From an optimization exercise on the open Yosys and OpenROAD flow, aimed at small area and a short achievable clock period; shortcuts taken in it are not production practice.
At most, simulation tests tie the RTL to the original design; equivalence was not proved.
The series may have gaps, and a smaller design here may also do less where the tests do not look.
Function not checked in runs 5 to 9: the RTL went through the layout flow alone.
Power is estimated from default activity; no workload was simulated.

`flow/design.v`:
```
module sigmoid_ROM(
    input [2:0] addr,
    output reg [17:0]  dout1,
    output reg [17:0]  dout2
    );
	always @* begin
		case(addr)
		4'h0: begin 
				dout1<=18'b0_0000_0100000000000; 
				dout2<=18'b0_0000_1000000000000; 
				end
		4'h1: begin 
				dout1<=18'b0_0000_0010000010101; 
				dout2<=18'b0_0000_1001100101011; 
				end
		4'h2: begin 
				dout1<=18'b0_0000_0000100010111; 
				dout2<=18'b0_0000_1101100001100; 
				end
		4'h3: begin 
				dout1<=18'b0_0000_0000000101000; 
				dout2<=18'b0_0000_1111011001101; 
				end
		4'h4: begin 
				dout1<=18'b0_0000_0000000000000; 
				dout2<=18'b0_0001_0000000000000; 
				end
		default:begin
				dout1<=18'd0;
				dout2<=18'd0;
				end
		endcase
	end
endmodule
module sigmoid_combinational(
    input wire [17:0] x1,
    output reg signed [15:0] fixed_op
    );
	wire [17:0]  dout1,dout2;
	reg [17:0] n1,n2,n3,n4,n5;
	reg [2:0] addr;
	reg pos,sign;
	reg signed [47:0] temp1;
	reg [17:0] x_abs;
	reg signed [47:0] temp2;
	sigmoid_ROM my_rom(
		.addr(addr),
		.dout1(dout1),
		.dout2(dout2)	
	);
	always @* begin
		x_abs={1'b0,x1[16:0]}; 
		n1=18'b0_0000_1100010110111;   	 
		n2=18'b0_0010_1010010100011;   	 
		n3=18'b0_0100_0000000000000;   	 
		n4=18'b0_1000_0000000000000;	 
		if(x1[17]==0) begin
			pos=1; 
		end else begin
			pos=0;
		end
		if(x_abs[16:0]< n1[16:0]) begin
			addr=3'b000;
		end
		else if((x_abs[16:0]>=n1[16:0]) && (x_abs[16:0]<n2[16:0])) begin
			addr=3'b001;
		end
		else if((x_abs[16:0]>=n2[16:0]) && (x_abs[16:0]<n3[16:0])) begin
			addr=3'b010;
		end
		else if((x_abs[16:0]>=n3[16:0]) && (x_abs[16:0]<n4[16:0])) begin
			addr=3'b011;
		end 
		else if(x_abs[16:0]>=n4[16:0]) begin
			addr=3'b100;
		end
		else begin
			addr=3'b100;
		end
		temp1=(x_abs*dout1)>>13; 
		temp2=(temp1+dout2);	
		if(temp2 >8192) begin
			temp2=8192;
		end
		if(pos==1) begin
			fixed_op=temp2;
		end else begin
			fixed_op=18'b0_0001_0000000000000-temp2;
		end	
	end 
endmodule
module sigmoid(
	input wire clk,
	input wire reset,
	input wire enable,
	input wire [17:0] x1,
	output reg [15:0] fixed_op
	);
	wire [15:0] fixed_op_next;
	sigmoid_combinational sigmoid_combinational_instance1(
		.x1(x1),
		.fixed_op(fixed_op_next)
	);
	always @(posedge(clk),posedge(reset)) begin
		if(reset) begin
			fixed_op <= 567;
		end else begin
			if(enable) begin
				fixed_op <= fixed_op_next;
			end else begin
				fixed_op <= fixed_op;
			end
		end
	end
endmodule
```
`flow/run.sh`:
```
#!/bin/bash
# synth_recipe.tcl (not shown) runs the flow's synth.tcl, then flattens the netlist and writes it again
# the make line also repeats each setting of config.mk as NAME=value (left out here)
make -C /OpenROAD-flow-scripts/flow DESIGN_CONFIG=/design/flow/config.mk WORK_HOME=/design/flow/orfs CLKGATE_MAP_FILE= SYNTH_SCRIPT=/design/flow/synth_recipe.tcl finish
```
`flow/config.mk`:
```
export PLATFORM = sky130hd
export DESIGN_NAME = sigmoid
export DESIGN_NICKNAME = sigmoid
export VERILOG_FILES = /design/flow/design.v
export SDC_FILE = /design/flow/constraint.sdc
export NUM_CORES = 4
export LEC_CHECK = 0
export CAP_MARGIN = 20
export CORE_MARGIN = 2
export CORE_UTILIZATION = 40
export SLEW_MARGIN = 20
```
`flow/constraint.sdc`:
```
create_clock -name core_clock -period 14.0 [get_ports {clk}]
set_input_delay 2.8000 -clock core_clock [delete_from_list [all_inputs] [get_ports {clk}]]
set_output_delay 2.8000 -clock core_clock [all_outputs]
set_load 0.01 [all_outputs]
```
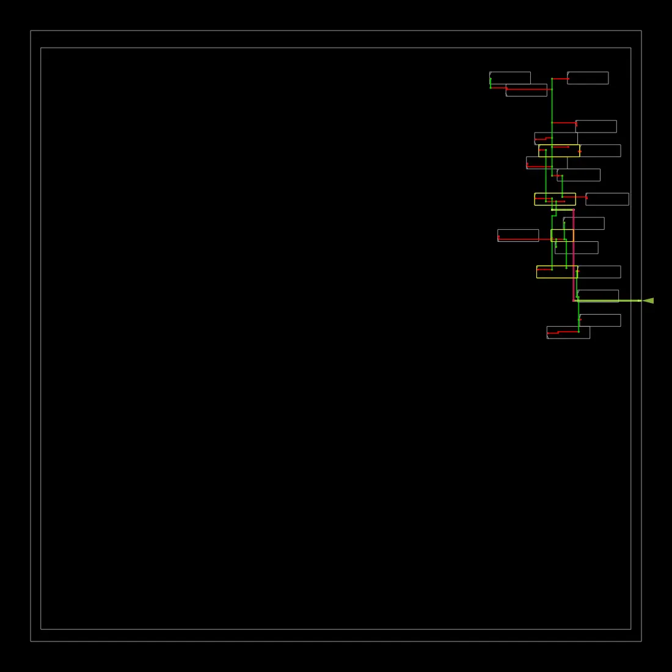
*Clock wiring as the flow saved it, run 1*
clk_buf instances: 4
FFs & Latches: 16
clock sinks: 16
Clock Latency Late Sink: 240 ps
Clock group: 0.0000604 W

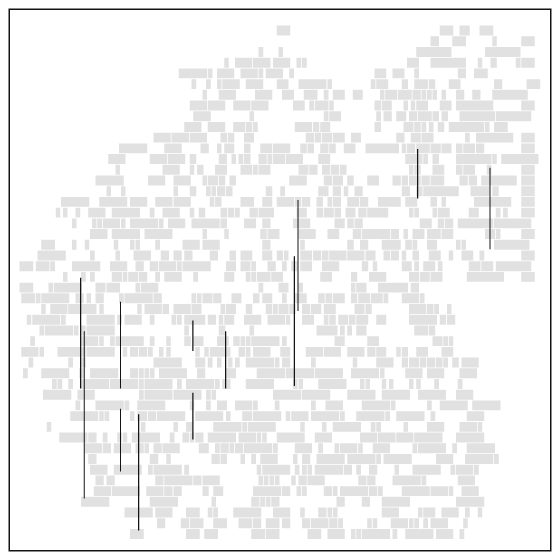
*M4 wires, run 1*
Cells faint in the background.
The longest straight run is 42.2 µm. 11 nets have wire on it.
Vias: 5859
WL final: 17.4 mm

==> reports/results.ini, run 1 <==
[setup_path]
cpMostUsedCell=a21oi_1
path_delay_family=compound AO/OA/AOI/OAI gates
critPathLaunchType=input pin
crit_fanout=21
cp.depth=44
worstSetupEndpoint=fixed_op[10]
cp_num_buf_inv=7

[detailed_routing]
route.met2.wl_mm=7.98
drtAntennaViolNets=0
wirelength_met1_mm=8.43
dr.pass1.iters=5

[power_and_ir_drop]
swShare_pct=55.4
p_comb_w=0.00113
vdd_drop_max_v=0.000110
power.leakage_nw=4.16
clkPwrFrac_pct=4.8

[placement]
io_buffers=36
placed_area_mm2=0.00781
place.gp.congestion=0.896

[synthesis]
synthCells=839
yosys_most_used_dff=dfrtp_1
synth_edf_count=0
netlist_area_mm2=0.00709
synthXorXnorAreaFrac_pct=3.94

[layout]
layout_common_cells=inv_1, ha_1, fa_1
layout-drive-gt1-share_pct=5.61
clk_share_pct=1.12
area_growth_pct=11.9
regArea_um2=408
n_fill_cell=1782
largest_reg_flops=16

[timing]
hold_viol=0
fmax_mhz=75.0
fin_skew_ps=0
rsz0062_at_grt=false

[cts]
cts_buffers=3
cts_tree=built
clk_pin_slew_ps=50

[min_path]
whs_path_depth=1

[global_routing]
antenna_found_initial=0
gr-usage-all-layers_pct=19.6

[die]
taps=225
ios=37

[job]
drv_cap=0

[outcome]
status=complete, no violations

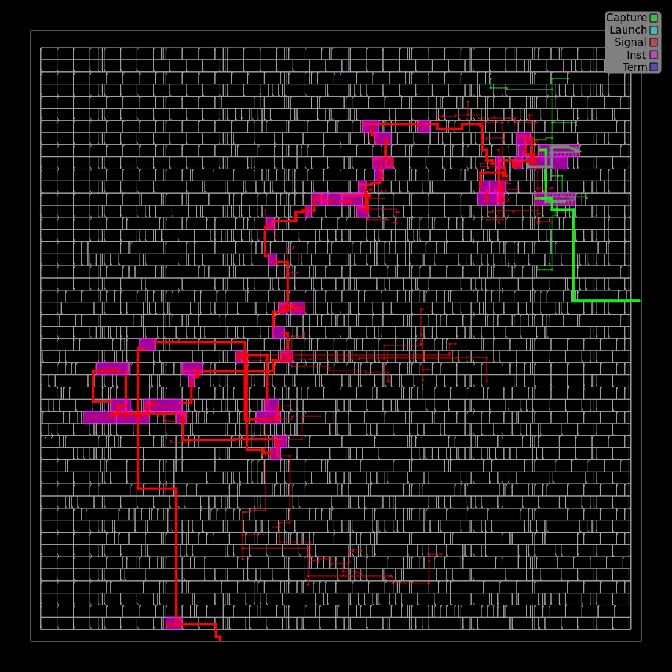
*Path with the least slack, run 1*
final core utilization: 45.9%
Final TNS setup: 0 ps

### Clock network drawn from the DEF, run 1

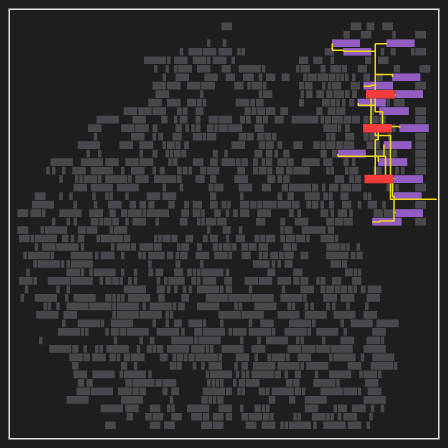

## Run 2: what changed since run 1
==> flow/design.v (replaced) <==
module sigmoid_combinational(
    input  wire [17:0] x1,
    output wire [15:0] fixed_op
    );
	wire [16:0] m   = x1[16:0];
	wire        neg = x1[17];
	wire r0  = m < 17'h018B7;
	wire r1  = m < 17'h054A3;
	wire r2  = ~m[16] & ~m[15];
	wire sat = m >= 17'd62874;	 
	wire [25:0] p1 = m[14:0] * 11'd1045;
	wire [24:0] p2 = m[14:0] * 9'd279;
	wire [19:0] p3 = m[15:0] * 3'd5;
	wire [11:0] q = r0 ? {1'b0, m[12:2]} :
	                r1 ? p1[24:13] :
	                r2 ? p2[24:13] :
	                     {2'b0, p3[19:10]};
	wire [12:0] k = r0 ? (neg ? 13'd1    : 13'd4096) :
	                r1 ? (neg ? 13'd7382 : 13'd4907) :
	                r2 ? (neg ? 13'd5365 : 13'd6924) :
	                     (neg ? 13'd4404 : 13'd7885);
	wire [12:0] g = k + {1'b0, q ^ {12{neg}}};
	assign fixed_op = sat ? {2'b00, ~neg, 13'd0} : {3'b000, g};
endmodule
module sigmoid(
	input wire clk,
	input wire reset,
	input wire enable,
	input wire [17:0] x1,
	output reg [15:0] fixed_op
	);
	wire [15:0] fixed_op_next;
	sigmoid_combinational sigmoid_combinational_instance1(
		.x1(x1),
		.fixed_op(fixed_op_next)
	);
	always @(posedge clk, posedge reset) begin
		if (reset)
			fixed_op <= 567;
		else if (enable)
			fixed_op <= fixed_op_next;
	end
endmodule
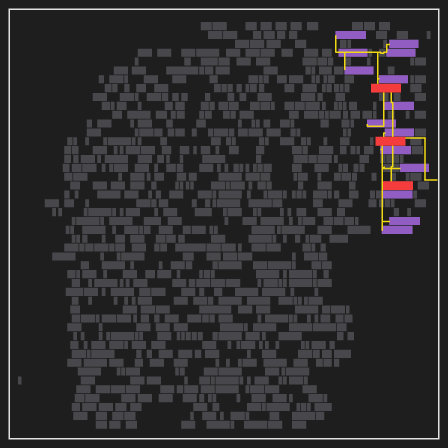
*Clock network drawn from the DEF, run 2*
Key: red = cells driving clock nets [count 3]; yellow = clock wires [length 184 µm]; purple = flip-flops [count 14]
There are 4 routed clock nets.
Clock group: 0.0000588 W
Max Clock Skew: 0 ps
Clk pwr share: 7.1%

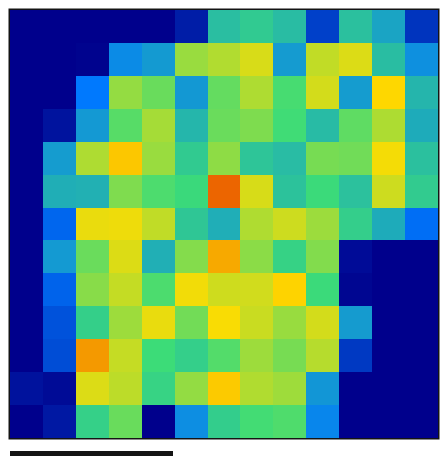
*Local utilization, run 2*
Bar = 50 µm. The die is cut into 13 by 13 equal tiles; dark blue is low, red is high, 0 to 100% covered.
The mean over all tiles is 40%. The fullest tile reaches 89%. 4.1% of the tiles are over 75% full.
Starting Density: 40.9%
Core Footprint: 0.0159 mm²

==> run 2 against run 1 <==
  * Routed wire length down 17%
  * Register-to-register slack better by 220 ps
  * Core utilization down 0.93 points
  * Largest cell class unchanged
  * Die area down 8.1%
  * Clock-buffer cell count unchanged
  * Global-route usage down 2.3 points
==> reports/results.ini, run 2 <==
[global_routing]
gr-usage-all-layers_pct=17.3  ; -2.3 points

[timing]
fmax_mhz=103  ; +37%
fin_tns_setup_ps=0  ; unchanged
rsz0062_at_grt=false

[cts]
cts_tree=built
clkLatencyLatePin_ps=240  ; about the same
clk_pin_slew_ps=50  ; about the same

[setup_path]
arrival_ps=9890
crit_fanout=11  ; -48%
path_delay_family=adder cells
worstSetupEndpoint=fixed_op[12]
cp.depth=28  ; -36%
critPathLaunchType=input pin
cp_num_buf_inv=3  ; -4

[detailed_routing]
dr.pass1.iters=4  ; -1
drtAntennaViolNets=0  ; unchanged
drt-total-wl_mm=14.4  ; -17%
route.met2.wl_mm=7.12  ; -11%

[layout]
fin_util_pct=45.0  ; -0.93 points
n_fill_cell=1637  ; -8.1%
area_growth_pct=9.92
clkbuf_count=4  ; unchanged
regArea_um2=358  ; -12%
multi_input_area_share_pct=76.2
largest_reg_flops=14  ; -2
layout-drive-gt1-share_pct=5.40  ; -0.21 points
layout_common_cells=ha_1, inv_1, fa_1
clk_share_pct=1.24  ; +0.12 points
inverters=159

[power_and_ir_drop]
p_comb_w=0.000704  ; -38%
swShare_pct=49.3  ; -6.2 points
power.leakage_nw=3.74  ; -10%
vdd_drop_max_v=0.0000750  ; -32%

[synthesis]
synth_edf_count=0  ; unchanged
synthCells=729  ; -13%
synthXorXnorAreaFrac_pct=6.20  ; +2.3 points
yosys_warnings=1

[job]
drv_cap=0  ; unchanged

[placement]
place.gp.congestion=0.840  ; -6.2%
io_buffers=34  ; -5.6%
placed_area_mm2=0.00705  ; -9.8%

[die]
ios=37  ; unchanged
taps=216  ; -4.0%

[outcome]
status=complete, no violations

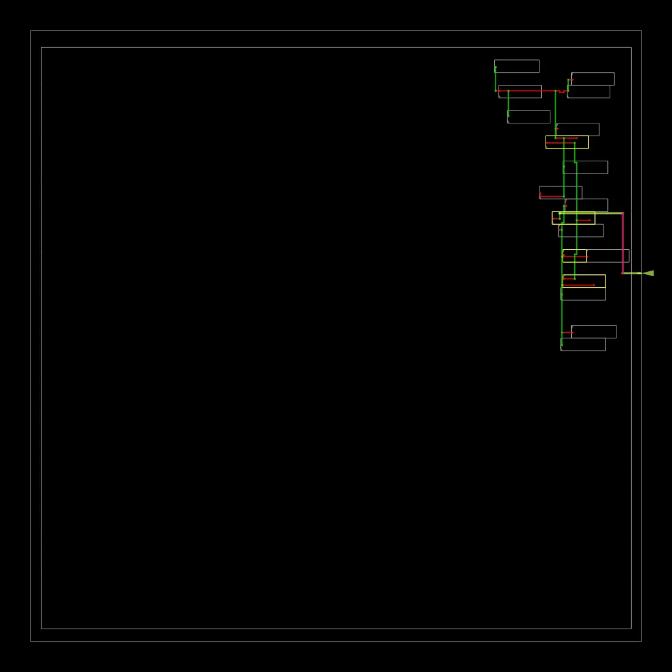
*Clock wiring as the flow saved it, run 2*
clock sinks: 14
FFs & Latches: 14
CTS Buf Count: 3

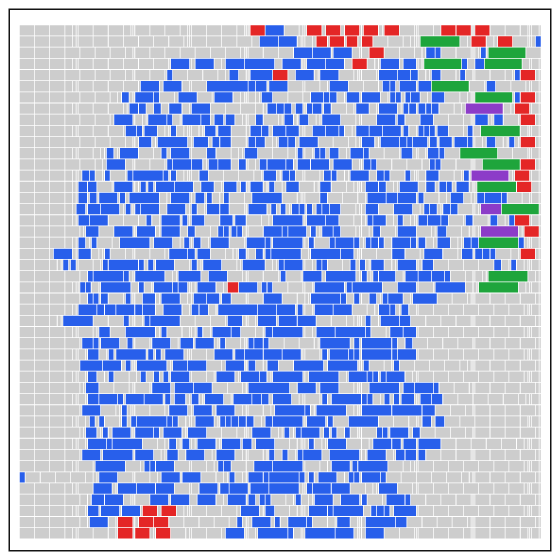
*Placed cells, one color a class, run 2*
Fill, decap, tap and diode cells in gray.
Key: green = flip-flops [cells 14]; red = other buffers and delay cells [cells 38]; blue = all other logic [cells 703]; purple = clock drivers and dummy loads [cells 4]

### Path with the least slack, run 2

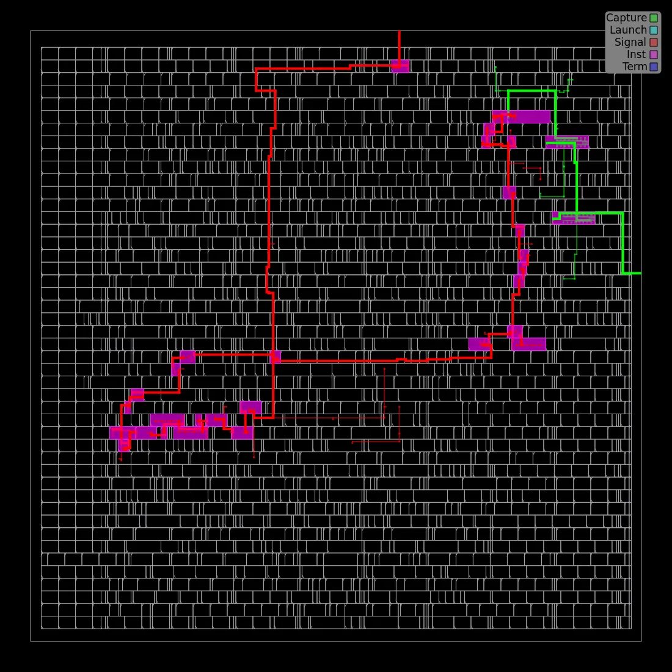

## Run 3: what changed since run 2
==> flow/design.v (replaced) <==
module sigmoid_combinational(
    input  wire [17:0] x1,
    output wire [15:0] fixed_op
    );
	wire [16:0] m   = x1[16:0];
	wire        neg = x1[17];
	wire r0  = m < 17'h018B7;
	wire r1  = ~r0 & (m < 17'h054A3);
	wire r2  = ~r0 & ~r1 & ~m[16] & ~m[15];
	wire r3  = ~r0 & ~r1 & ~r2;
	wire sat = m >= 17'd62874;	 
	wire [12:0] n13 = m[12:0] ^ {13{neg}};
	wire [14:0] n15 = m[14:0] ^ {15{neg}};
	wire [15:0] n16 = m[15:0] ^ {16{neg}};
	wire [25:0] a = ({26{r0}} & ({13'd0, n13} << 11))
	              | ({26{r1}} & ({11'd0, n15} << 10))
	              | ({26{r2}} & ({11'd0, n15} << 8))
	              | ({26{r3}} & ({10'd0, n16} << 5));
	wire [25:0] b = ({26{r1 | r2}} & ({11'd0, n15} << 4))
	              | ({26{r3}}      & ({10'd0, n16} << 3));
	wire [25:0] c = ({26{r1 | r2}} & ({11'd0, n15} << 2));
	wire [25:0] d = ({26{r1}} & {11'd0, n15})
	              | ({26{r2}} & ({11'd0, n15} << 1));
	wire [25:0] e = ({26{r2}} & {11'd0, n15});
	wire [25:0] k = r0 ? (neg ? 26'h10027ff : 26'h2000000) :
	                r1 ? (neg ? 26'h3904414 : 26'h2656000) :
	                r2 ? (neg ? 26'h0132116 : 26'h3618000) :
	                     (neg ? 26'h3fe8027 : 26'h3d9a000);
	wire [25:0] g = k + a + b + c + d + e;
	assign fixed_op = sat ? {2'b00, ~neg, 13'd0} : {3'b000, g[25:13]};
endmodule
module sigmoid(
	input wire clk,
	input wire reset,
	input wire enable,
	input wire [17:0] x1,
	output reg [15:0] fixed_op
	);
	wire [15:0] fixed_op_next;
	sigmoid_combinational sigmoid_combinational_instance1(
		.x1(x1),
		.fixed_op(fixed_op_next)
	);
	always @(posedge clk, posedge reset) begin
		if (reset)
			fixed_op <= 567;
		else if (enable)
			fixed_op <= fixed_op_next;
	end
endmodule
--- a/flow/config.mk
+++ b/flow/config.mk
@@ -5,7 +5,9 @@
 export SDC_FILE = /design/flow/constraint.sdc
 export NUM_CORES = 4
 export LEC_CHECK = 0
+export ABC_CLOCK_PERIOD_IN_PS = 3000
 export CAP_MARGIN = 20
 export CORE_MARGIN = 2
 export CORE_UTILIZATION = 40
+export SETUP_SLACK_MARGIN = 5
 export SLEW_MARGIN = 20
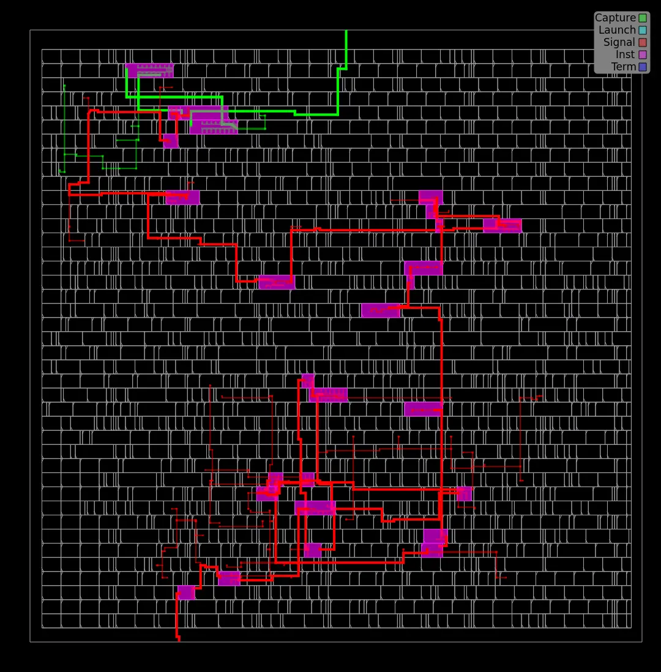
*Path with the least slack, run 3*
Final Instance Count excl. Fillers: 823
final worst slack: 5200 ps
final core utilization: 47.8%

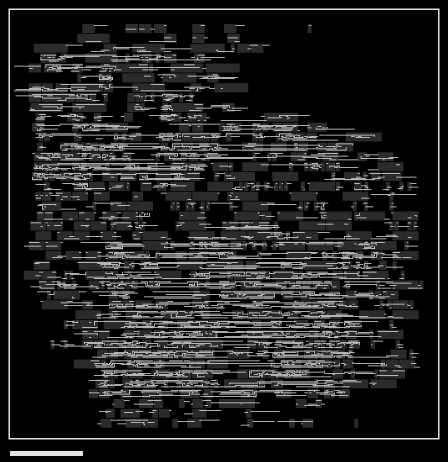
*Met1 routing, run 3*
Bar = 20 µm. Cells faint in the background.
The longest straight run is 38.6 µm. 725 nets have wire on it. The layer holds 42% of the routed length. The layer carries 6470 µm of wire. The wires run mostly horizontal.

==> run 3 against run 2 <==
  * Combinational power up 9.4%
  * Sequential power down 0.9%
  * Sequential share of layout area up 0.90 points
  * Register-to-register slack worse by 90 ps
  * Core utilization up 2.9 points
  * Clock power down 7.0%
  * Worst setup slack better by 950 ps
  * Die area down 19%
  * Hold slack better by 14 ps
  * Critical path type unchanged
  * Largest cell class unchanged
  * Largest power group unchanged
==> reports/results.ini, run 3 <==
[layout]
regArea_um2=358  ; unchanged
inverters=101  ; -36%
seq_cells=14  ; unchanged
layout_common_cells=inv_1, fa_1, ha_1
multi_input_area_share_pct=73.6  ; -2.6 points
area_growth_pct=16.5
clk_share_pct=1.30  ; +0.057 points
clkbuf_count=4  ; unchanged

[power_and_ir_drop]
vdd_drop_max_v=0.000116  ; +55%
p_comb_w=0.000770  ; +9.4%
power.leakage_nw=2.72  ; -27%

[timing]
fin_tns_setup_ps=0  ; unchanged
rsz0062_at_grt=false
fin_skew_ps=0  ; unchanged
fmax_mhz=114  ; +11%

[setup_path]
crit_fanout=17  ; +6
worstSetupEndpoint=fixed_op[11]
path_delay_family=adder cells
cp_num_buf_inv=7  ; +4
critPathLaunchType=input pin
cp.depth=24  ; -14%

[cts]
clkLatencyLatePin_ps=240  ; about the same
cts_buffers=3  ; unchanged
cts_sinks=14  ; unchanged

[die]
start_util_pct=41.0  ; +0.12 points
core-area_mm2=0.0127  ; -20%
taps=172  ; -20%

[job]
drv_cap=0  ; unchanged

[synthesis]
synth_edf_count=0  ; unchanged
yosys_warnings=1  ; unchanged
synthCells=633  ; -13%
synthXorXnorAreaFrac_pct=5.06  ; -1.1 points

[detailed_routing]
drt-total-wl_mm=15.6  ; +8.2%
drtAntennaViolNets=0  ; unchanged
route.met2.wl_mm=7.84  ; +10%

[outcome]
status=complete, no violations

[placement]
place.gp.congestion=0.879  ; +4.6%

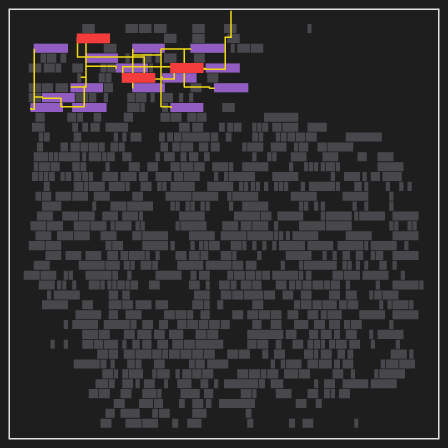
*Clock network drawn from the DEF, run 3*
Key: red = cells driving clock nets [count 3]; yellow = clock wires [length 230 µm]; purple = flip-flops [count 14]
There are 4 routed clock nets.

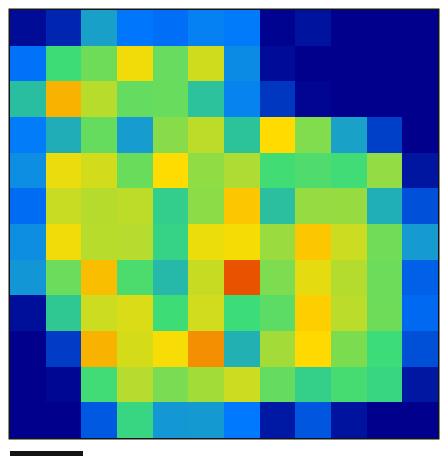
*Local utilization, run 3*
Bar = 20 µm. The die is cut into 12 by 12 equal tiles; dark blue is low, red is high, 0 to 100% covered.
The emptiest ninth of the die: north-east. 14% of the tiles are nearly empty. The fullest tile reaches 91%.

### M4 wires, run 3

Cells faint in the background.
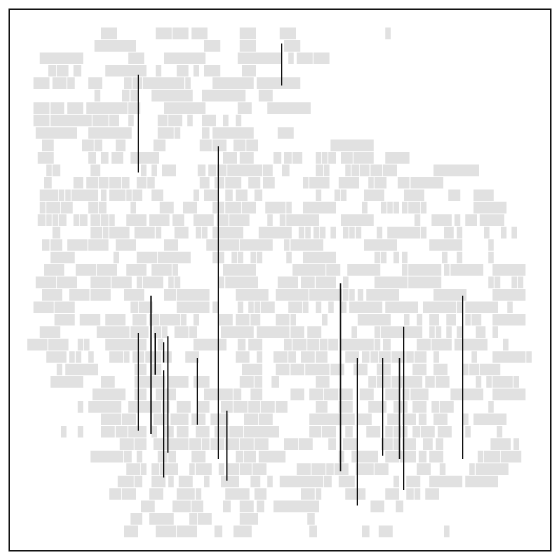

## Run 4: what changed since run 3
==> flow/config.mk (replaced) <==
export PLATFORM = sky130hd
export DESIGN_NAME = sigmoid
export DESIGN_NICKNAME = sigmoid
export VERILOG_FILES = /design/flow/design.v
export SDC_FILE = /design/flow/constraint.sdc
export NUM_CORES = 4
export LEC_CHECK = 0
export CAP_MARGIN = 20
export CORE_MARGIN = 2
export CORE_UTILIZATION = 40
export SLEW_MARGIN = 20
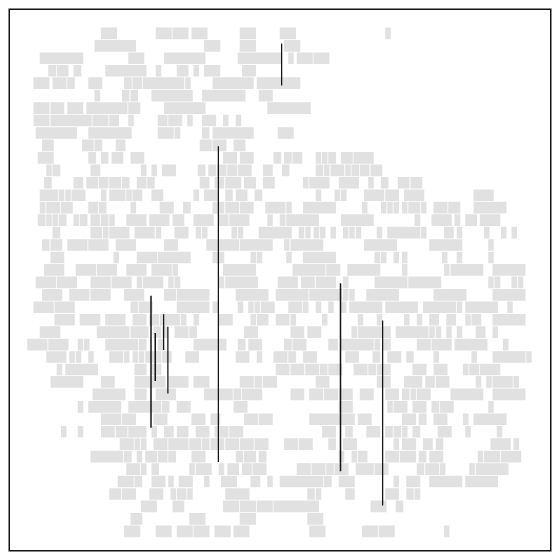
*M4 wires, run 4*
Cells faint in the background.
The layer holds 1.5% of the routed length. The longest straight run is 68.7 µm. The layer carries 219 µm of wire. 8 nets have wire on it. The wires run mostly vertical.

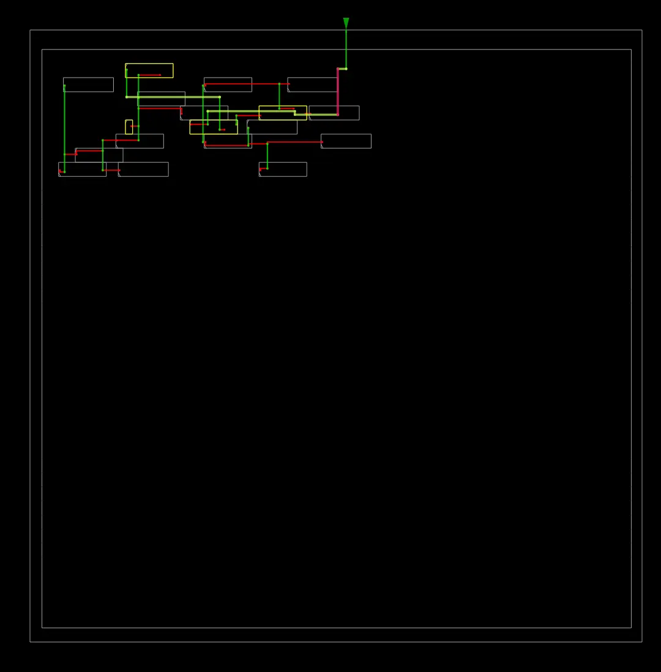
*Clock wiring as the flow saved it, run 4*
Clock group: 0.0000548 W

==> run 4 against run 3 <==
  * Die area stayed put
  * Sequential share of layout area is 0.44 points higher
  * Non-clock buffer count is 20 lower
  * Register-to-register slack hardly changed
  * Sequential cell count stayed put
  * Critical path depth is 1 lower
  * Synthesized cell count stayed put
  * Still clean on timing, DRC and antenna
  * Fmax is 19% lower
  * Sequential power hardly changed
==> reports/results.ini, run 4 <==
[detailed_routing]
dr.pass1.iters=6
drtAntennaViolNets=0  ; unchanged
drt-total-wl_mm=14.3  ; -8.1%
route.vias.total=4848
route.met2.wl_mm=7.29  ; -7.0%

[global_routing]
met2_usage_pct=37.6
grt_max_degree=88

[timing]
fin_skew_ps=0  ; unchanged
worst_slack_ps=3080  ; -2130 ps
rsz0062_at_grt=false
fin_tns_setup_ps=0  ; unchanged

[setup_path]
critPathLaunchType=input pin
crit_fanout=32  ; +15
path_delay_family=compound AO/OA/AOI/OAI gates
cp.required_ps=14130
crit_chain=clkdlybuf4s50_1 -> a21oi_1 -> o211ai_1 -> a21o_2 -> nand2_1 -> buf_4 -> inv_1 -> nor2_2 -> o22a_1 -> a21oi_1 -> fa_1 -> fa_1 -> inv_1 -> fa_1 -> inv_1 -> ha_1 -> and2_1 -> a221o_1 -> a31oi_1 -> a21boi_0 -> a211o_1 -> o21ai_0 -> a221o_1
cp.depth=23  ; -4.2%
worstSetupEndpoint=fixed_op[6]
cp_num_buf_inv=5  ; -2

[die]
ios=37
taps=172  ; unchanged

[layout]
clk_share_pct=1.40  ; +0.096 points
layout-drive-gt1-share_pct=5.59
inverters=97  ; -4.0%
seq_cells=14  ; unchanged
layout_common_cells=inv_1, ha_1, fa_1
multi_input_area_share_pct=75.2  ; +1.6 points
reg_top3=fixed_op: 14 flops
instances_no_fill=798  ; -3.0%
regArea_um2=358  ; unchanged
clkbuf_count=4  ; unchanged
multi_input_gates=471
area_growth_pct=8.50

[min_path]
whs_path_depth=2

[power_and_ir_drop]
power.leakage_nw=2.54  ; -6.7%
p_switching_w=0.000420
p_comb_w=0.000672  ; -13%
power.total_w=0.000795

[synthesis]
synth_edf_count=0  ; unchanged
yosys_warnings=1  ; unchanged
synthXorXnorAreaFrac_pct=5.06  ; unchanged

[cts]
clkLatencyLatePin_ps=240  ; about the same
clk_pin_slew_ps=50
cts_buffers=3  ; unchanged
cts_sinks=14  ; unchanged
clock-root-buffer=clkbuf_16

[placement]
place.gp.congestion=0.879  ; unchanged
io_buffers=34
place_inst=794
placed_area_mm2=0.00556

[job]
drv_cap=0  ; unchanged

[outcome]
status=complete, no violations

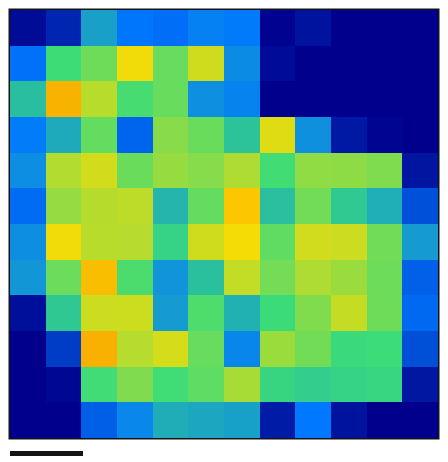
*Local utilization, run 4*
Bar = 20 µm. The die is cut into 12 by 12 equal tiles; dark blue is low, red is high, 0 to 100% covered.
15% of the tiles are nearly empty. The mean over all tiles is 39%. The fullest tile reaches 80%.
Starting Density: 41.0%
final core utilization: 44.5%
Core Footprint: 0.0127 mm²

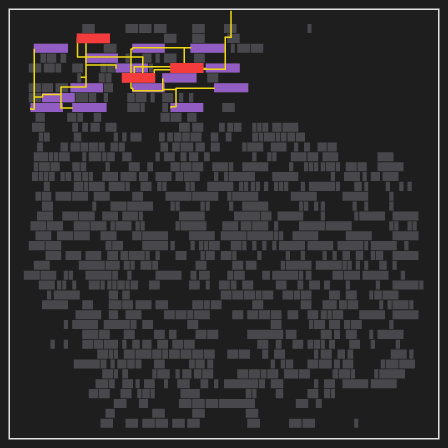
*Clock network drawn from the DEF, run 4*
Key: purple = flip-flops [count 14]; yellow = clock wires [length 226 µm]; red = cells driving clock nets [count 3]
There are 4 routed clock nets.

### Path with the least slack, run 4

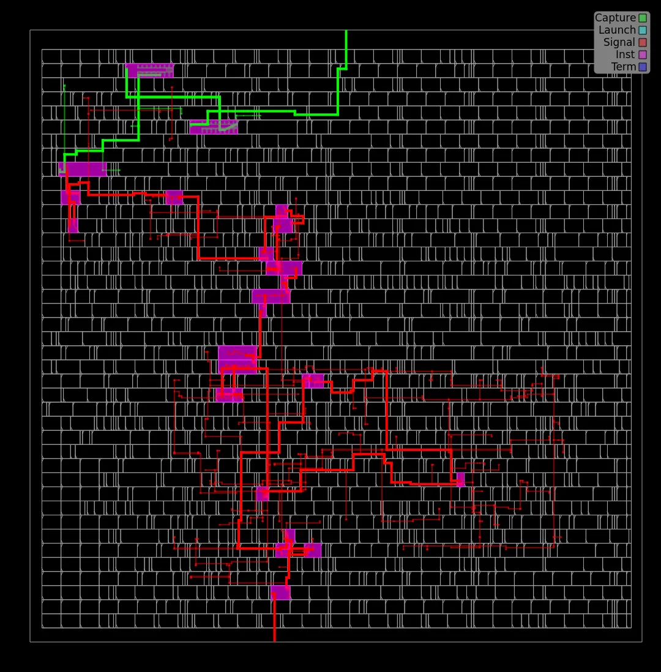

## Run 5: files that changed since run 4, shown whole
==> flow/design.v <==
module sigmoid_combinational(
    input  wire [17:0] x1,
    output wire [15:0] fixed_op
    );
	wire [16:0] m   = x1[16:0];
	wire        neg = x1[17];
	wire lt0 = m < 17'h018B7;
	wire lt1 = m < 17'h054A3;
	wire r0  = lt0;
	wire r1  = ~lt0 & lt1;
	wire r2  = ~lt1 & ~m[16] & ~m[15];
	wire r3  = ~m[16] & m[15];
	wire sat = m >= 17'd62874;	 
	wire [14:0] n  = m[14:0] ^ {15{neg}};
	wire [14:0] ni = ~n;
	wire p0_5 = (r3 & n[0]);
	wire p0_6 = (r3 & n[1]);
	wire p0_7 = (r3 & n[2]);
	wire p0_8 = (r2 & n[0]) | (r3 & n[3]);
	wire p0_9 = (r2 & n[1]) | (r3 & n[4]);
	wire p0_10 = (r1 & n[0]) | (r2 & n[2]) | (r3 & n[5]);
	wire p0_11 = (r0 & n[0]) | (r1 & n[1]) | (r2 & n[3]) | (r3 & n[6]);
	wire p0_12 = (r0 & n[1]) | (r1 & n[2]) | (r2 & n[4]) | (r3 & n[7]);
	wire p0_13 = (r0 & n[2]) | (r1 & n[3]) | (r2 & n[5]) | (r3 & n[8]);
	wire p0_14 = (r0 & n[3]) | (r1 & n[4]) | (r2 & n[6]) | (r3 & n[9]);
	wire p0_15 = (r0 & n[4]) | (r1 & n[5]) | (r2 & n[7]) | (r3 & n[10]);
	wire p0_16 = (r0 & n[5]) | (r1 & n[6]) | (r2 & n[8]) | (r3 & n[11]);
	wire p0_17 = (r0 & n[6]) | (r1 & n[7]) | (r2 & n[9]) | (r3 & n[12]);
	wire p0_18 = (r0 & n[7]) | (r1 & n[8]) | (r2 & n[10]) | (r3 & n[13]);
	wire p0_19 = (r0 & n[8]) | (r1 & n[9]) | (r2 & n[11]) | (r3 & n[14]);
	wire p0_20 = (r0 & n[9]) | (r1 & n[10]) | (r2 & n[12]);
	wire p0_21 = (r0 & n[10]) | (r1 & n[11]) | (r2 & n[13]);
	wire p0_22 = (r0 & n[11]) | (r1 & n[12]) | (r2 & n[14]);
	wire p0_23 = (r0 & n[12]) | (r1 & n[13]);
	wire p0_24 = (r0 & n[13]) | (r1 & n[14]);
	wire p0_25 = (r0 & n[14]);
	wire p1_3 = (r3 & n[0]);
	wire p1_4 = (r1 & n[0]) | (r3 & n[1]);
	wire p1_5 = (r1 & n[1]) | (r2 & n[0]) | (r3 & n[2]);
	wire p1_6 = (r1 & n[2]) | (r2 & n[1]) | (r3 & n[3]);
	wire p1_7 = (r1 & n[3]) | (r2 & n[2]) | (r3 & n[4]);
	wire p1_8 = (r1 & n[4]) | (r2 & n[3]) | (r3 & n[5]);
	wire p1_9 = (r1 & n[5]) | (r2 & n[4]) | (r3 & n[6]);
	wire p1_10 = (r1 & n[6]) | (r2 & n[5]) | (r3 & n[7]);
	wire p1_11 = (r1 & n[7]) | (r2 & n[6]) | (r3 & n[8]);
	wire p1_12 = (r1 & n[8]) | (r2 & n[7]) | (r3 & n[9]);
	wire p1_13 = (r1 & n[9]) | (r2 & n[8]) | (r3 & n[10]);
	wire p1_14 = (r1 & n[10]) | (r2 & n[9]) | (r3 & n[11]);
	wire p1_15 = (r1 & n[11]) | (r2 & n[10]) | (r3 & n[12]);
	wire p1_16 = (r1 & n[12]) | (r2 & n[11]) | (r3 & n[13]);
	wire p1_17 = (r1 & n[13]) | (r2 & n[12]) | (r3 & n[14]);
	wire p1_18 = (r1 & n[14]) | (r2 & n[13]);
	wire p1_19 = (r2 & n[14]);
	wire p2_2 = (r1 & n[0]);
	wire p2_3 = (r1 & n[1]) | (r2 & ni[0]);
	wire p2_4 = (r1 & n[2]) | (r2 & ni[1]);
	wire p2_5 = (r1 & n[3]) | (r2 & ni[2]);
	wire p2_6 = (r1 & n[4]) | (r2 & ni[3]);
	wire p2_7 = (r1 & n[5]) | (r2 & ni[4]);
	wire p2_8 = (r1 & n[6]) | (r2 & ni[5]);
	wire p2_9 = (r1 & n[7]) | (r2 & ni[6]);
	wire p2_10 = (r1 & n[8]) | (r2 & ni[7]);
	wire p2_11 = (r1 & n[9]) | (r2 & ni[8]);
	wire p2_12 = (r1 & n[10]) | (r2 & ni[9]);
	wire p2_13 = (r1 & n[11]) | (r2 & ni[10]);
	wire p2_14 = (r1 & n[12]) | (r2 & ni[11]);
	wire p2_15 = (r1 & n[13]) | (r2 & ni[12]);
	wire p2_16 = (r1 & n[14]) | (r2 & ni[13]);
	wire p2_17 = (r2 & ni[14]);
	wire p3_0 = (r1 & n[0]) | (r2 & ni[0]);
	wire p3_1 = (r1 & n[1]) | (r2 & ni[1]);
	wire p3_2 = (r1 & n[2]) | (r2 & ni[2]);
	wire p3_3 = (r1 & n[3]) | (r2 & ni[3]);
	wire p3_4 = (r1 & n[4]) | (r2 & ni[4]);
	wire p3_5 = (r1 & n[5]) | (r2 & ni[5]);
	wire p3_6 = (r1 & n[6]) | (r2 & ni[6]);
	wire p3_7 = (r1 & n[7]) | (r2 & ni[7]);
	wire p3_8 = (r1 & n[8]) | (r2 & ni[8]);
	wire p3_9 = (r1 & n[9]) | (r2 & ni[9]);
	wire p3_10 = (r1 & n[10]) | (r2 & ni[10]);
	wire p3_11 = (r1 & n[11]) | (r2 & ni[11]);
	wire p3_12 = (r1 & n[12]) | (r2 & ni[12]);
	wire p3_13 = (r1 & n[13]) | (r2 & ni[13]);
	wire p3_14 = (r1 & n[14]) | (r2 & ni[14]);
	wire k_0 = (r0 & neg) | r2 | (r3 & neg);
	wire k_1 = (r0 & neg) | (r2 & neg) | (r3 & neg);
	wire k_2 = (r0 & neg) | (r1 & neg) | (r2 & neg) | (r3 & neg);
	wire k_3 = (r0 & neg) | r2;
	wire k_4 = (r0 & neg) | (r1 & neg) | (r2 & neg);
	wire k_5 = (r0 & neg) | (r3 & neg);
	wire k_6 = (r0 & neg);
	wire k_7 = (r0 & neg);
	wire k_8 = (r0 & neg) | (r2 & neg);
	wire k_9 = (r0 & neg);
	wire k_10 = (r0 & neg) | (r1 & neg);
	wire k_13 = (r0 & neg) | (r1 & ~neg) | (r2 & neg) | (r3 & ~neg);
	wire k_14 = r1;
	wire k_15 = (r2 & neg) | r3;
	wire k_16 = (r1 & ~neg) | (r2 & ~neg) | (r3 & ~neg);
	wire k_17 = (r2 & neg) | (r3 & neg);
	wire k_18 = (r1 & ~neg) | r2 | r3;
	wire k_19 = r2 | r3;
	wire k_20 = (r1 & neg) | (r2 & ~neg) | (r3 & neg);
	wire k_21 = (r1 & ~neg) | r3;
	wire k_22 = (r1 & ~neg) | (r2 & ~neg) | r3;
	wire k_23 = (r1 & neg) | r3;
	wire k_24 = (r1 & neg) | (r2 & ~neg) | r3;
	wire k_25 = r0 | r1 | (r2 & ~neg) | r3;
	wire s0 = p0_5 ^ p1_5;
	wire c0 = p0_5 & p1_5;
	wire s1 = p0_6 ^ p1_6 ^ p2_6;
	wire c1 = (p0_6 & p1_6) | (p0_6 & p2_6) | (p1_6 & p2_6);
	wire s2 = p0_7 ^ p1_7 ^ p2_7;
	wire c2 = (p0_7 & p1_7) | (p0_7 & p2_7) | (p1_7 & p2_7);
	wire s3 = p0_8 ^ p1_8 ^ p2_8;
	wire c3 = (p0_8 & p1_8) | (p0_8 & p2_8) | (p1_8 & p2_8);
	wire s4 = p0_9 ^ p1_9 ^ p2_9;
	wire c4 = (p0_9 & p1_9) | (p0_9 & p2_9) | (p1_9 & p2_9);
	wire s5 = p0_10 ^ p1_10 ^ p2_10;
	wire c5 = (p0_10 & p1_10) | (p0_10 & p2_10) | (p1_10 & p2_10);
	wire s6 = p0_11 ^ p1_11;
	wire c6 = p0_11 & p1_11;
	wire s7 = p0_12 ^ p1_12;
	wire c7 = p0_12 & p1_12;
	wire s8 = p0_13 ^ p1_13 ^ p2_13;
	wire c8 = (p0_13 & p1_13) | (p0_13 & p2_13) | (p1_13 & p2_13);
	wire s9 = p0_14 ^ p1_14 ^ p2_14;
	wire c9 = (p0_14 & p1_14) | (p0_14 & p2_14) | (p1_14 & p2_14);
	wire s10 = p0_15 ^ p1_15;
	wire c10 = p0_15 & p1_15;
	wire s11 = p0_16 ^ p1_16;
	wire c11 = p0_16 & p1_16;
	wire s12 = p0_17 ^ p1_17;
	wire c12 = p0_17 & p1_17;
	wire s13 = p1_3 ^ p2_3;
	wire c13 = p1_3 & p2_3;
	wire s14 = p1_4 ^ p2_4 ^ p3_4;
	wire c14 = (p1_4 & p2_4) | (p1_4 & p3_4) | (p2_4 & p3_4);
	wire s15 = p2_5 ^ p3_5 ^ k_5;
	wire c15 = (p2_5 & p3_5) | (p2_5 & k_5) | (p3_5 & k_5);
	wire s16 = p3_6 ^ k_6 ^ c0;
	wire c16 = (p3_6 & k_6) | (p3_6 & c0) | (k_6 & c0);
	wire s17 = p3_7 ^ k_7 ^ c1;
	wire c17 = (p3_7 & k_7) | (p3_7 & c1) | (k_7 & c1);
	wire s18 = p3_8 ^ k_8 ^ c2;
	wire c18 = (p3_8 & k_8) | (p3_8 & c2) | (k_8 & c2);
	wire s19 = p3_9 ^ k_9 ^ c3;
	wire c19 = (p3_9 & k_9) | (p3_9 & c3) | (k_9 & c3);
	wire s20 = p3_10 ^ k_10 ^ c4;
	wire c20 = (p3_10 & k_10) | (p3_10 & c4) | (k_10 & c4);
	wire s21 = p2_11 ^ p3_11 ^ c5;
	wire c21 = (p2_11 & p3_11) | (p2_11 & c5) | (p3_11 & c5);
	wire s22 = p2_12 ^ p3_12 ^ c6;
	wire c22 = (p2_12 & p3_12) | (p2_12 & c6) | (p3_12 & c6);
	wire s23 = p3_13 ^ k_13 ^ c7;
	wire c23 = (p3_13 & k_13) | (p3_13 & c7) | (k_13 & c7);
	wire s24 = p3_14 ^ k_14 ^ c8;
	wire c24 = (p3_14 & k_14) | (p3_14 & c8) | (k_14 & c8);
	wire s25 = p2_15 ^ k_15 ^ c9;
	wire c25 = (p2_15 & k_15) | (p2_15 & c9) | (k_15 & c9);
	wire s26 = p2_16 ^ k_16 ^ c10;
	wire c26 = (p2_16 & k_16) | (p2_16 & c10) | (k_16 & c10);
	wire s27 = p2_17 ^ k_17 ^ c11;
	wire c27 = (p2_17 & k_17) | (p2_17 & c11) | (k_17 & c11);
	wire s28 = p0_18 ^ p1_18 ^ k_18;
	wire c28 = (p0_18 & p1_18) | (p0_18 & k_18) | (p1_18 & k_18);
	wire s29 = p0_19 ^ p1_19;
	wire c29 = p0_19 & p1_19;
	wire s30 = p2_2 ^ p3_2;
	wire c30 = p2_2 & p3_2;
	wire s31 = p3_3 ^ k_3 ^ s13;
	wire c31 = (p3_3 & k_3) | (p3_3 & s13) | (k_3 & s13);
	wire s32 = k_4 ^ c13 ^ s14;
	wire c32 = (k_4 & c13) | (k_4 & s14) | (c13 & s14);
	wire s33 = s0 ^ c14 ^ s15;
	wire c33 = (s0 & c14) | (s0 & s15) | (c14 & s15);
	wire s34 = s1 ^ c15 ^ s16;
	wire c34 = (s1 & c15) | (s1 & s16) | (c15 & s16);
	wire s35 = s2 ^ c16 ^ s17;
	wire c35 = (s2 & c16) | (s2 & s17) | (c16 & s17);
	wire s36 = s3 ^ c17 ^ s18;
	wire c36 = (s3 & c17) | (s3 & s18) | (c17 & s18);
	wire s37 = s4 ^ c18 ^ s19;
	wire c37 = (s4 & c18) | (s4 & s19) | (c18 & s19);
	wire s38 = s5 ^ c19 ^ s20;
	wire c38 = (s5 & c19) | (s5 & s20) | (c19 & s20);
	wire s39 = s6 ^ c20 ^ s21;
	wire c39 = (s6 & c20) | (s6 & s21) | (c20 & s21);
	wire s40 = s7 ^ c21 ^ s22;
	wire c40 = (s7 & c21) | (s7 & s22) | (c21 & s22);
	wire s41 = s8 ^ c22 ^ s23;
	wire c41 = (s8 & c22) | (s8 & s23) | (c22 & s23);
	wire s42 = s9 ^ c23 ^ s24;
	wire c42 = (s9 & c23) | (s9 & s24) | (c23 & s24);
	wire s43 = s10 ^ c24 ^ s25;
	wire c43 = (s10 & c24) | (s10 & s25) | (c24 & s25);
	wire s44 = s11 ^ c25 ^ s26;
	wire c44 = (s11 & c25) | (s11 & s26) | (c25 & s26);
	wire s45 = s12 ^ c26 ^ s27;
	wire c45 = (s12 & c26) | (s12 & s27) | (c26 & s27);
	wire s46 = c12 ^ c27 ^ s28;
	wire c46 = (c12 & c27) | (c12 & s28) | (c27 & s28);
	wire s47 = k_19 ^ c28 ^ s29;
	wire c47 = (k_19 & c28) | (k_19 & s29) | (c28 & s29);
	wire s48 = p0_20 ^ k_20 ^ c29;
	wire c48 = (p0_20 & k_20) | (p0_20 & c29) | (k_20 & c29);
	wire s49 = p0_21 ^ k_21;
	wire c49 = p0_21 & k_21;
	wire s50 = p0_22 ^ k_22;
	wire c50 = p0_22 & k_22;
	wire s51 = p0_23 ^ k_23;
	wire c51 = p0_23 & k_23;
	wire s52 = p0_24 ^ k_24;
	wire c52 = p0_24 & k_24;
	wire s53 = p0_25 ^ k_25;
	wire c53 = p0_25 & k_25;
	wire [25:0] ra = {c52, c51, c50, c49, c48, c47, c46, c45, c44, c43, c42, c41, c40, c39, c38, c37, c36, c35, c34, c33, c32, c31, c30, k_2, p3_1, p3_0};
	wire [25:0] rb = {s53, s52, s51, s50, s49, s48, s47, s46, s45, s44, s43, s42, s41, s40, s39, s38, s37, s36, s35, s34, s33, s32, s31, s30, k_1, k_0};
	wire [25:0] pg = ra ^ rb;
	wire [25:0] gg = ra & rb;
	wire G1_0 = gg[1] | (pg[1] & gg[0]);
	wire G3_2 = gg[3] | (pg[3] & gg[2]);
	wire P3_2 = pg[3] & pg[2];
	wire G5_4 = gg[5] | (pg[5] & gg[4]);
	wire P5_4 = pg[5] & pg[4];
	wire G7_6 = gg[7] | (pg[7] & gg[6]);
	wire P7_6 = pg[7] & pg[6];
	wire G9_8 = gg[9] | (pg[9] & gg[8]);
	wire P9_8 = pg[9] & pg[8];
	wire G11_10 = gg[11] | (pg[11] & gg[10]);
	wire P11_10 = pg[11] & pg[10];
	wire G13_12 = gg[13] | (pg[13] & gg[12]);
	wire P13_12 = pg[13] & pg[12];
	wire G15_14 = gg[15] | (pg[15] & gg[14]);
	wire P15_14 = pg[15] & pg[14];
	wire G17_16 = gg[17] | (pg[17] & gg[16]);
	wire P17_16 = pg[17] & pg[16];
	wire G19_18 = gg[19] | (pg[19] & gg[18]);
	wire P19_18 = pg[19] & pg[18];
	wire G21_20 = gg[21] | (pg[21] & gg[20]);
	wire P21_20 = pg[21] & pg[20];
	wire G23_22 = gg[23] | (pg[23] & gg[22]);
	wire P23_22 = pg[23] & pg[22];
	wire G25_24 = gg[25] | (pg[25] & gg[24]);
	wire P25_24 = pg[25] & pg[24];
	wire G3_0 = G3_2 | (P3_2 & G1_0);
	wire G7_4 = G7_6 | (P7_6 & G5_4);
	wire P7_4 = P7_6 & P5_4;
	wire G11_8 = G11_10 | (P11_10 & G9_8);
	wire P11_8 = P11_10 & P9_8;
	wire G15_12 = G15_14 | (P15_14 & G13_12);
	wire P15_12 = P15_14 & P13_12;
	wire G19_16 = G19_18 | (P19_18 & G17_16);
	wire P19_16 = P19_18 & P17_16;
	wire G23_20 = G23_22 | (P23_22 & G21_20);
	wire P23_20 = P23_22 & P21_20;
	wire G7_0 = G7_4 | (P7_4 & G3_0);
	wire G15_8 = G15_12 | (P15_12 & G11_8);
	wire P15_8 = P15_12 & P11_8;
	wire G23_16 = G23_20 | (P23_20 & G19_16);
	wire P23_16 = P23_20 & P19_16;
	wire G15_0 = G15_8 | (P15_8 & G7_0);
	wire G23_0 = G23_16 | (P23_16 & G15_0);
	wire G11_0 = G11_8 | (P11_8 & G7_0);
	wire G19_0 = G19_16 | (P19_16 & G15_0);
	wire G5_0 = G5_4 | (P5_4 & G3_0);
	wire G9_0 = G9_8 | (P9_8 & G7_0);
	wire G13_0 = G13_12 | (P13_12 & G11_0);
	wire G17_0 = G17_16 | (P17_16 & G15_0);
	wire G21_0 = G21_20 | (P21_20 & G19_0);
	wire G25_0 = G25_24 | (P25_24 & G23_0);
	wire G2_0 = gg[2] | (pg[2] & G1_0);
	wire G4_0 = gg[4] | (pg[4] & G3_0);
	wire G6_0 = gg[6] | (pg[6] & G5_0);
	wire G8_0 = gg[8] | (pg[8] & G7_0);
	wire G10_0 = gg[10] | (pg[10] & G9_0);
	wire G12_0 = gg[12] | (pg[12] & G11_0);
	wire G14_0 = gg[14] | (pg[14] & G13_0);
	wire G16_0 = gg[16] | (pg[16] & G15_0);
	wire G18_0 = gg[18] | (pg[18] & G17_0);
	wire G20_0 = gg[20] | (pg[20] & G19_0);
	wire G22_0 = gg[22] | (pg[22] & G21_0);
	wire G24_0 = gg[24] | (pg[24] & G23_0);
	wire G0_0 = gg[0];
	wire [25:0] g = pg ^ {G24_0, G23_0, G22_0, G21_0, G20_0, G19_0, G18_0, G17_0, G16_0, G15_0, G14_0, G13_0, G12_0, G11_0, G10_0, G9_0, G8_0, G7_0, G6_0, G5_0, G4_0, G3_0, G2_0, G1_0, G0_0, 1'b0};
	assign fixed_op = sat ? {2'b00, ~neg, 13'd0} : {3'b000, g[25:13]};
endmodule
module sigmoid(
	input wire clk,
	input wire reset,
	input wire enable,
	input wire [17:0] x1,
	output reg [15:0] fixed_op
	);
	wire [15:0] fixed_op_next;
	sigmoid_combinational sigmoid_combinational_instance1(
		.x1(x1),
		.fixed_op(fixed_op_next)
	);
	always @(posedge clk, posedge reset) begin
		if (reset)
			fixed_op <= 567;
		else if (enable)
			fixed_op <= fixed_op_next;
	end
endmodule
==> flow/config.mk <==
export PLATFORM = sky130hd
export DESIGN_NAME = sigmoid
export DESIGN_NICKNAME = sigmoid
export VERILOG_FILES = /design/flow/design.v
export SDC_FILE = /design/flow/constraint.sdc
export NUM_CORES = 4
export LEC_CHECK = 0
export ABC_AREA = 1
export CAP_MARGIN = 20
export CORE_MARGIN = 2
export CORE_UTILIZATION = 40
export SLEW_MARGIN = 20
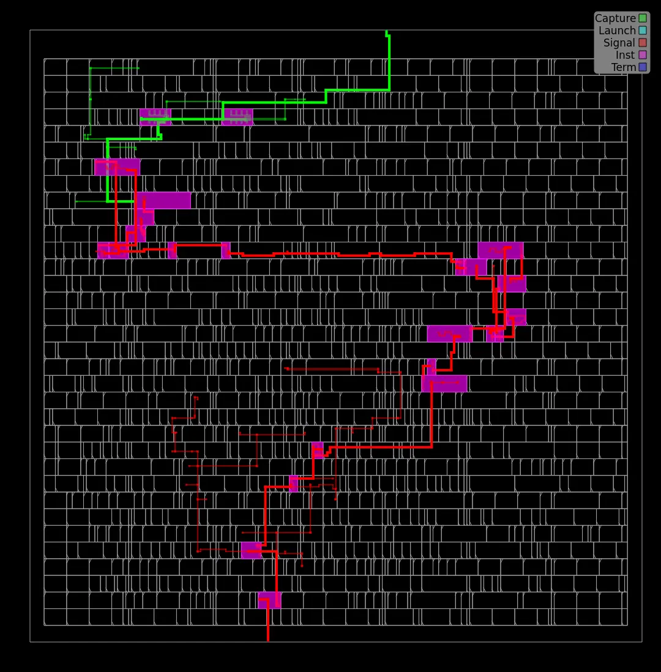
*Path with the least slack, run 5*
clock period minus worst slack: 8170 ps
final worst slack: 5830 ps
final core utilization: 47.1%
Final Instance Count excl. Fillers: 647

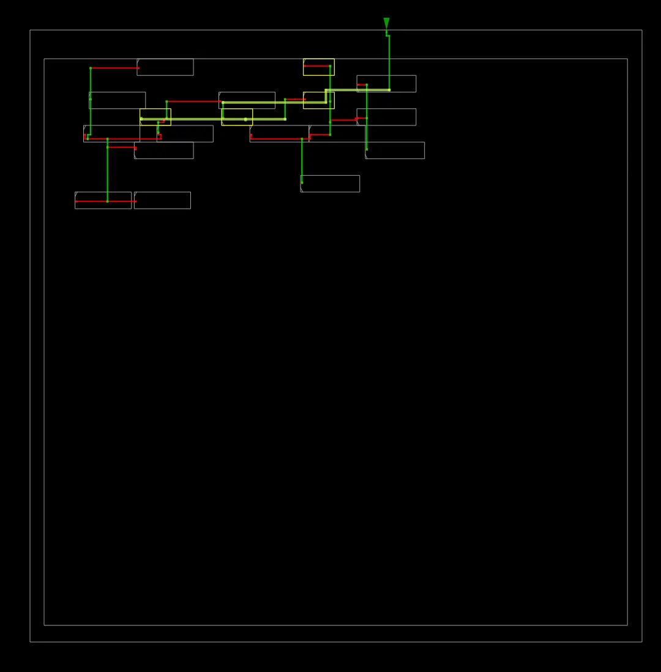
*Clock wiring as the flow saved it, run 5*
Clock group: 0.0000391 W

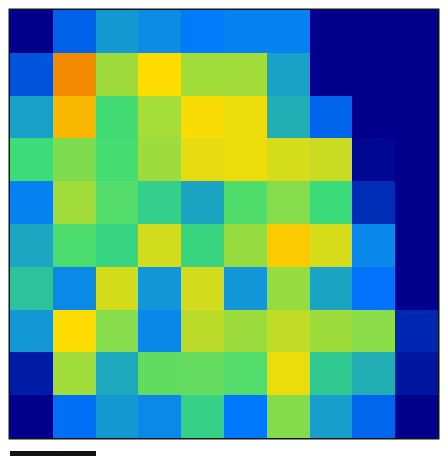
*Local utilization, run 5*
Bar = 20 µm. The die is cut into 10 by 10 equal tiles; dark blue is low, red is high, 0 to 100% covered.
16% of the tiles are nearly empty. The mean over all tiles is 40%. The densest ninth of the die: center. 5.0% of the tiles are over 75% full. The fullest tile reaches 84%.

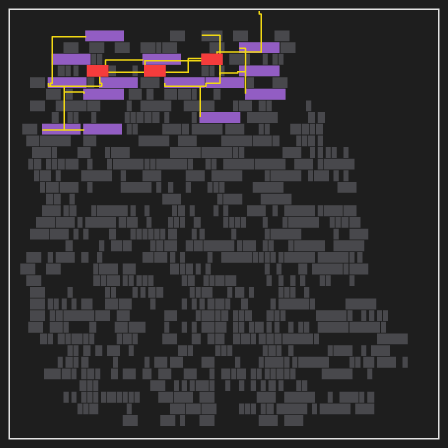
*Clock network drawn from the DEF, run 5*
Key: red = cells driving clock nets [count 3]; purple = flip-flops [count 14]; yellow = clock wires [length 201 µm]
There are 4 routed clock nets.
Clk pwr share: 9.9%

==> run 5 against run 4 <==
  * Combinational power is 56% lower
  * Hold slack worse by 11 ps
  * Die area down 28%
  * Still clean on timing, DRC and antenna
  * Fmax up 34%
  * Clock skew unchanged
  * Final area down 27%
==> reports/results.ini, run 5 <==
[outcome]
status=complete, no violations

[layout]
area_growth_pct=12.7
regArea_um2=358  ; unchanged
clkbuf_count=4  ; unchanged
layout_common_cells=nand2_1, inv_1, fa_1
seq_cells=14  ; unchanged
multi_input_area_share_pct=68.8  ; -6.4 points
multi_input_gates=381  ; -19%
reg_top3=fixed_op: 14 flops
layout-drive-gt1-share_pct=6.68  ; +1.1 points

[detailed_routing]
route.vias.total=3365  ; -31%
dr.pass1.iters=5  ; -1
drtAntennaViolNets=0  ; unchanged
route.met2.wl_mm=4.76  ; -35%

[timing]
holdWs_ps=469
fin_skew_ps=0  ; unchanged
fin_tns_setup_ps=0  ; unchanged
rsz0062_at_grt=false
fmax_mhz=122

[synthesis]
syn_avg_cell_area_um2=7.20
synthXorXnorAreaFrac_pct=5.24  ; +0.18 points
synth_compound_gate_area_share_pct=8.84
synth_commonest_cells=nand2_1, inv_1, fa_1
yosys_warnings=1  ; unchanged
synth_edf_count=0  ; unchanged

[die]
taps=108  ; -37%
core-area_mm2=0.00881  ; -31%
ios=37  ; unchanged
start_util_pct=41.8  ; +0.75 points

[job]
drv_cap=0  ; unchanged

[setup_path]
cp.depth=21  ; -8.7%
crit_chain=clkdlybuf4s50_1 -> xnor2_1 -> nor2_1 -> nor3_1 -> fa_1 -> inv_1 -> fa_1 -> fa_1 -> ha_1 -> nand2_1 -> inv_1 -> a221oi_1 -> o211a_1 -> nand2_1 -> nand2_1 -> nand2_1 -> a21oi_1 -> fa_1 -> xor2_1 -> xor2_1 -> a22o_1
critical_path_class=in -> reg
critPathLaunchType=input pin
path_delay_family=adder cells
cp_num_buf_inv=3  ; -2
cp.required_ps=14140  ; about the same
crit_fanout=20  ; -38%

[cts]
cts_buffers=3  ; unchanged
clock-root-buffer=clkbuf_8
clkLatencyLatePin_ps=240  ; about the same
clk_pin_slew_ps=60  ; about the same
cts_buffer_depth=2
cts_sinks=14  ; unchanged

[min_path]
whs_path_depth=2  ; unchanged

[global_routing]
grt_max_degree=25  ; -72%
met2_usage_pct=35.6  ; -2.1 points
antenna_found_initial=0

[power_and_ir_drop]
p_comb_w=0.000294  ; -56%
power.total_w=0.000396  ; -50%
p_switching_w=0.000188  ; -55%
power.leakage_nw=2.28  ; -10%

[placement]
placed_area_mm2=0.00409  ; -26%
place.gp.congestion=0.979  ; +11%
io_buffers=34  ; unchanged
place_inst=643  ; -19%

## Run 6: what changed since run 5
--- a/flow/config.mk
+++ b/flow/config.mk
@@ -9,4 +9,5 @@
 export CAP_MARGIN = 20
 export CORE_MARGIN = 2
 export CORE_UTILIZATION = 40
+export SETUP_SLACK_MARGIN = 5
 export SLEW_MARGIN = 20
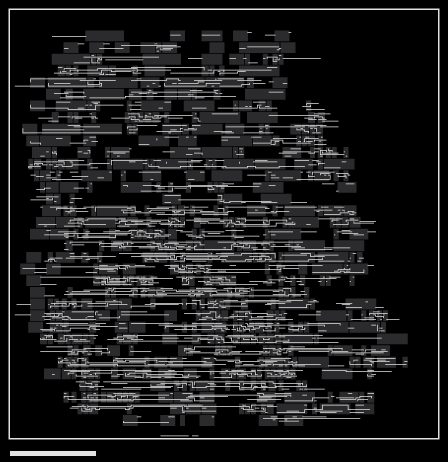
*Met1 routing, run 6*
Bar = 20 µm. Cells faint in the background.
The longest straight run is 28.1 µm. The layer carries 4320 µm of wire.

==> run 6 against run 5 <==
  * Core utilization unchanged
  * Synthesized area did not move
  * Combinational power hardly changed
  * Register-to-register slack about the same
  * Clock skew stayed put
  * Global-route usage is the same
  * Worst setup slack did not move
  * Synthesized cell count unchanged
  * Highest routed layer unchanged
==> reports/results.ini, run 6 <==
[placement]
io_buffers=34  ; unchanged
place.gp.congestion=0.979  ; unchanged

[setup_path]
crit_fanout=20  ; unchanged
critical_path_class=in -> reg
critPathLaunchType=input pin
cp.depth=21  ; unchanged

[power_and_ir_drop]
p_switching_w=0.000188  ; unchanged
power.total_w=0.000396  ; unchanged

[job]
drv_cap=0  ; unchanged

[outcome]
status=complete, no violations

[cts]
cts_sinks=14  ; unchanged
cts_buffer_depth=2  ; unchanged
cts_buffers=3  ; unchanged

[detailed_routing]
route.vias.total=3365  ; unchanged
drtAntennaViolNets=0  ; unchanged
route.met2.wl_mm=4.76  ; unchanged

[layout]
instances_no_fill=647  ; unchanged
clkbuf_count=4  ; unchanged
multi_input_gates=381  ; unchanged
area_growth_pct=12.7  ; unchanged
fin_util_pct=47.1  ; unchanged

[synthesis]
synth_edf_count=0  ; unchanged
synthXorXnorAreaFrac_pct=5.24  ; unchanged
synth_commonest_cells=nand2_1, inv_1, fa_1

[timing]
rsz0062_at_grt=false
fmax_mhz=122  ; unchanged

[global_routing]
met2_usage_pct=35.6  ; unchanged

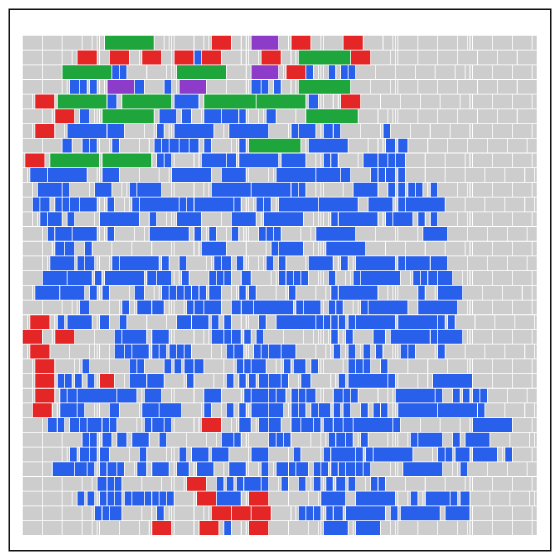
*Placed cells, one color a class, run 6*
Fill, decap, tap and diode cells in gray.
Key: blue = all other logic [cells 486]; red = other buffers and delay cells [cells 35]; purple = clock drivers and dummy loads [cells 4]; green = flip-flops [cells 14]
final instance area: 0.00414 mm²
# rows: 34
sequential cell area share: 8.64%
Core Footprint: 0.00881 mm²

## Run 7: what changed since run 6
==> flow/flow/run.sh (new file) <==
#!/bin/bash
# The standard layout, with timing repair aiming for extra setup slack.
set -euo pipefail
bash standard.sh SETUP_SLACK_MARGIN=8 finish > standard.log 2>&1
==> flow/standard.sh (new file) <==
#!/bin/bash
# synth_recipe.tcl (not shown) runs the flow's synth.tcl, then flattens the netlist and writes it again
# the make line also repeats each setting of config.mk as NAME=value (left out here)
make -C /OpenROAD-flow-scripts/flow DESIGN_CONFIG=/design/flow/config.mk WORK_HOME=/design/flow/orfs CLKGATE_MAP_FILE= SYNTH_SCRIPT=/design/flow/synth_recipe.tcl "${@:-finish}"
--- a/flow/config.mk
+++ b/flow/config.mk
@@ -9,5 +9,4 @@
 export CAP_MARGIN = 20
 export CORE_MARGIN = 2
 export CORE_UTILIZATION = 40
-export SETUP_SLACK_MARGIN = 5
 export SLEW_MARGIN = 20
removed: flow/run.sh
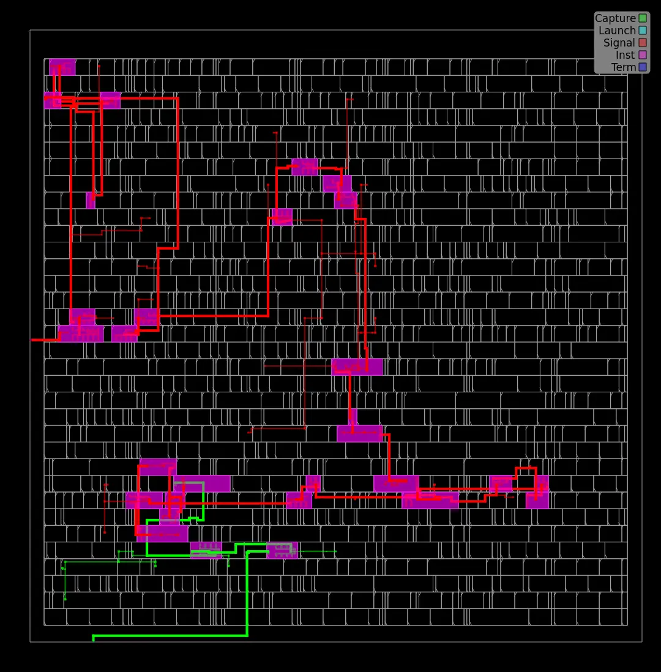
*Path with the least slack, run 7*
final core utilization: 62.1%
final worst slack: 6650 ps
clock period minus worst slack: 7350 ps
Final Instance Count excl. Fillers: 724

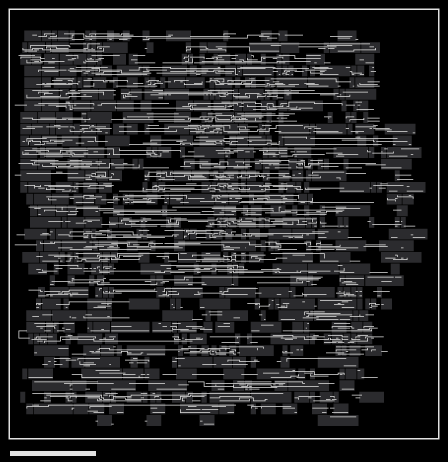
*Met1 routing, run 7*
Bar = 20 µm. Cells faint in the background.
The layer carries 5360 µm of wire. The longest straight run is 43.7 µm. 664 nets have wire on it. The layer holds 43% of the routed length.

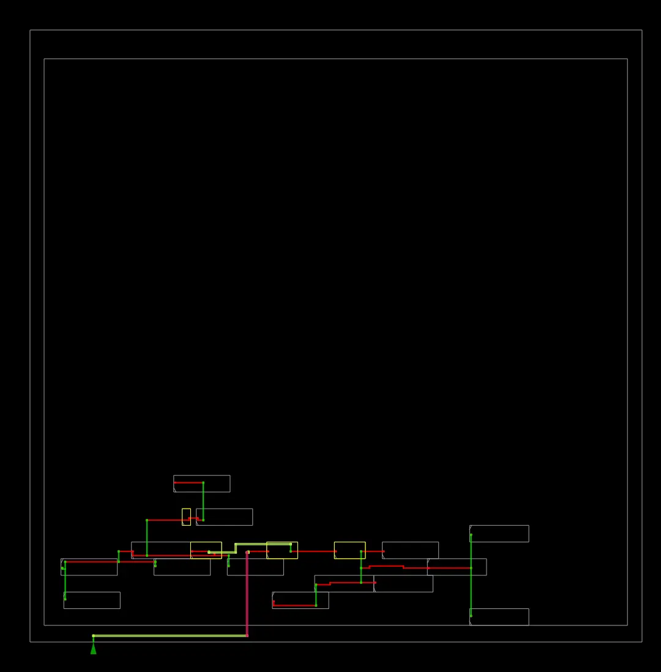
*Clock wiring as the flow saved it, run 7*
Clock group: 0.0000342 W

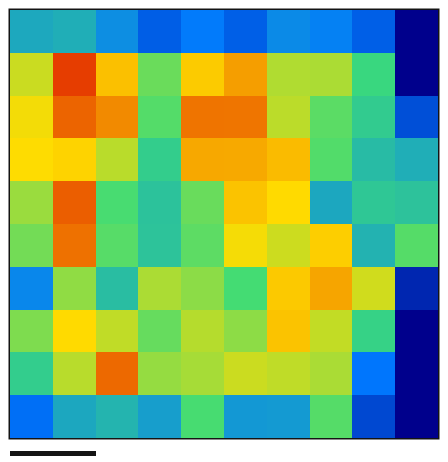
*Local utilization, run 7*
Bar = 20 µm. The die is cut into 10 by 10 equal tiles; dark blue is low, red is high, 0 to 100% covered.
The fullest tile reaches 93%. The mean over all tiles is 54%. 5.0% of the tiles are nearly empty.
Starting Density: 41.8%

==> run 7 against run 6 <==
  * Still clean on timing, DRC and antenna
  * Sequential share of layout area shrank 2.1 points
  * Core utilization grew 15 points
  * Synthesized area is the same
  * Clock power shrank 13%
  * Worst setup slack gained 820 ps
  * Register-to-register slack is essentially flat
  * Total power grew 30%
  * Final cell count grew 12%
  * Final area grew 32%
  * Sequential power is essentially flat
  * Via count grew 13%
  * Fmax grew 11%
  * Largest power group unchanged
  * Highest routed layer unchanged
==> reports/results.ini, run 7 <==
[layout]
reg_top3=fixed_op: 14 flops
area_growth_pct=48.7
clkbuf_count=4  ; unchanged
seq_share_pct=6.54  ; -2.1 points
final_area_mm2=0.00547  ; +32%
multi_input_gates=383  ; +0.52%

[detailed_routing]
route.vias.total=3814  ; +13%
route.met2.wl_mm=6.16  ; +29%
drtAntennaViolNets=0  ; unchanged

[die]
row_count=34  ; unchanged
core-area_mm2=0.00881  ; unchanged

[job]
drv_cap=0  ; unchanged

[timing]
rsz0062_at_grt=true
fmax_mhz=136  ; +11%

[cts]
cts_buffers=3  ; unchanged
cts_sinks=14  ; unchanged
cts_buffer_depth=2  ; unchanged

[global_routing]
met2_usage_pct=40.2  ; +4.7 points

[synthesis]
synthXorXnorAreaFrac_pct=5.24  ; unchanged
synth_commonest_cells=nand2_1, inv_1, fa_1
synth_top_family_by_area=adder cells
synth_edf_count=0  ; unchanged

[setup_path]
critPathLaunchType=input pin
cp-end-kind=flop
crit_fanout=7  ; -65%
critical_path_class=in -> reg

[min_path]
min_path_type=reg -> reg

[outcome]
status=complete, no violations

[power_and_ir_drop]
power.total_w=0.000516  ; +30%
p_switching_w=0.000243  ; +29%

### M4 wires, run 7

Cells faint in the background.
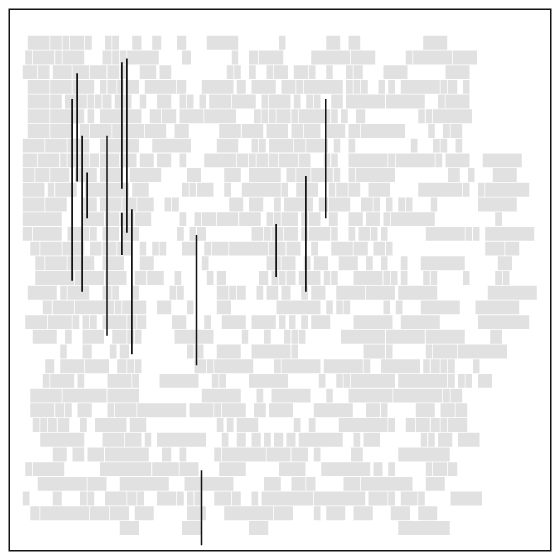

## Run 8: files that changed since run 7, shown whole
==> flow/design.v <==
module sigmoid_combinational(
    input  wire [17:0] x1,
    output wire [15:0] fixed_op
    );
	wire [16:0] m   = x1[16:0];
	wire        neg = x1[17];
	wire lt0 = m < 17'h018B7;
	wire lt1 = m < 17'h054A3;
	wire r0  = lt0;
	wire r1  = ~lt0 & lt1;
	wire r2  = ~lt1 & ~m[16] & ~m[15];
	wire r3  = ~m[16] & m[15];
	wire sat = m >= 17'd62874;	 
	wire [14:0] n  = m[14:0] ^ {15{neg}};
	wire [14:0] ni = ~n;
	wire p0_0 = r2 | (r3 & neg);
	wire p0_1 = (r2 & neg) | (r3 & neg);
	wire p0_2 = (r1 & neg) | (r2 & neg) | (r3 & neg);
	wire p0_4 = (r1 & neg) | (r2 & neg);
	wire p0_5 = (r0 & neg) | (r3 & n[0]);
	wire p0_6 = (r0 & neg) | (r3 & n[1]);
	wire p0_7 = (r0 & neg) | (r3 & n[2]);
	wire p0_8 = (r0 & neg) | (r2 & n[0]) | (r3 & n[3]);
	wire p0_9 = (r0 & neg) | (r2 & n[1]) | (r3 & n[4]);
	wire p0_10 = (r0 & neg) | (r1 & n[0]) | (r2 & n[2]) | (r3 & n[5]);
	wire p0_11 = (r0 & n[0]) | (r1 & n[1]) | (r2 & n[3]) | (r3 & n[6]);
	wire p0_12 = (r0 & n[1]) | (r1 & n[2]) | (r2 & n[4]) | (r3 & n[7]);
	wire p0_13 = (r0 & n[2]) | (r1 & n[3]) | (r2 & n[5]) | (r3 & n[8]);
	wire p0_14 = (r0 & n[3]) | (r1 & n[4]) | (r2 & n[6]) | (r3 & n[9]);
	wire p0_15 = (r0 & n[4]) | (r1 & n[5]) | (r2 & n[7]) | (r3 & n[10]);
	wire p0_16 = (r0 & n[5]) | (r1 & n[6]) | (r2 & n[8]) | (r3 & n[11]);
	wire p0_17 = (r0 & n[6]) | (r1 & n[7]) | (r2 & n[9]) | (r3 & n[12]);
	wire p0_18 = (r0 & n[7]) | (r1 & n[8]) | (r2 & n[10]) | (r3 & n[13]);
	wire p0_19 = (r0 & n[8]) | (r1 & n[9]) | (r2 & n[11]) | (r3 & n[14]);
	wire p0_20 = (r0 & n[9]) | (r1 & n[10]) | (r2 & n[12]) | (r3 & neg);
	wire p0_21 = (r0 & n[10]) | (r1 & n[11]) | (r2 & n[13]) | r3;
	wire p0_22 = (r0 & n[11]) | (r1 & n[12]) | r3;
	wire p0_23 = (r0 & n[12]) | (r1 & n[13]) | (r2 & ~neg) | r3;
	wire p0_24 = (r0 & neg) | (r1 & n[14]) | (r2 & ~neg) | r3;
	wire p0_25 = (r0 & ~neg) | r1 | (r2 & ~neg) | r3;
	wire p1_3 = (r0 & neg) | r2 | (r3 & n[0]);
	wire p1_4 = (r0 & neg) | (r1 & n[0]) | (r3 & n[1]);
	wire p1_5 = (r1 & n[1]) | (r2 & n[0]) | (r3 & n[2]);
	wire p1_6 = (r1 & n[2]) | (r2 & n[1]) | (r3 & n[3]);
	wire p1_7 = (r1 & n[3]) | (r2 & n[2]) | (r3 & n[4]);
	wire p1_8 = (r1 & n[4]) | (r2 & n[3]) | (r3 & n[5]);
	wire p1_9 = (r1 & n[5]) | (r2 & n[4]) | (r3 & n[6]);
	wire p1_10 = (r1 & n[6]) | (r2 & n[5]) | (r3 & n[7]);
	wire p1_11 = (r1 & n[7]) | (r2 & n[6]) | (r3 & n[8]);
	wire p1_12 = (r1 & n[8]) | (r2 & n[7]) | (r3 & n[9]);
	wire p1_13 = (r0 & neg) | (r1 & n[9]) | (r2 & n[8]) | (r3 & n[10]);
	wire p1_14 = (r1 & n[10]) | (r2 & n[9]) | (r3 & n[11]);
	wire p1_15 = (r1 & n[11]) | (r2 & n[10]) | (r3 & n[12]);
	wire p1_16 = (r1 & n[12]) | (r2 & n[11]) | (r3 & n[13]);
	wire p1_17 = (r1 & n[13]) | (r2 & n[12]) | (r3 & n[14]);
	wire p1_18 = (r1 & n[14]) | (r2 & n[13]) | r3;
	wire p1_19 = r3;
	wire p1_20 = (r1 & neg) | (r2 & neg);
	wire p1_21 = (r1 & ~neg) | (r2 & ~neg);
	wire p1_22 = (r1 & ~neg);
	wire p1_23 = (r1 & neg);
	wire p1_24 = (r1 & neg);
	wire p2_2 = (r0 & neg) | (r1 & n[0]);
	wire p2_3 = (r1 & n[1]) | (r2 & ni[0]);
	wire p2_4 = (r1 & n[2]) | (r2 & ni[1]);
	wire p2_5 = (r1 & n[3]) | (r2 & ni[2]) | (r3 & neg);
	wire p2_6 = (r1 & n[4]) | (r2 & ni[3]);
	wire p2_7 = (r1 & n[5]) | (r2 & ni[4]);
	wire p2_8 = (r1 & n[6]) | (r2 & ni[5]);
	wire p2_9 = (r1 & n[7]) | (r2 & ni[6]);
	wire p2_10 = (r1 & n[8]) | (r2 & ni[7]);
	wire p2_11 = (r1 & n[9]) | (r2 & ni[8]);
	wire p2_12 = (r1 & n[10]) | (r2 & ni[9]);
	wire p2_13 = (r1 & n[11]) | (r2 & ni[10]) | (r3 & ~neg);
	wire p2_14 = (r1 & n[12]) | (r2 & ni[11]);
	wire p2_15 = (r1 & n[13]) | (r2 & ni[12]) | r3;
	wire p2_16 = (r1 & n[14]) | (r2 & ni[13]) | (r3 & ~neg);
	wire p2_17 = (r3 & neg);
	wire p2_18 = (r1 & ~neg) | (r2 & ~neg);
	wire p3_0 = (r0 & neg) | (r1 & n[0]) | (r2 & ni[0]);
	wire p3_1 = (r0 & neg) | (r1 & n[1]) | (r2 & ni[1]);
	wire p3_2 = (r1 & n[2]) | (r2 & ni[2]);
	wire p3_3 = (r1 & n[3]) | (r2 & ni[3]);
	wire p3_4 = (r1 & n[4]) | (r2 & ni[4]);
	wire p3_5 = (r1 & n[5]) | (r2 & ni[5]);
	wire p3_6 = (r1 & n[6]) | (r2 & ni[6]);
	wire p3_7 = (r1 & n[7]) | (r2 & ni[7]);
	wire p3_8 = (r1 & n[8]) | (r2 & ni[8]);
	wire p3_9 = (r1 & n[9]) | (r2 & ni[9]);
	wire p3_10 = (r1 & n[10]) | (r2 & ni[10]);
	wire p3_11 = (r1 & n[11]) | (r2 & ni[11]);
	wire p3_12 = (r1 & n[12]) | (r2 & ni[12]);
	wire p3_13 = (r1 & n[13]) | (r2 & ni[13]);
	wire p3_14 = (r1 & n[14]) | (r2 & neg);
	wire p3_15 = (r2 & neg);
	wire p3_16 = (r1 & ~neg) | (r2 & ~neg);
	wire p4_8 = (r2 & neg);
	wire p4_10 = (r1 & neg);
	wire p4_13 = (r1 & ~neg) | (r2 & neg);
	wire p4_14 = r1;
	wire s0 = p0_8 ^ p1_8;
	wire c0 = p0_8 & p1_8;
	wire s1 = p0_9 ^ p1_9;
	wire c1 = p0_9 & p1_9;
	wire s2 = p0_10 ^ p1_10 ^ p2_10;
	wire c2 = (p0_10 & p1_10) | (p0_10 & p2_10) | (p1_10 & p2_10);
	wire s3 = p0_11 ^ p1_11;
	wire c3 = p0_11 & p1_11;
	wire s4 = p0_12 ^ p1_12;
	wire c4 = p0_12 & p1_12;
	wire s5 = p0_13 ^ p1_13 ^ p2_13;
	wire c5 = (p0_13 & p1_13) | (p0_13 & p2_13) | (p1_13 & p2_13);
	wire s6 = p0_14 ^ p1_14 ^ p2_14;
	wire c6 = (p0_14 & p1_14) | (p0_14 & p2_14) | (p1_14 & p2_14);
	wire s7 = p0_15 ^ p1_15;
	wire c7 = p0_15 & p1_15;
	wire s8 = p0_16 ^ p1_16;
	wire c8 = p0_16 & p1_16;
	wire s9 = p0_4 ^ p1_4;
	wire c9 = p0_4 & p1_4;
	wire s10 = p0_5 ^ p1_5 ^ p2_5;
	wire c10 = (p0_5 & p1_5) | (p0_5 & p2_5) | (p1_5 & p2_5);
	wire s11 = p0_6 ^ p1_6 ^ p2_6;
	wire c11 = (p0_6 & p1_6) | (p0_6 & p2_6) | (p1_6 & p2_6);
	wire s12 = p0_7 ^ p1_7 ^ p2_7;
	wire c12 = (p0_7 & p1_7) | (p0_7 & p2_7) | (p1_7 & p2_7);
	wire s13 = p2_8 ^ p3_8 ^ p4_8;
	wire c13 = (p2_8 & p3_8) | (p2_8 & p4_8) | (p3_8 & p4_8);
	wire s14 = p2_9 ^ p3_9 ^ c0;
	wire c14 = (p2_9 & p3_9) | (p2_9 & c0) | (p3_9 & c0);
	wire s15 = p3_10 ^ p4_10 ^ c1;
	wire c15 = (p3_10 & p4_10) | (p3_10 & c1) | (p4_10 & c1);
	wire s16 = p2_11 ^ p3_11 ^ c2;
	wire c16 = (p2_11 & p3_11) | (p2_11 & c2) | (p3_11 & c2);
	wire s17 = p2_12 ^ p3_12 ^ c3;
	wire c17 = (p2_12 & p3_12) | (p2_12 & c3) | (p3_12 & c3);
	wire s18 = p3_13 ^ p4_13 ^ c4;
	wire c18 = (p3_13 & p4_13) | (p3_13 & c4) | (p4_13 & c4);
	wire s19 = p3_14 ^ p4_14 ^ c5;
	wire c19 = (p3_14 & p4_14) | (p3_14 & c5) | (p4_14 & c5);
	wire s20 = p2_15 ^ p3_15 ^ c6;
	wire c20 = (p2_15 & p3_15) | (p2_15 & c6) | (p3_15 & c6);
	wire s21 = p2_16 ^ p3_16 ^ c7;
	wire c21 = (p2_16 & p3_16) | (p2_16 & c7) | (p3_16 & c7);
	wire s22 = p0_17 ^ p1_17 ^ p2_17;
	wire c22 = (p0_17 & p1_17) | (p0_17 & p2_17) | (p1_17 & p2_17);
	wire s23 = p0_18 ^ p1_18;
	wire c23 = p0_18 & p1_18;
	wire s24 = p0_2 ^ p2_2;
	wire c24 = p0_2 & p2_2;
	wire s25 = p1_3 ^ p2_3 ^ p3_3;
	wire c25 = (p1_3 & p2_3) | (p1_3 & p3_3) | (p2_3 & p3_3);
	wire s26 = p2_4 ^ p3_4 ^ s9;
	wire c26 = (p2_4 & p3_4) | (p2_4 & s9) | (p3_4 & s9);
	wire s27 = p3_5 ^ c9 ^ s10;
	wire c27 = (p3_5 & c9) | (p3_5 & s10) | (c9 & s10);
	wire s28 = p3_6 ^ c10 ^ s11;
	wire c28 = (p3_6 & c10) | (p3_6 & s11) | (c10 & s11);
	wire s29 = p3_7 ^ c11 ^ s12;
	wire c29 = (p3_7 & c11) | (p3_7 & s12) | (c11 & s12);
	wire s30 = s0 ^ c12 ^ s13;
	wire c30 = (s0 & c12) | (s0 & s13) | (c12 & s13);
	wire s31 = s1 ^ c13 ^ s14;
	wire c31 = (s1 & c13) | (s1 & s14) | (c13 & s14);
	wire s32 = s2 ^ c14 ^ s15;
	wire c32 = (s2 & c14) | (s2 & s15) | (c14 & s15);
	wire s33 = s3 ^ c15 ^ s16;
	wire c33 = (s3 & c15) | (s3 & s16) | (c15 & s16);
	wire s34 = s4 ^ c16 ^ s17;
	wire c34 = (s4 & c16) | (s4 & s17) | (c16 & s17);
	wire s35 = s5 ^ c17 ^ s18;
	wire c35 = (s5 & c17) | (s5 & s18) | (c17 & s18);
	wire s36 = s6 ^ c18 ^ s19;
	wire c36 = (s6 & c18) | (s6 & s19) | (c18 & s19);
	wire s37 = s7 ^ c19 ^ s20;
	wire c37 = (s7 & c19) | (s7 & s20) | (c19 & s20);
	wire s38 = s8 ^ c20 ^ s21;
	wire c38 = (s8 & c20) | (s8 & s21) | (c20 & s21);
	wire s39 = c8 ^ c21 ^ s22;
	wire c39 = (c8 & c21) | (c8 & s22) | (c21 & s22);
	wire s40 = p2_18 ^ c22 ^ s23;
	wire c40 = (p2_18 & c22) | (p2_18 & s23) | (c22 & s23);
	wire s41 = p0_19 ^ p1_19 ^ c23;
	wire c41 = (p0_19 & p1_19) | (p0_19 & c23) | (p1_19 & c23);
	wire s42 = p0_20 ^ p1_20;
	wire c42 = p0_20 & p1_20;
	wire s43 = p0_21 ^ p1_21;
	wire c43 = p0_21 & p1_21;
	wire s44 = p0_22 ^ p1_22;
	wire c44 = p0_22 & p1_22;
	wire s45 = p0_23 ^ p1_23;
	wire c45 = p0_23 & p1_23;
	wire s46 = p0_24 ^ p1_24;
	wire c46 = p0_24 & p1_24;
	wire [25:0] ra = {p0_25, c45, c44, c43, c42, c41, c40, c39, c38, c37, c36, c35, c34, c33, c32, c31, c30, c29, c28, c27, c26, c25, c24, p3_2, p0_1, p0_0};
	wire [25:0] rb = {c46, s46, s45, s44, s43, s42, s41, s40, s39, s38, s37, s36, s35, s34, s33, s32, s31, s30, s29, s28, s27, s26, s25, s24, p3_1, p3_0};
	wire [25:0] pg = ra ^ rb;
	wire [25:0] gg = ra & rb;
	wire G1_0 = gg[1] | (pg[1] & gg[0]);
	wire G3_2 = gg[3] | (pg[3] & gg[2]);
	wire P3_2 = pg[3] & pg[2];
	wire G5_4 = gg[5] | (pg[5] & gg[4]);
	wire P5_4 = pg[5] & pg[4];
	wire G7_6 = gg[7] | (pg[7] & gg[6]);
	wire P7_6 = pg[7] & pg[6];
	wire G9_8 = gg[9] | (pg[9] & gg[8]);
	wire P9_8 = pg[9] & pg[8];
	wire G11_10 = gg[11] | (pg[11] & gg[10]);
	wire P11_10 = pg[11] & pg[10];
	wire G13_12 = gg[13] | (pg[13] & gg[12]);
	wire P13_12 = pg[13] & pg[12];
	wire G15_14 = gg[15] | (pg[15] & gg[14]);
	wire P15_14 = pg[15] & pg[14];
	wire G17_16 = gg[17] | (pg[17] & gg[16]);
	wire P17_16 = pg[17] & pg[16];
	wire G19_18 = gg[19] | (pg[19] & gg[18]);
	wire P19_18 = pg[19] & pg[18];
	wire G21_20 = gg[21] | (pg[21] & gg[20]);
	wire P21_20 = pg[21] & pg[20];
	wire G23_22 = gg[23] | (pg[23] & gg[22]);
	wire P23_22 = pg[23] & pg[22];
	wire G25_24 = gg[25] | (pg[25] & gg[24]);
	wire P25_24 = pg[25] & pg[24];
	wire G3_0 = G3_2 | (P3_2 & G1_0);
	wire G7_4 = G7_6 | (P7_6 & G5_4);
	wire P7_4 = P7_6 & P5_4;
	wire G11_8 = G11_10 | (P11_10 & G9_8);
	wire P11_8 = P11_10 & P9_8;
	wire G15_12 = G15_14 | (P15_14 & G13_12);
	wire P15_12 = P15_14 & P13_12;
	wire G19_16 = G19_18 | (P19_18 & G17_16);
	wire P19_16 = P19_18 & P17_16;
	wire G23_20 = G23_22 | (P23_22 & G21_20);
	wire P23_20 = P23_22 & P21_20;
	wire G7_0 = G7_4 | (P7_4 & G3_0);
	wire G15_8 = G15_12 | (P15_12 & G11_8);
	wire P15_8 = P15_12 & P11_8;
	wire G23_16 = G23_20 | (P23_20 & G19_16);
	wire P23_16 = P23_20 & P19_16;
	wire G15_0 = G15_8 | (P15_8 & G7_0);
	wire G23_0 = G23_16 | (P23_16 & G15_0);
	wire G11_0 = G11_8 | (P11_8 & G7_0);
	wire G19_0 = G19_16 | (P19_16 & G15_0);
	wire G5_0 = G5_4 | (P5_4 & G3_0);
	wire G9_0 = G9_8 | (P9_8 & G7_0);
	wire G13_0 = G13_12 | (P13_12 & G11_0);
	wire G17_0 = G17_16 | (P17_16 & G15_0);
	wire G21_0 = G21_20 | (P21_20 & G19_0);
	wire G25_0 = G25_24 | (P25_24 & G23_0);
	wire G2_0 = gg[2] | (pg[2] & G1_0);
	wire G4_0 = gg[4] | (pg[4] & G3_0);
	wire G6_0 = gg[6] | (pg[6] & G5_0);
	wire G8_0 = gg[8] | (pg[8] & G7_0);
	wire G10_0 = gg[10] | (pg[10] & G9_0);
	wire G12_0 = gg[12] | (pg[12] & G11_0);
	wire G14_0 = gg[14] | (pg[14] & G13_0);
	wire G16_0 = gg[16] | (pg[16] & G15_0);
	wire G18_0 = gg[18] | (pg[18] & G17_0);
	wire G20_0 = gg[20] | (pg[20] & G19_0);
	wire G22_0 = gg[22] | (pg[22] & G21_0);
	wire G24_0 = gg[24] | (pg[24] & G23_0);
	wire G0_0 = gg[0];
	wire [25:0] g = pg ^ {G24_0, G23_0, G22_0, G21_0, G20_0, G19_0, G18_0, G17_0, G16_0, G15_0, G14_0, G13_0, G12_0, G11_0, G10_0, G9_0, G8_0, G7_0, G6_0, G5_0, G4_0, G3_0, G2_0, G1_0, G0_0, 1'b0};
	assign fixed_op = sat ? {2'b00, ~neg, 13'd0} : {3'b000, g[25:13]};
endmodule
module sigmoid(
	input wire clk,
	input wire reset,
	input wire enable,
	input wire [17:0] x1,
	output reg [15:0] fixed_op
	);
	wire [15:0] fixed_op_next;
	sigmoid_combinational sigmoid_combinational_instance1(
		.x1(x1),
		.fixed_op(fixed_op_next)
	);
	always @(posedge clk, posedge reset) begin
		if (reset)
			fixed_op <= 567;
		else if (enable)
			fixed_op <= fixed_op_next;
	end
endmodule
==> flow/flow/run.sh <==
#!/bin/bash
# The standard layout, with plain buffers on the ports and timing repair
# aiming for extra setup slack.
set -euo pipefail
bash standard.sh BUFFER_PORTS_ARGS="-buffer_cell sky130_fd_sc_hd__buf_1" SETUP_SLACK_MARGIN=0 finish > standard.log 2>&1
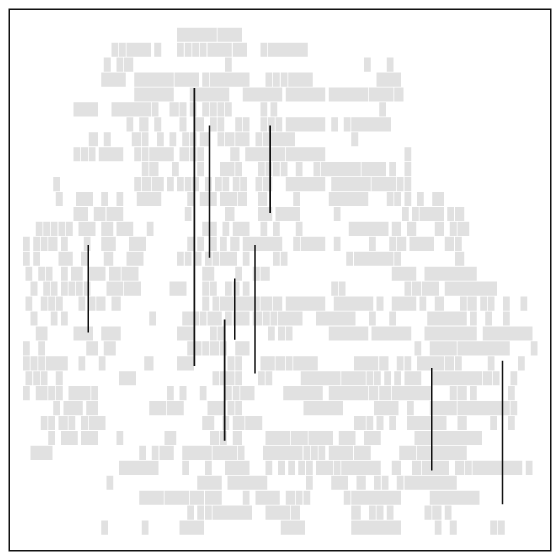
*M4 wires, run 8*
Cells faint in the background.
9 nets have wire on it. The longest straight run is 50.3 µm. The layer carries 205 µm of wire.
WL final: 9.31 mm
Vias: 3281

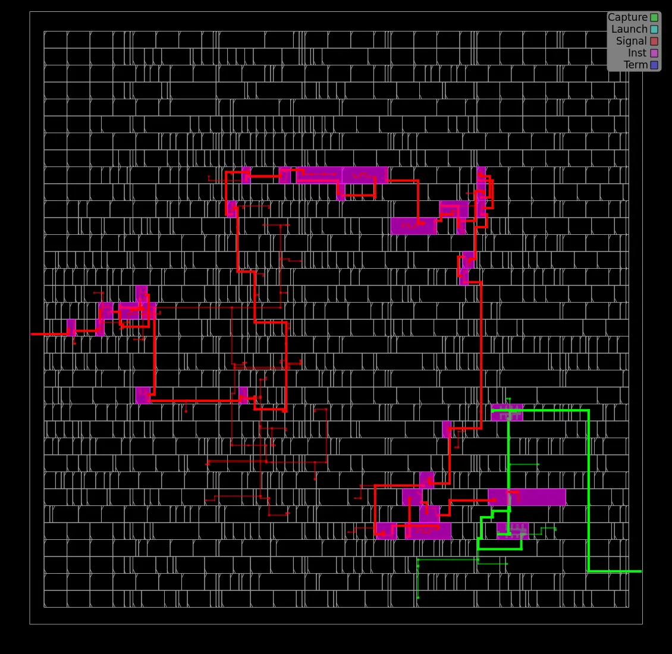
*Path with the least slack, run 8*
final core utilization: 44.0%
Final Instance Count excl. Fillers: 631

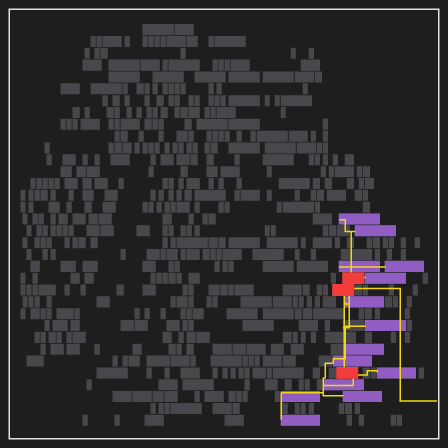
*Clock network drawn from the DEF, run 8*
Key: yellow = clock wires [length 183 µm]; purple = flip-flops [count 14]; red = cells driving clock nets [count 3]
There are 4 routed clock nets.
Clk pwr share: 10.9%
Clock group: 0.0000382 W

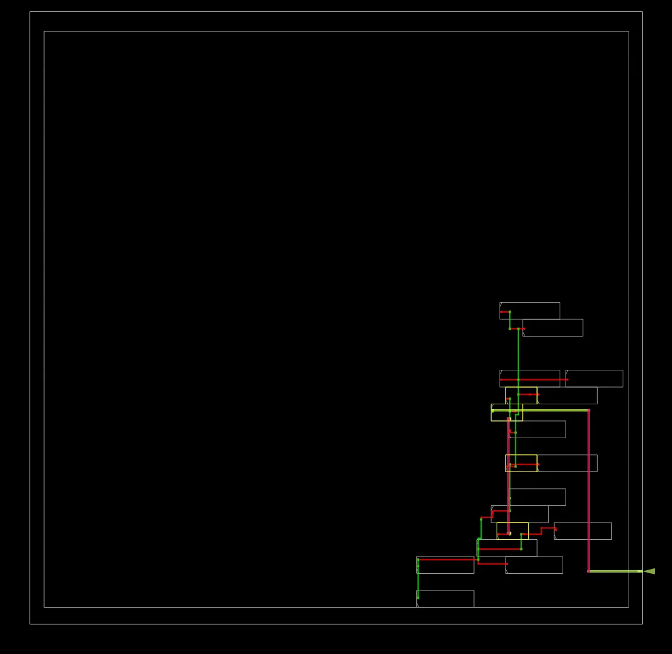
*Clock wiring as the flow saved it, run 8*

==> run 8 against run 7 <==
  * Synthesized cell count decreased by 3.1%
  * Highest routed layer unchanged
  * Synthesized area decreased by 3.2%
  * Final area decreased by 30%
  * Sequential power about the same
  * Critical path type unchanged
  * Total power decreased by 32%
  * Via count decreased by 14%
  * Clock-buffer cell count unchanged
  * Largest power group unchanged
  * Core utilization decreased by 18 points
==> reports/results.ini, run 8 <==
[outcome]
status=complete, no violations

[timing]
fmax_mhz=122  ; -10%
fin_crit_ps=8180  ; +828 ps
rsz0062_at_grt=false
worst_slack_ps=5820  ; -828 ps
finalCritPeriodShare_pct=58.4
hold_viol=0
slew_violations=0

[die]
start_util_pct=41.0  ; -0.74 points
core-area_mm2=0.00868  ; -1.4%
row_count=34  ; unchanged

[min_path]
min_path_type=reg -> reg
holdPathEnd=fixed_op[5]
hp-start=fixed_op[5]

[synthesis]
synth_commonest_cells=nand2_1, inv_1, fa_1
synth_edf_count=0  ; unchanged
synthXorXnorAreaFrac_pct=5.41  ; +0.17 points
yosysSeqAreaShare_pct=10.0
synth_top_family_by_area=adder cells
netlist_area_mm2=0.00356

[placement]
place_inst=627
hpwl_mm=8.05

[cts]
cts_buffers=3  ; unchanged
cts_buffer_depth=2  ; unchanged
clock-root-buffer=clkbuf_8
htreeDepth=1
clk_pin_slew_ps=60
cts_sinks=14  ; unchanged

[setup_path]
cp_slowest_stage_delay_ps=460
worstSetupEndpoint=fixed_op[12]
critical_path_class=in -> reg
cp-end-kind=flop
critPathLaunchType=input pin
arrival_ps=8310
cpMostUsedCell=nand2_1
crit_fanout=14  ; +7

[detailed_routing]
route.met2.wl_mm=4.27  ; -31%
initialDrtViolationCount=209
highest_layer=met4
drtAntennaViolNets=0  ; unchanged

[global_routing]
gr-usage-met1_pct=27.5
met2_usage_pct=32.0  ; -8.3 points

[layout]
multi_input_gates=372  ; -2.9%
nNonClkBuffers=35
layout_common_cells=nand2_1, inv_1, fa_1
clkbuf_count=4  ; unchanged
final_area_mm2=0.00382  ; -30%
reg_top3=fixed_op: 14 flops
n_fill_cell=930
seq_share_pct=9.36  ; +2.8 points
layout-drive-gt1-share_pct=7.07
area_growth_pct=7.34

[power_and_ir_drop]
vdd_drop_max_v=0.0000355
p_switching_w=0.000173  ; -29%
power.leakage_nw=2.07
power.total_w=0.000352  ; -32%
p_comb_w=0.000251

[job]
drv_cap=0  ; unchanged

### Met1 routing, run 8

Bar = 20 µm. Cells faint in the background.
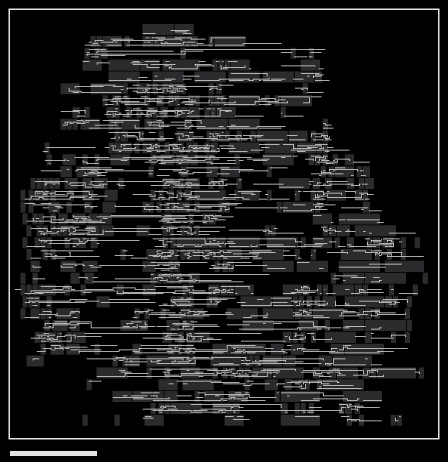

## Run 9: what changed since run 8
==> flow/flow/run.sh (replaced) <==
#!/bin/bash
# The standard layout, with plain buffers on the ports and timing repair
# aiming for extra setup slack.
set -euo pipefail
bash standard.sh BUFFER_PORTS_ARGS="-buffer_cell sky130_fd_sc_hd__buf_1" SETUP_SLACK_MARGIN=7 finish > standard.log 2>&1
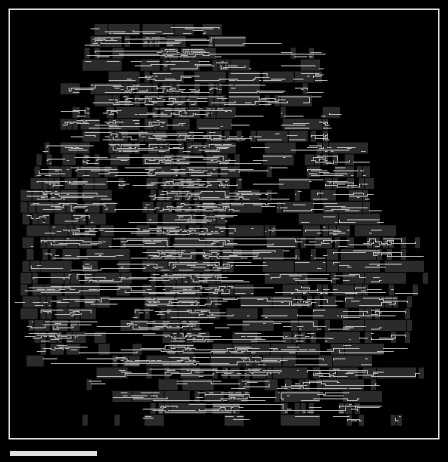
*Met1 routing, run 9*
Bar = 20 µm. Cells faint in the background.
The wires run mostly horizontal. 595 nets have wire on it.
Vias: 3504
WL final: 10.6 mm
met1 Use GR: 28.7%

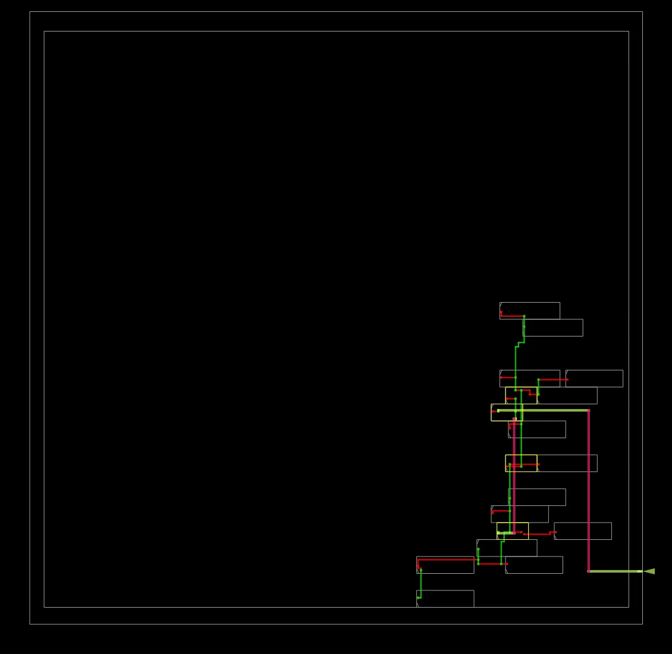
*Clock wiring as the flow saved it, run 9*
Clock group: 0.0000383 W

==> run 9 against run 8 <==
  * Sequential cell count unchanged
  * Fmax up 13%
  * Clock skew unchanged
  * Synthesized cell count unchanged
  * Clock-buffer cell count unchanged
  * Synthesized area unchanged
  * Critical path type unchanged
  * Total power up 25%
==> reports/results.ini, run 9 <==
[setup_path]
critical_path_class=in -> reg
crit_fanout=3  ; -11
worstSetupEndpoint=fixed_op[12]
cp_slowest_stage_delay_ps=550  ; +90 ps

[layout]
instances_no_fill=664  ; +5.2%
n_fill_cell=820  ; -12%
area_growth_pct=31.1
seq_share_pct=7.67  ; -1.7 points

[synthesis]
synth_top_family_by_area=adder cells
yosysSeqAreaShare_pct=10.0  ; unchanged

[timing]
fmax_mhz=138  ; +13%
finalCritPeriodShare_pct=51.6  ; -6.8 points
rsz0062_at_grt=true
slew_violations=0  ; unchanged

[power_and_ir_drop]
clkPwrFrac_pct=8.7  ; -2.2 points
power.leakage_nw=2.44  ; +17%

[min_path]
min_path_type=reg -> reg

[global_routing]
met2_usage_pct=35.5  ; +3.5 points

[detailed_routing]
highest_layer=met4
initialDrtViolationCount=249  ; +19%

[die]
row_count=34  ; unchanged
core-area_mm2=0.00868  ; unchanged

[cts]
htreeDepth=1  ; unchanged
clk_pin_slew_ps=60  ; about the same
cts_sinks=14  ; unchanged
cts_buffers=3  ; unchanged

[outcome]
status=complete, no violations

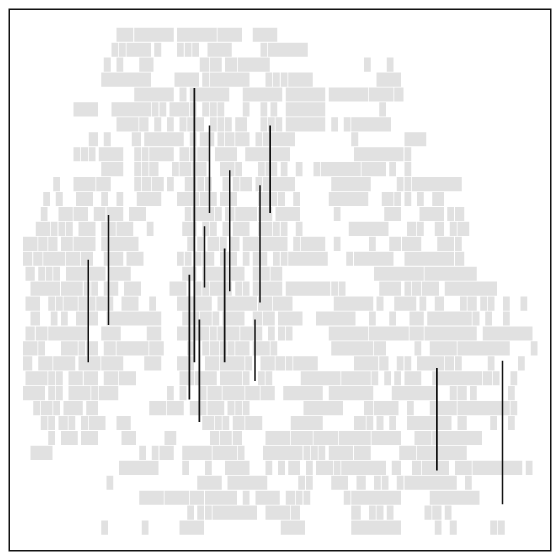
*M4 wires, run 9*
Cells faint in the background.
The layer holds 2.7% of the routed length. The layer carries 289 µm of wire. The longest straight run is 49.6 µm. The wires run mostly vertical. 14 nets have wire on it.

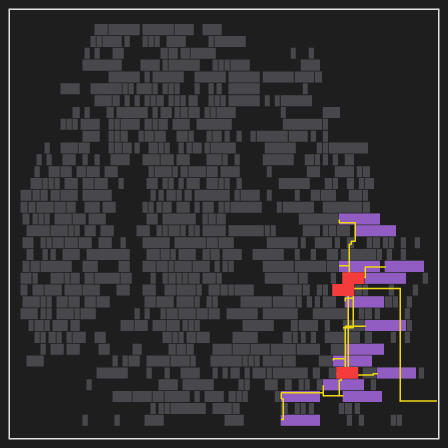
*Clock network drawn from the DEF, run 9*
Key: red = cells driving clock nets [count 3]; purple = flip-flops [count 14]; yellow = clock wires [length 180 µm]
There are 4 routed clock nets.

### Local utilization, run 9

Bar = 20 µm. The die is cut into 10 by 10 equal tiles; dark blue is low, red is high, 0 to 100% covered.
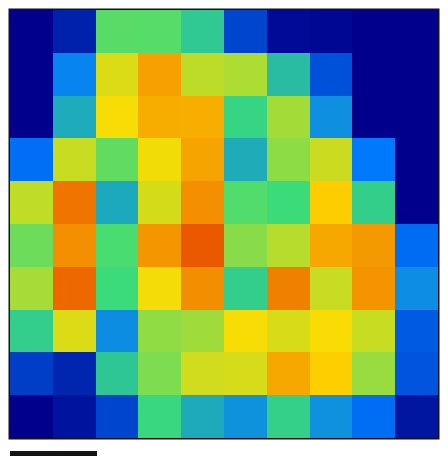

## Run 10: large edit since run 9, in outline
flow/design.v: 284 -> 292 lines; modules unchanged: 1
  sigmoid_combinational: edited, 265 -> 265 lines
  sigmoid_fa: new, 4 lines
  sigmoid_ha: new, 4 lines
==> module sigmoid_ha as of run 10 <==
module sigmoid_ha(input wire a, input wire b, output wire s, output wire co);
	assign s  = a ^ b;
	assign co = a & b;
endmodule
==> module sigmoid_fa as of run 10 <==
module sigmoid_fa(input wire a, input wire b, input wire c, output wire s, output wire co);
	assign s  = a ^ b ^ c;
	assign co = (a & b) | (a & c) | (b & c);
endmodule
==> flow/flow/run.sh (replaced) <==
#!/bin/bash
# The standard layout, with plain buffers on the ports and timing repair
# aiming for extra setup slack.
set -euo pipefail
bash standard.sh BUFFER_PORTS_ARGS="-buffer_cell sky130_fd_sc_hd__buf_1" SETUP_SLACK_MARGIN=0 finish > standard.log 2>&1
--- a/flow/config.mk
+++ b/flow/config.mk
@@ -11,2 +11,3 @@
 export CORE_UTILIZATION = 40
 export SLEW_MARGIN = 20
+export SYNTH_HIERARCHICAL = 1
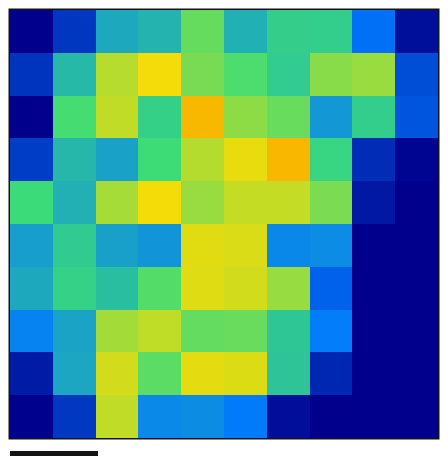
*Local utilization, run 10*
Bar = 20 µm. The die is cut into 10 by 10 equal tiles; dark blue is low, red is high, 0 to 100% covered.
The fullest tile reaches 79%. The densest ninth of the die: center. 16% of the tiles are nearly empty. 2.0% of the tiles are over 75% full. The emptiest ninth of the die: south-east.

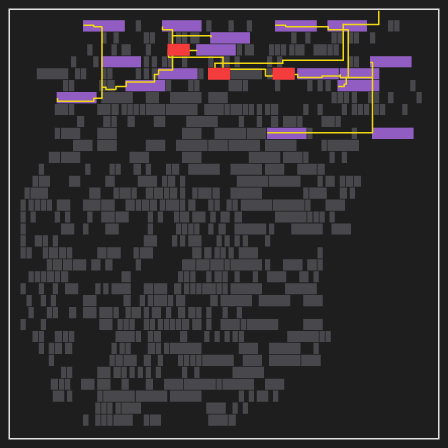
*Clock network drawn from the DEF, run 10*
Key: purple = flip-flops [count 16]; red = cells driving clock nets [count 3]; yellow = clock wires [length 259 µm]
There are 4 routed clock nets.
Clock Latency Late Sink: 250 ps
Clock group: 0.0000366 W
Clk pwr share: 9.7%

==> run 10 against run 9 <==
  * Still clean on timing, DRC and antenna
  * First-iteration DRC count rose by 8.8%
  * Clock-buffer cell count did not move
  * Final cell count fell by 7.4%
  * Critical path type unchanged
  * Highest routed layer unchanged
==> reports/results.ini, run 10 <==
[global_routing]
met2_usage_pct=31.9  ; -3.6 points
grt_use_met3_pct=3.53
grt_pass1_wl_mm=15.0
grt_max_degree=30
gr-usage-all-layers_pct=19.0

[layout]
instances_no_fill=615  ; -7.4%
n_fill_cell=917  ; +12%
clk_share_pct=1.20
clkbuf_count=4
seq_share_pct=10.9  ; +3.2 points
area_growth_pct=7.02

[power_and_ir_drop]
p_seq_share_pct=18.8
power.leakage_nw=2.06  ; -15%

[timing]
fin_tns_setup_ps=0
slew_violations=0  ; unchanged
fmax_mhz=125  ; -9.7%
rsz0062_at_grt=false

[die]
core-area_mm2=0.00859  ; -0.98%
ios=37
fp.dieH_um=97.5
row_count=34  ; unchanged

[setup_path]
cp_slowest_stage_delay_ps=520  ; -30 ps
worstSetupEndpoint=fixed_op[12]
crit_fanout=16  ; +13
critical_path_class=in -> reg

[detailed_routing]
initialDrtViolationCount=271  ; +8.8%
highest_layer=met4

[synthesis]
synth_top_cell_by_area=fa_1
yosysSeqAreaShare_pct=11.7  ; +1.6 points
synth_compound_gate_area_share_pct=7.84
synth_simple_gate_area_share_pct=30.9

[cts]
cts_buffers=3  ; unchanged
htreeDepth=1  ; unchanged
clk_pin_slew_ps=70  ; about the same

[placement]
pre_cts_ws_ps=5780

[outcome]
status=complete, no violations

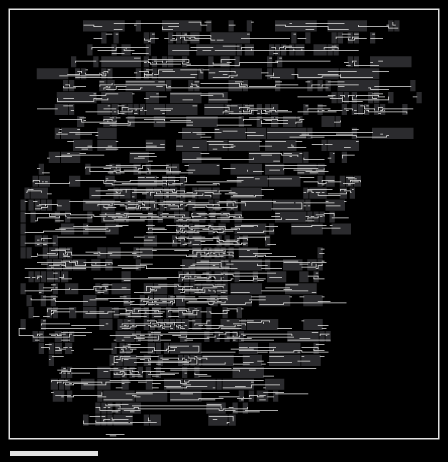
*Met1 routing, run 10*
Bar = 20 µm. Cells faint in the background.
The layer holds 46% of the routed length. The layer carries 4030 µm of wire. The longest straight run is 36.8 µm. 556 nets have wire on it.
met1 Use GR: 26.4%
WL final: 8.68 mm
Vias: 3202

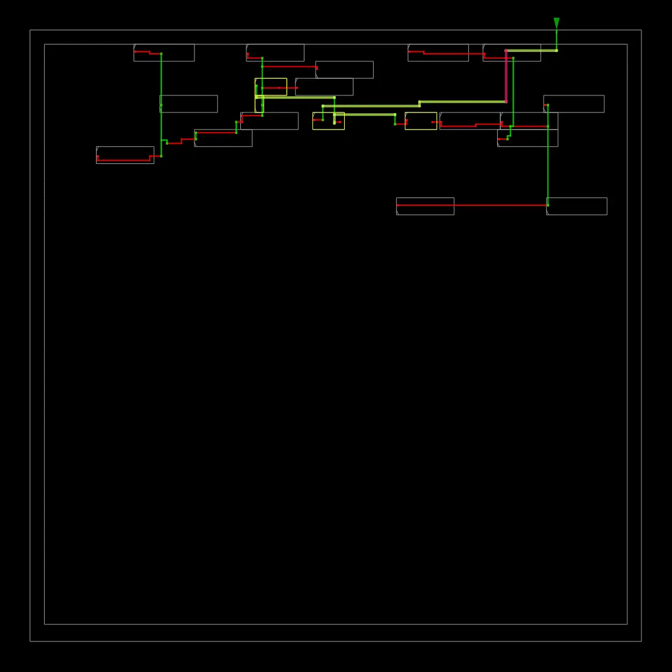
*Clock wiring as the flow saved it, run 10*
FFs & Latches: 16
clock sinks: 16

## Run 11: what changed since run 10
==> flow/flow/run.sh (replaced) <==
#!/bin/bash
# The standard layout, with plain buffers (buf_1) on the ports instead of the
# default delay-cell buffers.  The make output goes to standard.log; ORFS keeps
# each step's log under orfs/logs/.
set -euo pipefail
bash standard.sh BUFFER_PORTS_ARGS="-buffer_cell sky130_fd_sc_hd__buf_1" finish > standard.log 2>&1
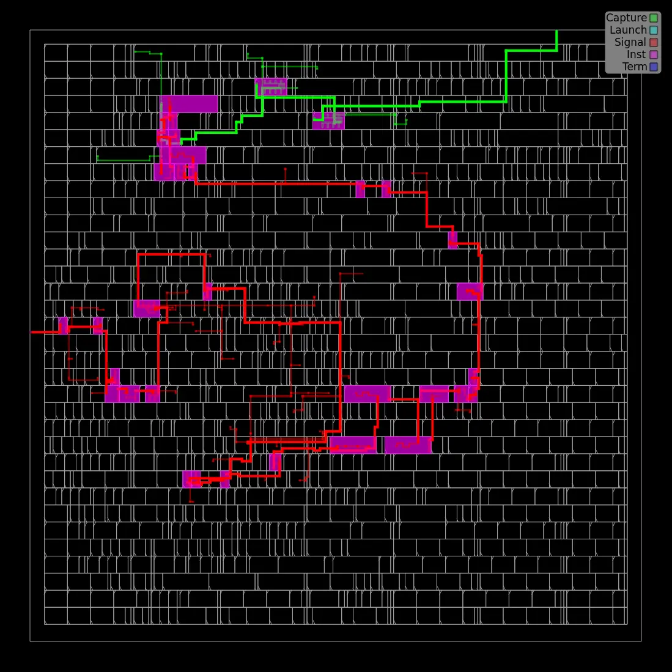
*Path with the least slack, run 11*
clock period minus worst slack: 8000 ps
final core utilization: 43.5%
final worst slack: 6000 ps
Final Instance Count excl. Fillers: 615

==> run 11 against run 10 <==
  * Still clean
  * Via count unchanged
  * Hold slack unchanged
  * Fmax unchanged
  * Sequential share of layout area unchanged
  * Register-to-register slack about the same
  * Clock-buffer cell count unchanged
  * Sequential cell count unchanged
  * Core utilization unchanged
  * Critical endpoint unchanged
  * Largest cell class unchanged
  * Highest routed layer unchanged
==> reports/results.ini, run 11 <==
[setup_path]
cp_slowest_stage_delay_ps=520  ; about the same
crit_fanout=16  ; unchanged
worstSetupEndpoint=fixed_op[12]
critPathLaunchType=input pin
critical_path_class=in -> reg
worstRegToRegCells=2

[power_and_ir_drop]
clkPwrFrac_pct=9.7  ; about the same
pwr-share-comb_pct=71.5
power.leakage_nw=2.06  ; unchanged
clock_net_power_w=0.0000366  ; about the same
p_seq_share_pct=18.8  ; about the same

[detailed_routing]
highest_layer=met4
initialDrtViolationCount=271  ; unchanged
route.vias.total=3202  ; unchanged

[synthesis]
synth_top_cell_by_area=fa_1
synth_compound_gate_area_share_pct=7.84  ; unchanged
syn_avg_cell_area_um2=7.34
synth_simple_gate_area_share_pct=30.9  ; unchanged
synth_commonest_cells=nand2_1, inv_1, fa_1

[die]
row_count=34  ; unchanged
ios=37  ; unchanged

[layout]
n_fill_cell=917  ; unchanged
multi_input_area_share_pct=74.6
area_growth_pct=7.02  ; unchanged
clk_share_pct=1.20  ; unchanged
clkbuf_count=4  ; unchanged
seq_share_pct=10.9  ; unchanged
seq_cells=16  ; unchanged

[placement]
pre_cts_ws_ps=5780  ; unchanged
placed_area_mm2=0.00369

[timing]
fin_tns_setup_ps=0  ; unchanged
rsz0062_at_grt=false
slew_violations=0  ; unchanged

[cts]
htreeDepth=1  ; unchanged
cts_sinks=16  ; unchanged
clk_pin_slew_ps=70  ; about the same

[global_routing]
met2_usage_pct=31.9  ; unchanged
grt_use_met3_pct=3.53  ; unchanged
grt_overflow=0
gr-usage-all-layers_pct=19.0  ; unchanged
grt_pass1_wl_mm=15.0  ; unchanged
gr-usage-met1_pct=26.4  ; unchanged

[outcome]
status=complete, no violations

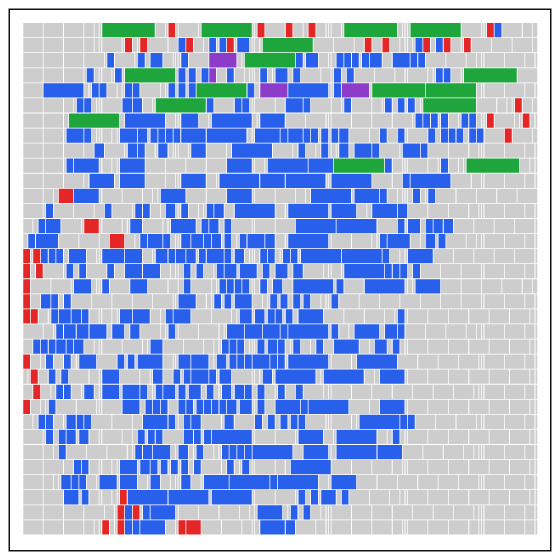
*Placed cells, one color a class, run 11*
Fill, decap, tap and diode cells in gray.
Key: green = flip-flops [cells 16]; blue = all other logic [cells 447]; purple = clock drivers and dummy loads [cells 4]; red = other buffers and delay cells [cells 40]
Core Footprint: 0.00859 mm²
final instance area: 0.00374 mm²

## Run 12: what changed since run 11
--- a/flow/design.v
+++ b/flow/design.v
@@ -1,7 +1,18 @@
-module sigmoid_combinational(
-    input  wire [17:0] x1,
-    output wire [15:0] fixed_op
-    );
+module sigmoid_fa(input wire a, input wire b, input wire c, output wire s, output wire co);
+	assign s  = a ^ b ^ c;
+	assign co = (a & b) | (a & c) | (b & c);
+endmodule
+module sigmoid_ha(input wire a, input wire b, output wire s, output wire co);
+	assign s  = a ^ b;
+	assign co = a & b;
+endmodule
+module sigmoid(
+	input wire clk,
+	input wire reset,
+	input wire enable,
+	input wire [17:0] x1,
+	output reg [15:0] fixed_op
+	);
 	wire [16:0] m   = x1[16:0];
 	wire        neg = x1[17];
 	wire lt0 = m < 17'h018B7;
@@ -261,28 +272,7 @@
 	wire G24_0 = gg[24] | (pg[24] & G23_0);
 	wire G0_0 = gg[0];
 	wire [25:0] g = pg ^ {G24_0, G23_0, G22_0, G21_0, G20_0, G19_0, G18_0, G17_0, G16_0, G15_0, G14_0, G13_0, G12_0, G11_0, G10_0, G9_0, G8_0, G7_0, G6_0, G5_0, G4_0, G3_0, G2_0, G1_0, G0_0, 1'b0};
-	assign fixed_op = sat ? {2'b00, ~neg, 13'd0} : {3'b000, g[25:13]};
-endmodule
-module sigmoid_fa(input wire a, input wire b, input wire c, output wire s, output wire co);
-	assign s  = a ^ b ^ c;
-	assign co = (a & b) | (a & c) | (b & c);
-endmodule
-module sigmoid_ha(input wire a, input wire b, output wire s, output wire co);
-	assign s  = a ^ b;
-	assign co = a & b;
-endmodule
-module sigmoid(
-	input wire clk,
-	input wire reset,
-	input wire enable,
-	input wire [17:0] x1,
-	output reg [15:0] fixed_op
-	);
-	wire [15:0] fixed_op_next;
-	sigmoid_combinational sigmoid_combinational_instance1(
-		.x1(x1),
-		.fixed_op(fixed_op_next)
-	);
+	wire [15:0] fixed_op_next = sat ? {2'b00, ~neg, 13'd0} : {3'b000, g[25:13]};
 	always @(posedge clk, posedge reset) begin
 		if (reset)
 			fixed_op <= 567;
--- a/flow/config.mk
+++ b/flow/config.mk
@@ -8,6 +8,6 @@
 export ABC_AREA = 1
 export CAP_MARGIN = 20
 export CORE_MARGIN = 2
-export CORE_UTILIZATION = 40
+export CORE_UTILIZATION = 70
 export SLEW_MARGIN = 20
 export SYNTH_HIERARCHICAL = 1
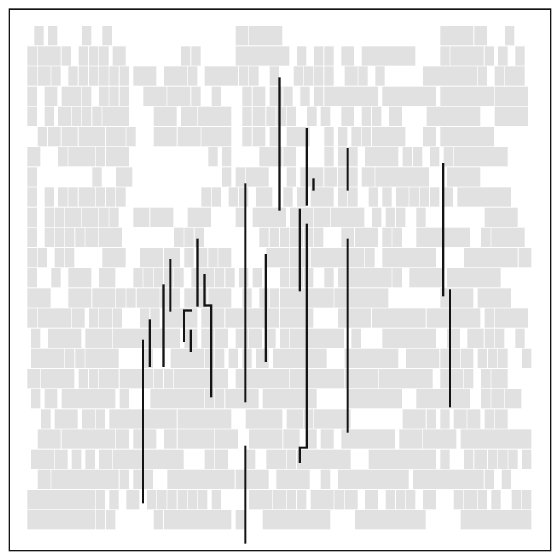
*M4 wires, run 12*
Cells faint in the background.
20 nets have wire on it. The longest straight run is 30.1 µm. The wires run mostly vertical.

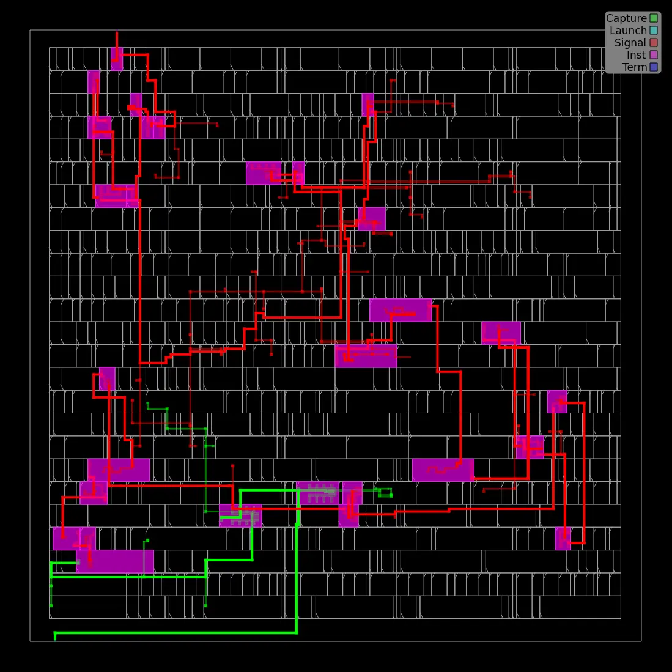
*Path with the least slack, run 12*
clock period minus worst slack: 7800 ps
final core utilization: 75.6%
Final Instance Count excl. Fillers: 526

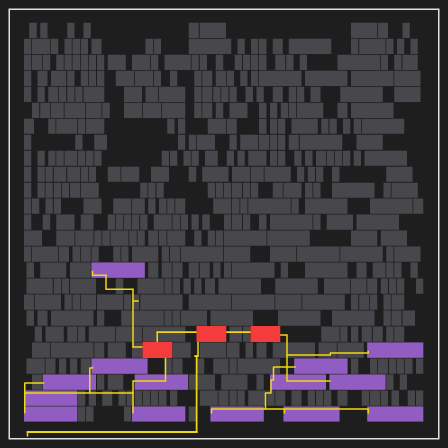
*Clock network drawn from the DEF, run 12*
Key: red = cells driving clock nets [count 3]; purple = flip-flops [count 14]; yellow = clock wires [length 221 µm]
There are 4 routed clock nets.

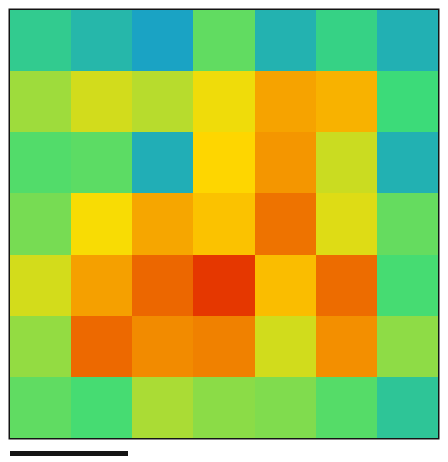
*Local utilization, run 12*
Bar = 20 µm. The die is cut into 7 by 7 equal tiles; dark blue is low, red is high, 0 to 100% covered.
The mean over all tiles is 65%. 33% of the tiles are over 75% full. The densest ninth of the die: center.
Core Footprint: 0.00463 mm²
Starting Density: 71.6%

==> run 12 against run 11 <==
  * Clock skew did not move
  * Combinational power fell by 6%
  * Core utilization rose by 32 points
  * Die area fell by 44%
  * Sequential power fell by 11%
  * Non-clock buffer count fell by 6
  * Sequential share of layout area fell by 0.68 points
  * Fmax rose by 2.5%
  * Total power fell by 6.9%
  * Critical endpoint unchanged
  * Largest cell class unchanged
==> reports/results.ini, run 12 <==
[layout]
multi_input_area_share_pct=77.3  ; +2.7 points
seq_cells=14  ; -2
n_fill_cell=367  ; -60%
area_growth_pct=5.51
seq_share_pct=10.2  ; -0.68 points

[synthesis]
synth_compound_gate_area_share_pct=9.89  ; +2.0 points
syn_avg_cell_area_um2=7.47  ; +1.7%
synth_top_cell_by_area=fa_1
synth_commonest_cells=nand2_1, inv_1, fa_1

[placement]
pre_cts_ws_ps=6030  ; +255 ps
placed_area_mm2=0.00345  ; -6.5%

[setup_path]
cp_slowest_stage_delay_ps=530  ; about the same
worstSetupEndpoint=fixed_op[12]
critical_path_class=in -> reg
critPathLaunchType=input pin
worstRegToRegCells=2  ; unchanged
crit_fanout=18  ; +2

[timing]
worst_slack_ps=6200  ; +196 ps
fin_tns_setup_ps=0  ; unchanged
slew_violations=0  ; unchanged

[power_and_ir_drop]
power.leakage_nw=1.91  ; -7.4%
clock_net_power_w=0.0000354  ; -3%
pwr-share-comb_pct=71.9  ; +0.4 points
clkPwrFrac_pct=10.1  ; +0.4 points

[die]
ios=37  ; unchanged
row_count=25  ; -26%
die-area_mm2=0.00530

[detailed_routing]
highest_layer=met4
wirelength_met1_mm=3.55
initialDrtViolationCount=435  ; +61%
route.vias.total=3275  ; +2.3%

[outcome]
status=complete, no violations

[cts]
cts_sinks=14  ; -2
clk_pin_slew_ps=60  ; about the same
htreeDepth=1  ; unchanged

[global_routing]
grt_overflow=0  ; unchanged
gr-usage-met1_pct=46.5  ; +20 points
gr-usage-all-layers_pct=34.7  ; +16 points
met2_usage_pct=58.6  ; +27 points
grt_pass1_wl_mm=14.3  ; -4.6%
grt_use_met3_pct=5.66  ; +2.1 points

### Met1 routing, run 12

Bar = 20 µm. Cells faint in the background.
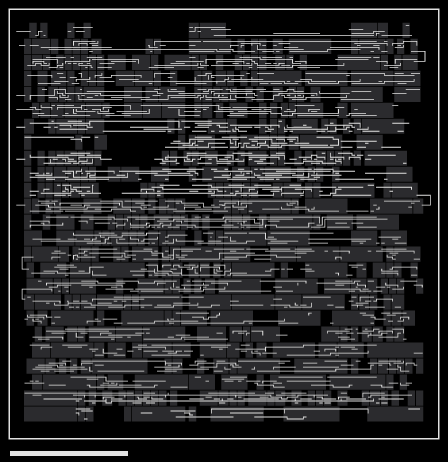

## Run 13: what changed since run 12
--- a/flow/config.mk
+++ b/flow/config.mk
@@ -9,5 +9,6 @@
 export CAP_MARGIN = 20
 export CORE_MARGIN = 2
 export CORE_UTILIZATION = 70
+export CTS_BUF_LIST = sky130_fd_sc_hd__clkbuf_2 sky130_fd_sc_hd__clkbuf_4
 export SLEW_MARGIN = 20
 export SYNTH_HIERARCHICAL = 1
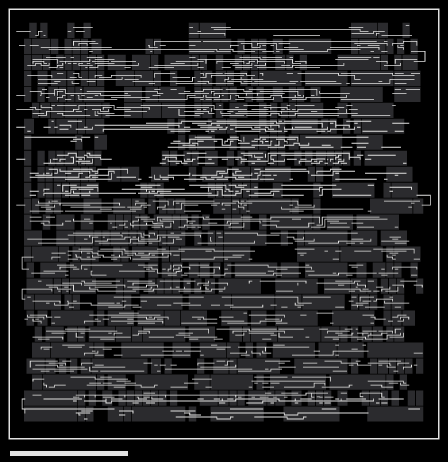
*Met1 routing, run 13*
Bar = 20 µm. Cells faint in the background.
The layer carries 3550 µm of wire. The layer holds 41% of the routed length. The wires run mostly horizontal. The longest straight run is 39.1 µm. 528 nets have wire on it.

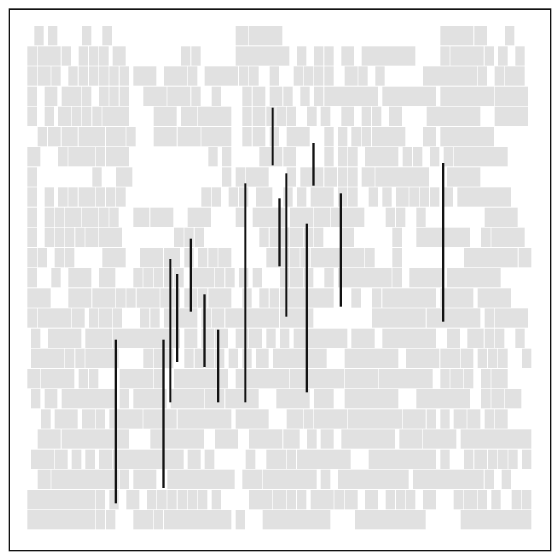
*M4 wires, run 13*
Cells faint in the background.
The layer holds 2.7% of the routed length. 15 nets have wire on it. The wires run mostly vertical. The longest straight run is 29.2 µm. The layer carries 229 µm of wire.
Vias: 3212
WL final: 8.56 mm

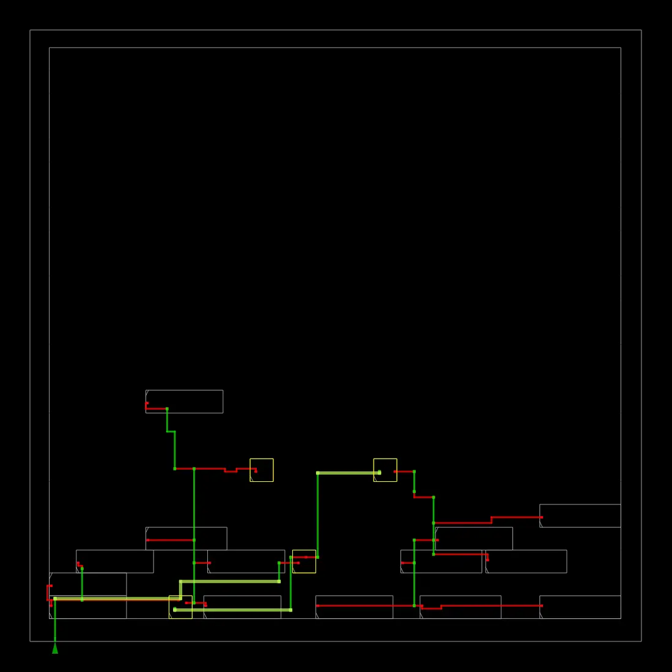
*Clock wiring as the flow saved it, run 13*
Clock group: 0.0000271 W
FFs & Latches: 14

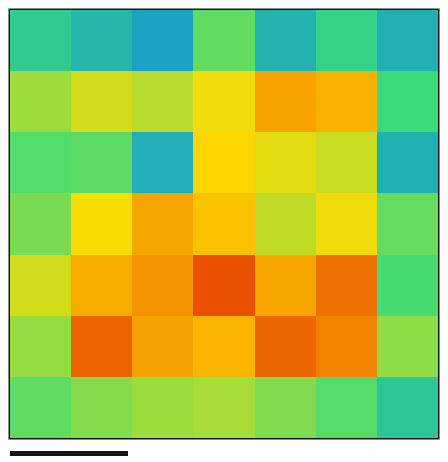
*Local utilization, run 13*
Bar = 20 µm. The die is cut into 7 by 7 equal tiles; dark blue is low, red is high, 0 to 100% covered.
31% of the tiles are over 75% full. The mean over all tiles is 64%. The fullest tile reaches 91%.
final core utilization: 75.2%

==> run 13 against run 12 <==
  * Sequential share of layout area about the same
  * Fmax increased by 0.70%
  * Sequential cell count stayed put
  * First-iteration DRC count decreased by 8.0%
  * Routed wire length fell by 2.5%
  * Clock-buffer cell count is the same
  * Non-clock buffer count stayed put
  * Highest routed layer unchanged
==> reports/results.ini, run 13 <==
[outcome]
status=complete, no violations

[detailed_routing]
drcViolationCount=0
route.met2.wl_mm=3.99
highest_layer=met4
wirelength_met1_mm=3.55  ; -0.11%
initialDrtViolationCount=400  ; -8.0%

[global_routing]
met2_usage_pct=57.0  ; -1.6 points
grt_use_met3_pct=5.80  ; +0.14 points
gr-usage-met1_pct=46.9  ; +0.35 points
gr-usage-all-layers_pct=34.4  ; -0.27 points
grt_pass1_wl_mm=14.1  ; -1.3%
grt_overflow=0  ; unchanged

[power_and_ir_drop]
power.leakage_nw=1.91  ; -0.23%
power.total_w=0.000337
swShare_pct=50.1
clkPwrFrac_pct=8.0  ; -2.1 points
power_density_mw_per_mm2=96.8
p_int_w=0.000168
pwr-share-comb_pct=73.3  ; +1.4 points

[synthesis]
ys_seq_elements=14
syn_avg_cell_area_um2=7.47  ; unchanged
synth_edf_count=0
synth_top_cell_by_area=fa_1
synth_compound_gate_area_share_pct=9.89  ; unchanged

[layout]
n_fill_cell=375  ; +2.2%
multi_input_area_mm2=0.00270
seq_share_pct=10.3  ; +0.044 points
instances_no_fill=526  ; unchanged
multi_input_area_share_pct=77.6  ; +0.33 points
area_growth_pct=5.06

[timing]
worst_slack_ps=6250  ; +54.3 ps
fin_crit_ps=7750  ; -54.3 ps
fin_tns_setup_ps=0  ; unchanged
slew_violations=0  ; unchanged

[placement]
place_inst=522
pre_cts_ws_ps=6030  ; unchanged

[setup_path]
critical_path_class=in -> reg
crit_fanout=18  ; unchanged
cp_slowest_stage_delay_ps=470  ; -60 ps
cp.required_ps=14180
worstSetupEndpoint=fixed_op[12]
path_delay_family=adder cells
critPathLaunchType=input pin
worstRegToRegCells=2  ; unchanged

[die]
die-area_mm2=0.00530  ; unchanged
start_util_pct=71.6  ; unchanged
ios=37  ; unchanged
row_count=25  ; unchanged
core-area_mm2=0.00463  ; unchanged
fp.dieH_um=72.8

[min_path]
min_path_type=reg -> reg

[cts]
clk_pin_slew_ps=90  ; +30 ps
cts_sinks=14  ; unchanged
htreeDepth=1  ; unchanged

## port drivers added, routing unchanged
How much do the figures lean on ideal ports? The routed layouts below were timed once more, with nothing changed but the port constraints.
Step 1: set_driving_cell puts a clkbuf_16 on clk and a buf_2 on each other input, an assumption about the parent block.
Step 2 adds t to the input delays and takes it off the output delays; t is the mean of the earliest and latest rising clock arrival at the registers after step 1. Input paths then give back, and output paths get back, about the clock's delay inside the block.
Slacks: ideal ports / drivers / drivers and shift; pairs: ideal ports / drivers.
run	shift t [ns]	setup slack, ns	worst hold slack (ns)	clock arrival spread, ns	worst data-port slew with drivers (ns)
run 1	0.271	0.668 / 0.671 / 0.400	0.474 / 0.474 / 0.474	0.004 / 0.004	0.03
run 2	0.266	4.256 / 4.256 / 3.991	0.466 / 0.466 / 0.466	0.003 / 0.003	0.04
run 3	0.271	5.204 / 5.214 / 4.943	0.479 / 0.479 / 0.479	0.004 / 0.004	0.03
run 4	0.270	3.076 / 3.081 / 2.811	0.479 / 0.479 / 0.479	0.006 / 0.006	0.03
run 5	0.265	5.828 / 5.825 / 5.560	0.469 / 0.469 / 0.469	0.003 / 0.002	0.04
run 6	0.265	5.828 / 5.825 / 5.560	0.469 / 0.469 / 0.469	0.003 / 0.002	0.04
run 7	0.263	6.652 / 6.628 / 6.365	0.472 / 0.472 / 0.472	0.007 / 0.007	0.06
run 8	0.264	5.824 / 5.824 / 5.560	0.472 / 0.472 / 0.472	0.004 / 0.003	0.03
run 9	0.265	6.780 / 6.761 / 6.496	0.471 / 0.471 / 0.471	0.001 / 0.001	0.06
run 10	0.275	6.004 / 6.009 / 5.735	0.461 / 0.461 / 0.461	0.003 / 0.003	0.04
run 11	0.275	6.004 / 6.009 / 5.735	0.461 / 0.461 / 0.461	0.003 / 0.003	0.04
run 12	0.268	6.200 / 6.202 / 5.934	0.470 / 0.470 / 0.470	0.005 / 0.006	0.03
run 13	0.303	6.254 / 6.253 / 5.949	0.472 / 0.472 / 0.472	0.006 / 0.005	0.03
After both steps every run listed still meets setup and hold. For run 13, which loses most, drivers alone change the setup slack by -0.001 ns; drivers and shift together by -0.305 ns.
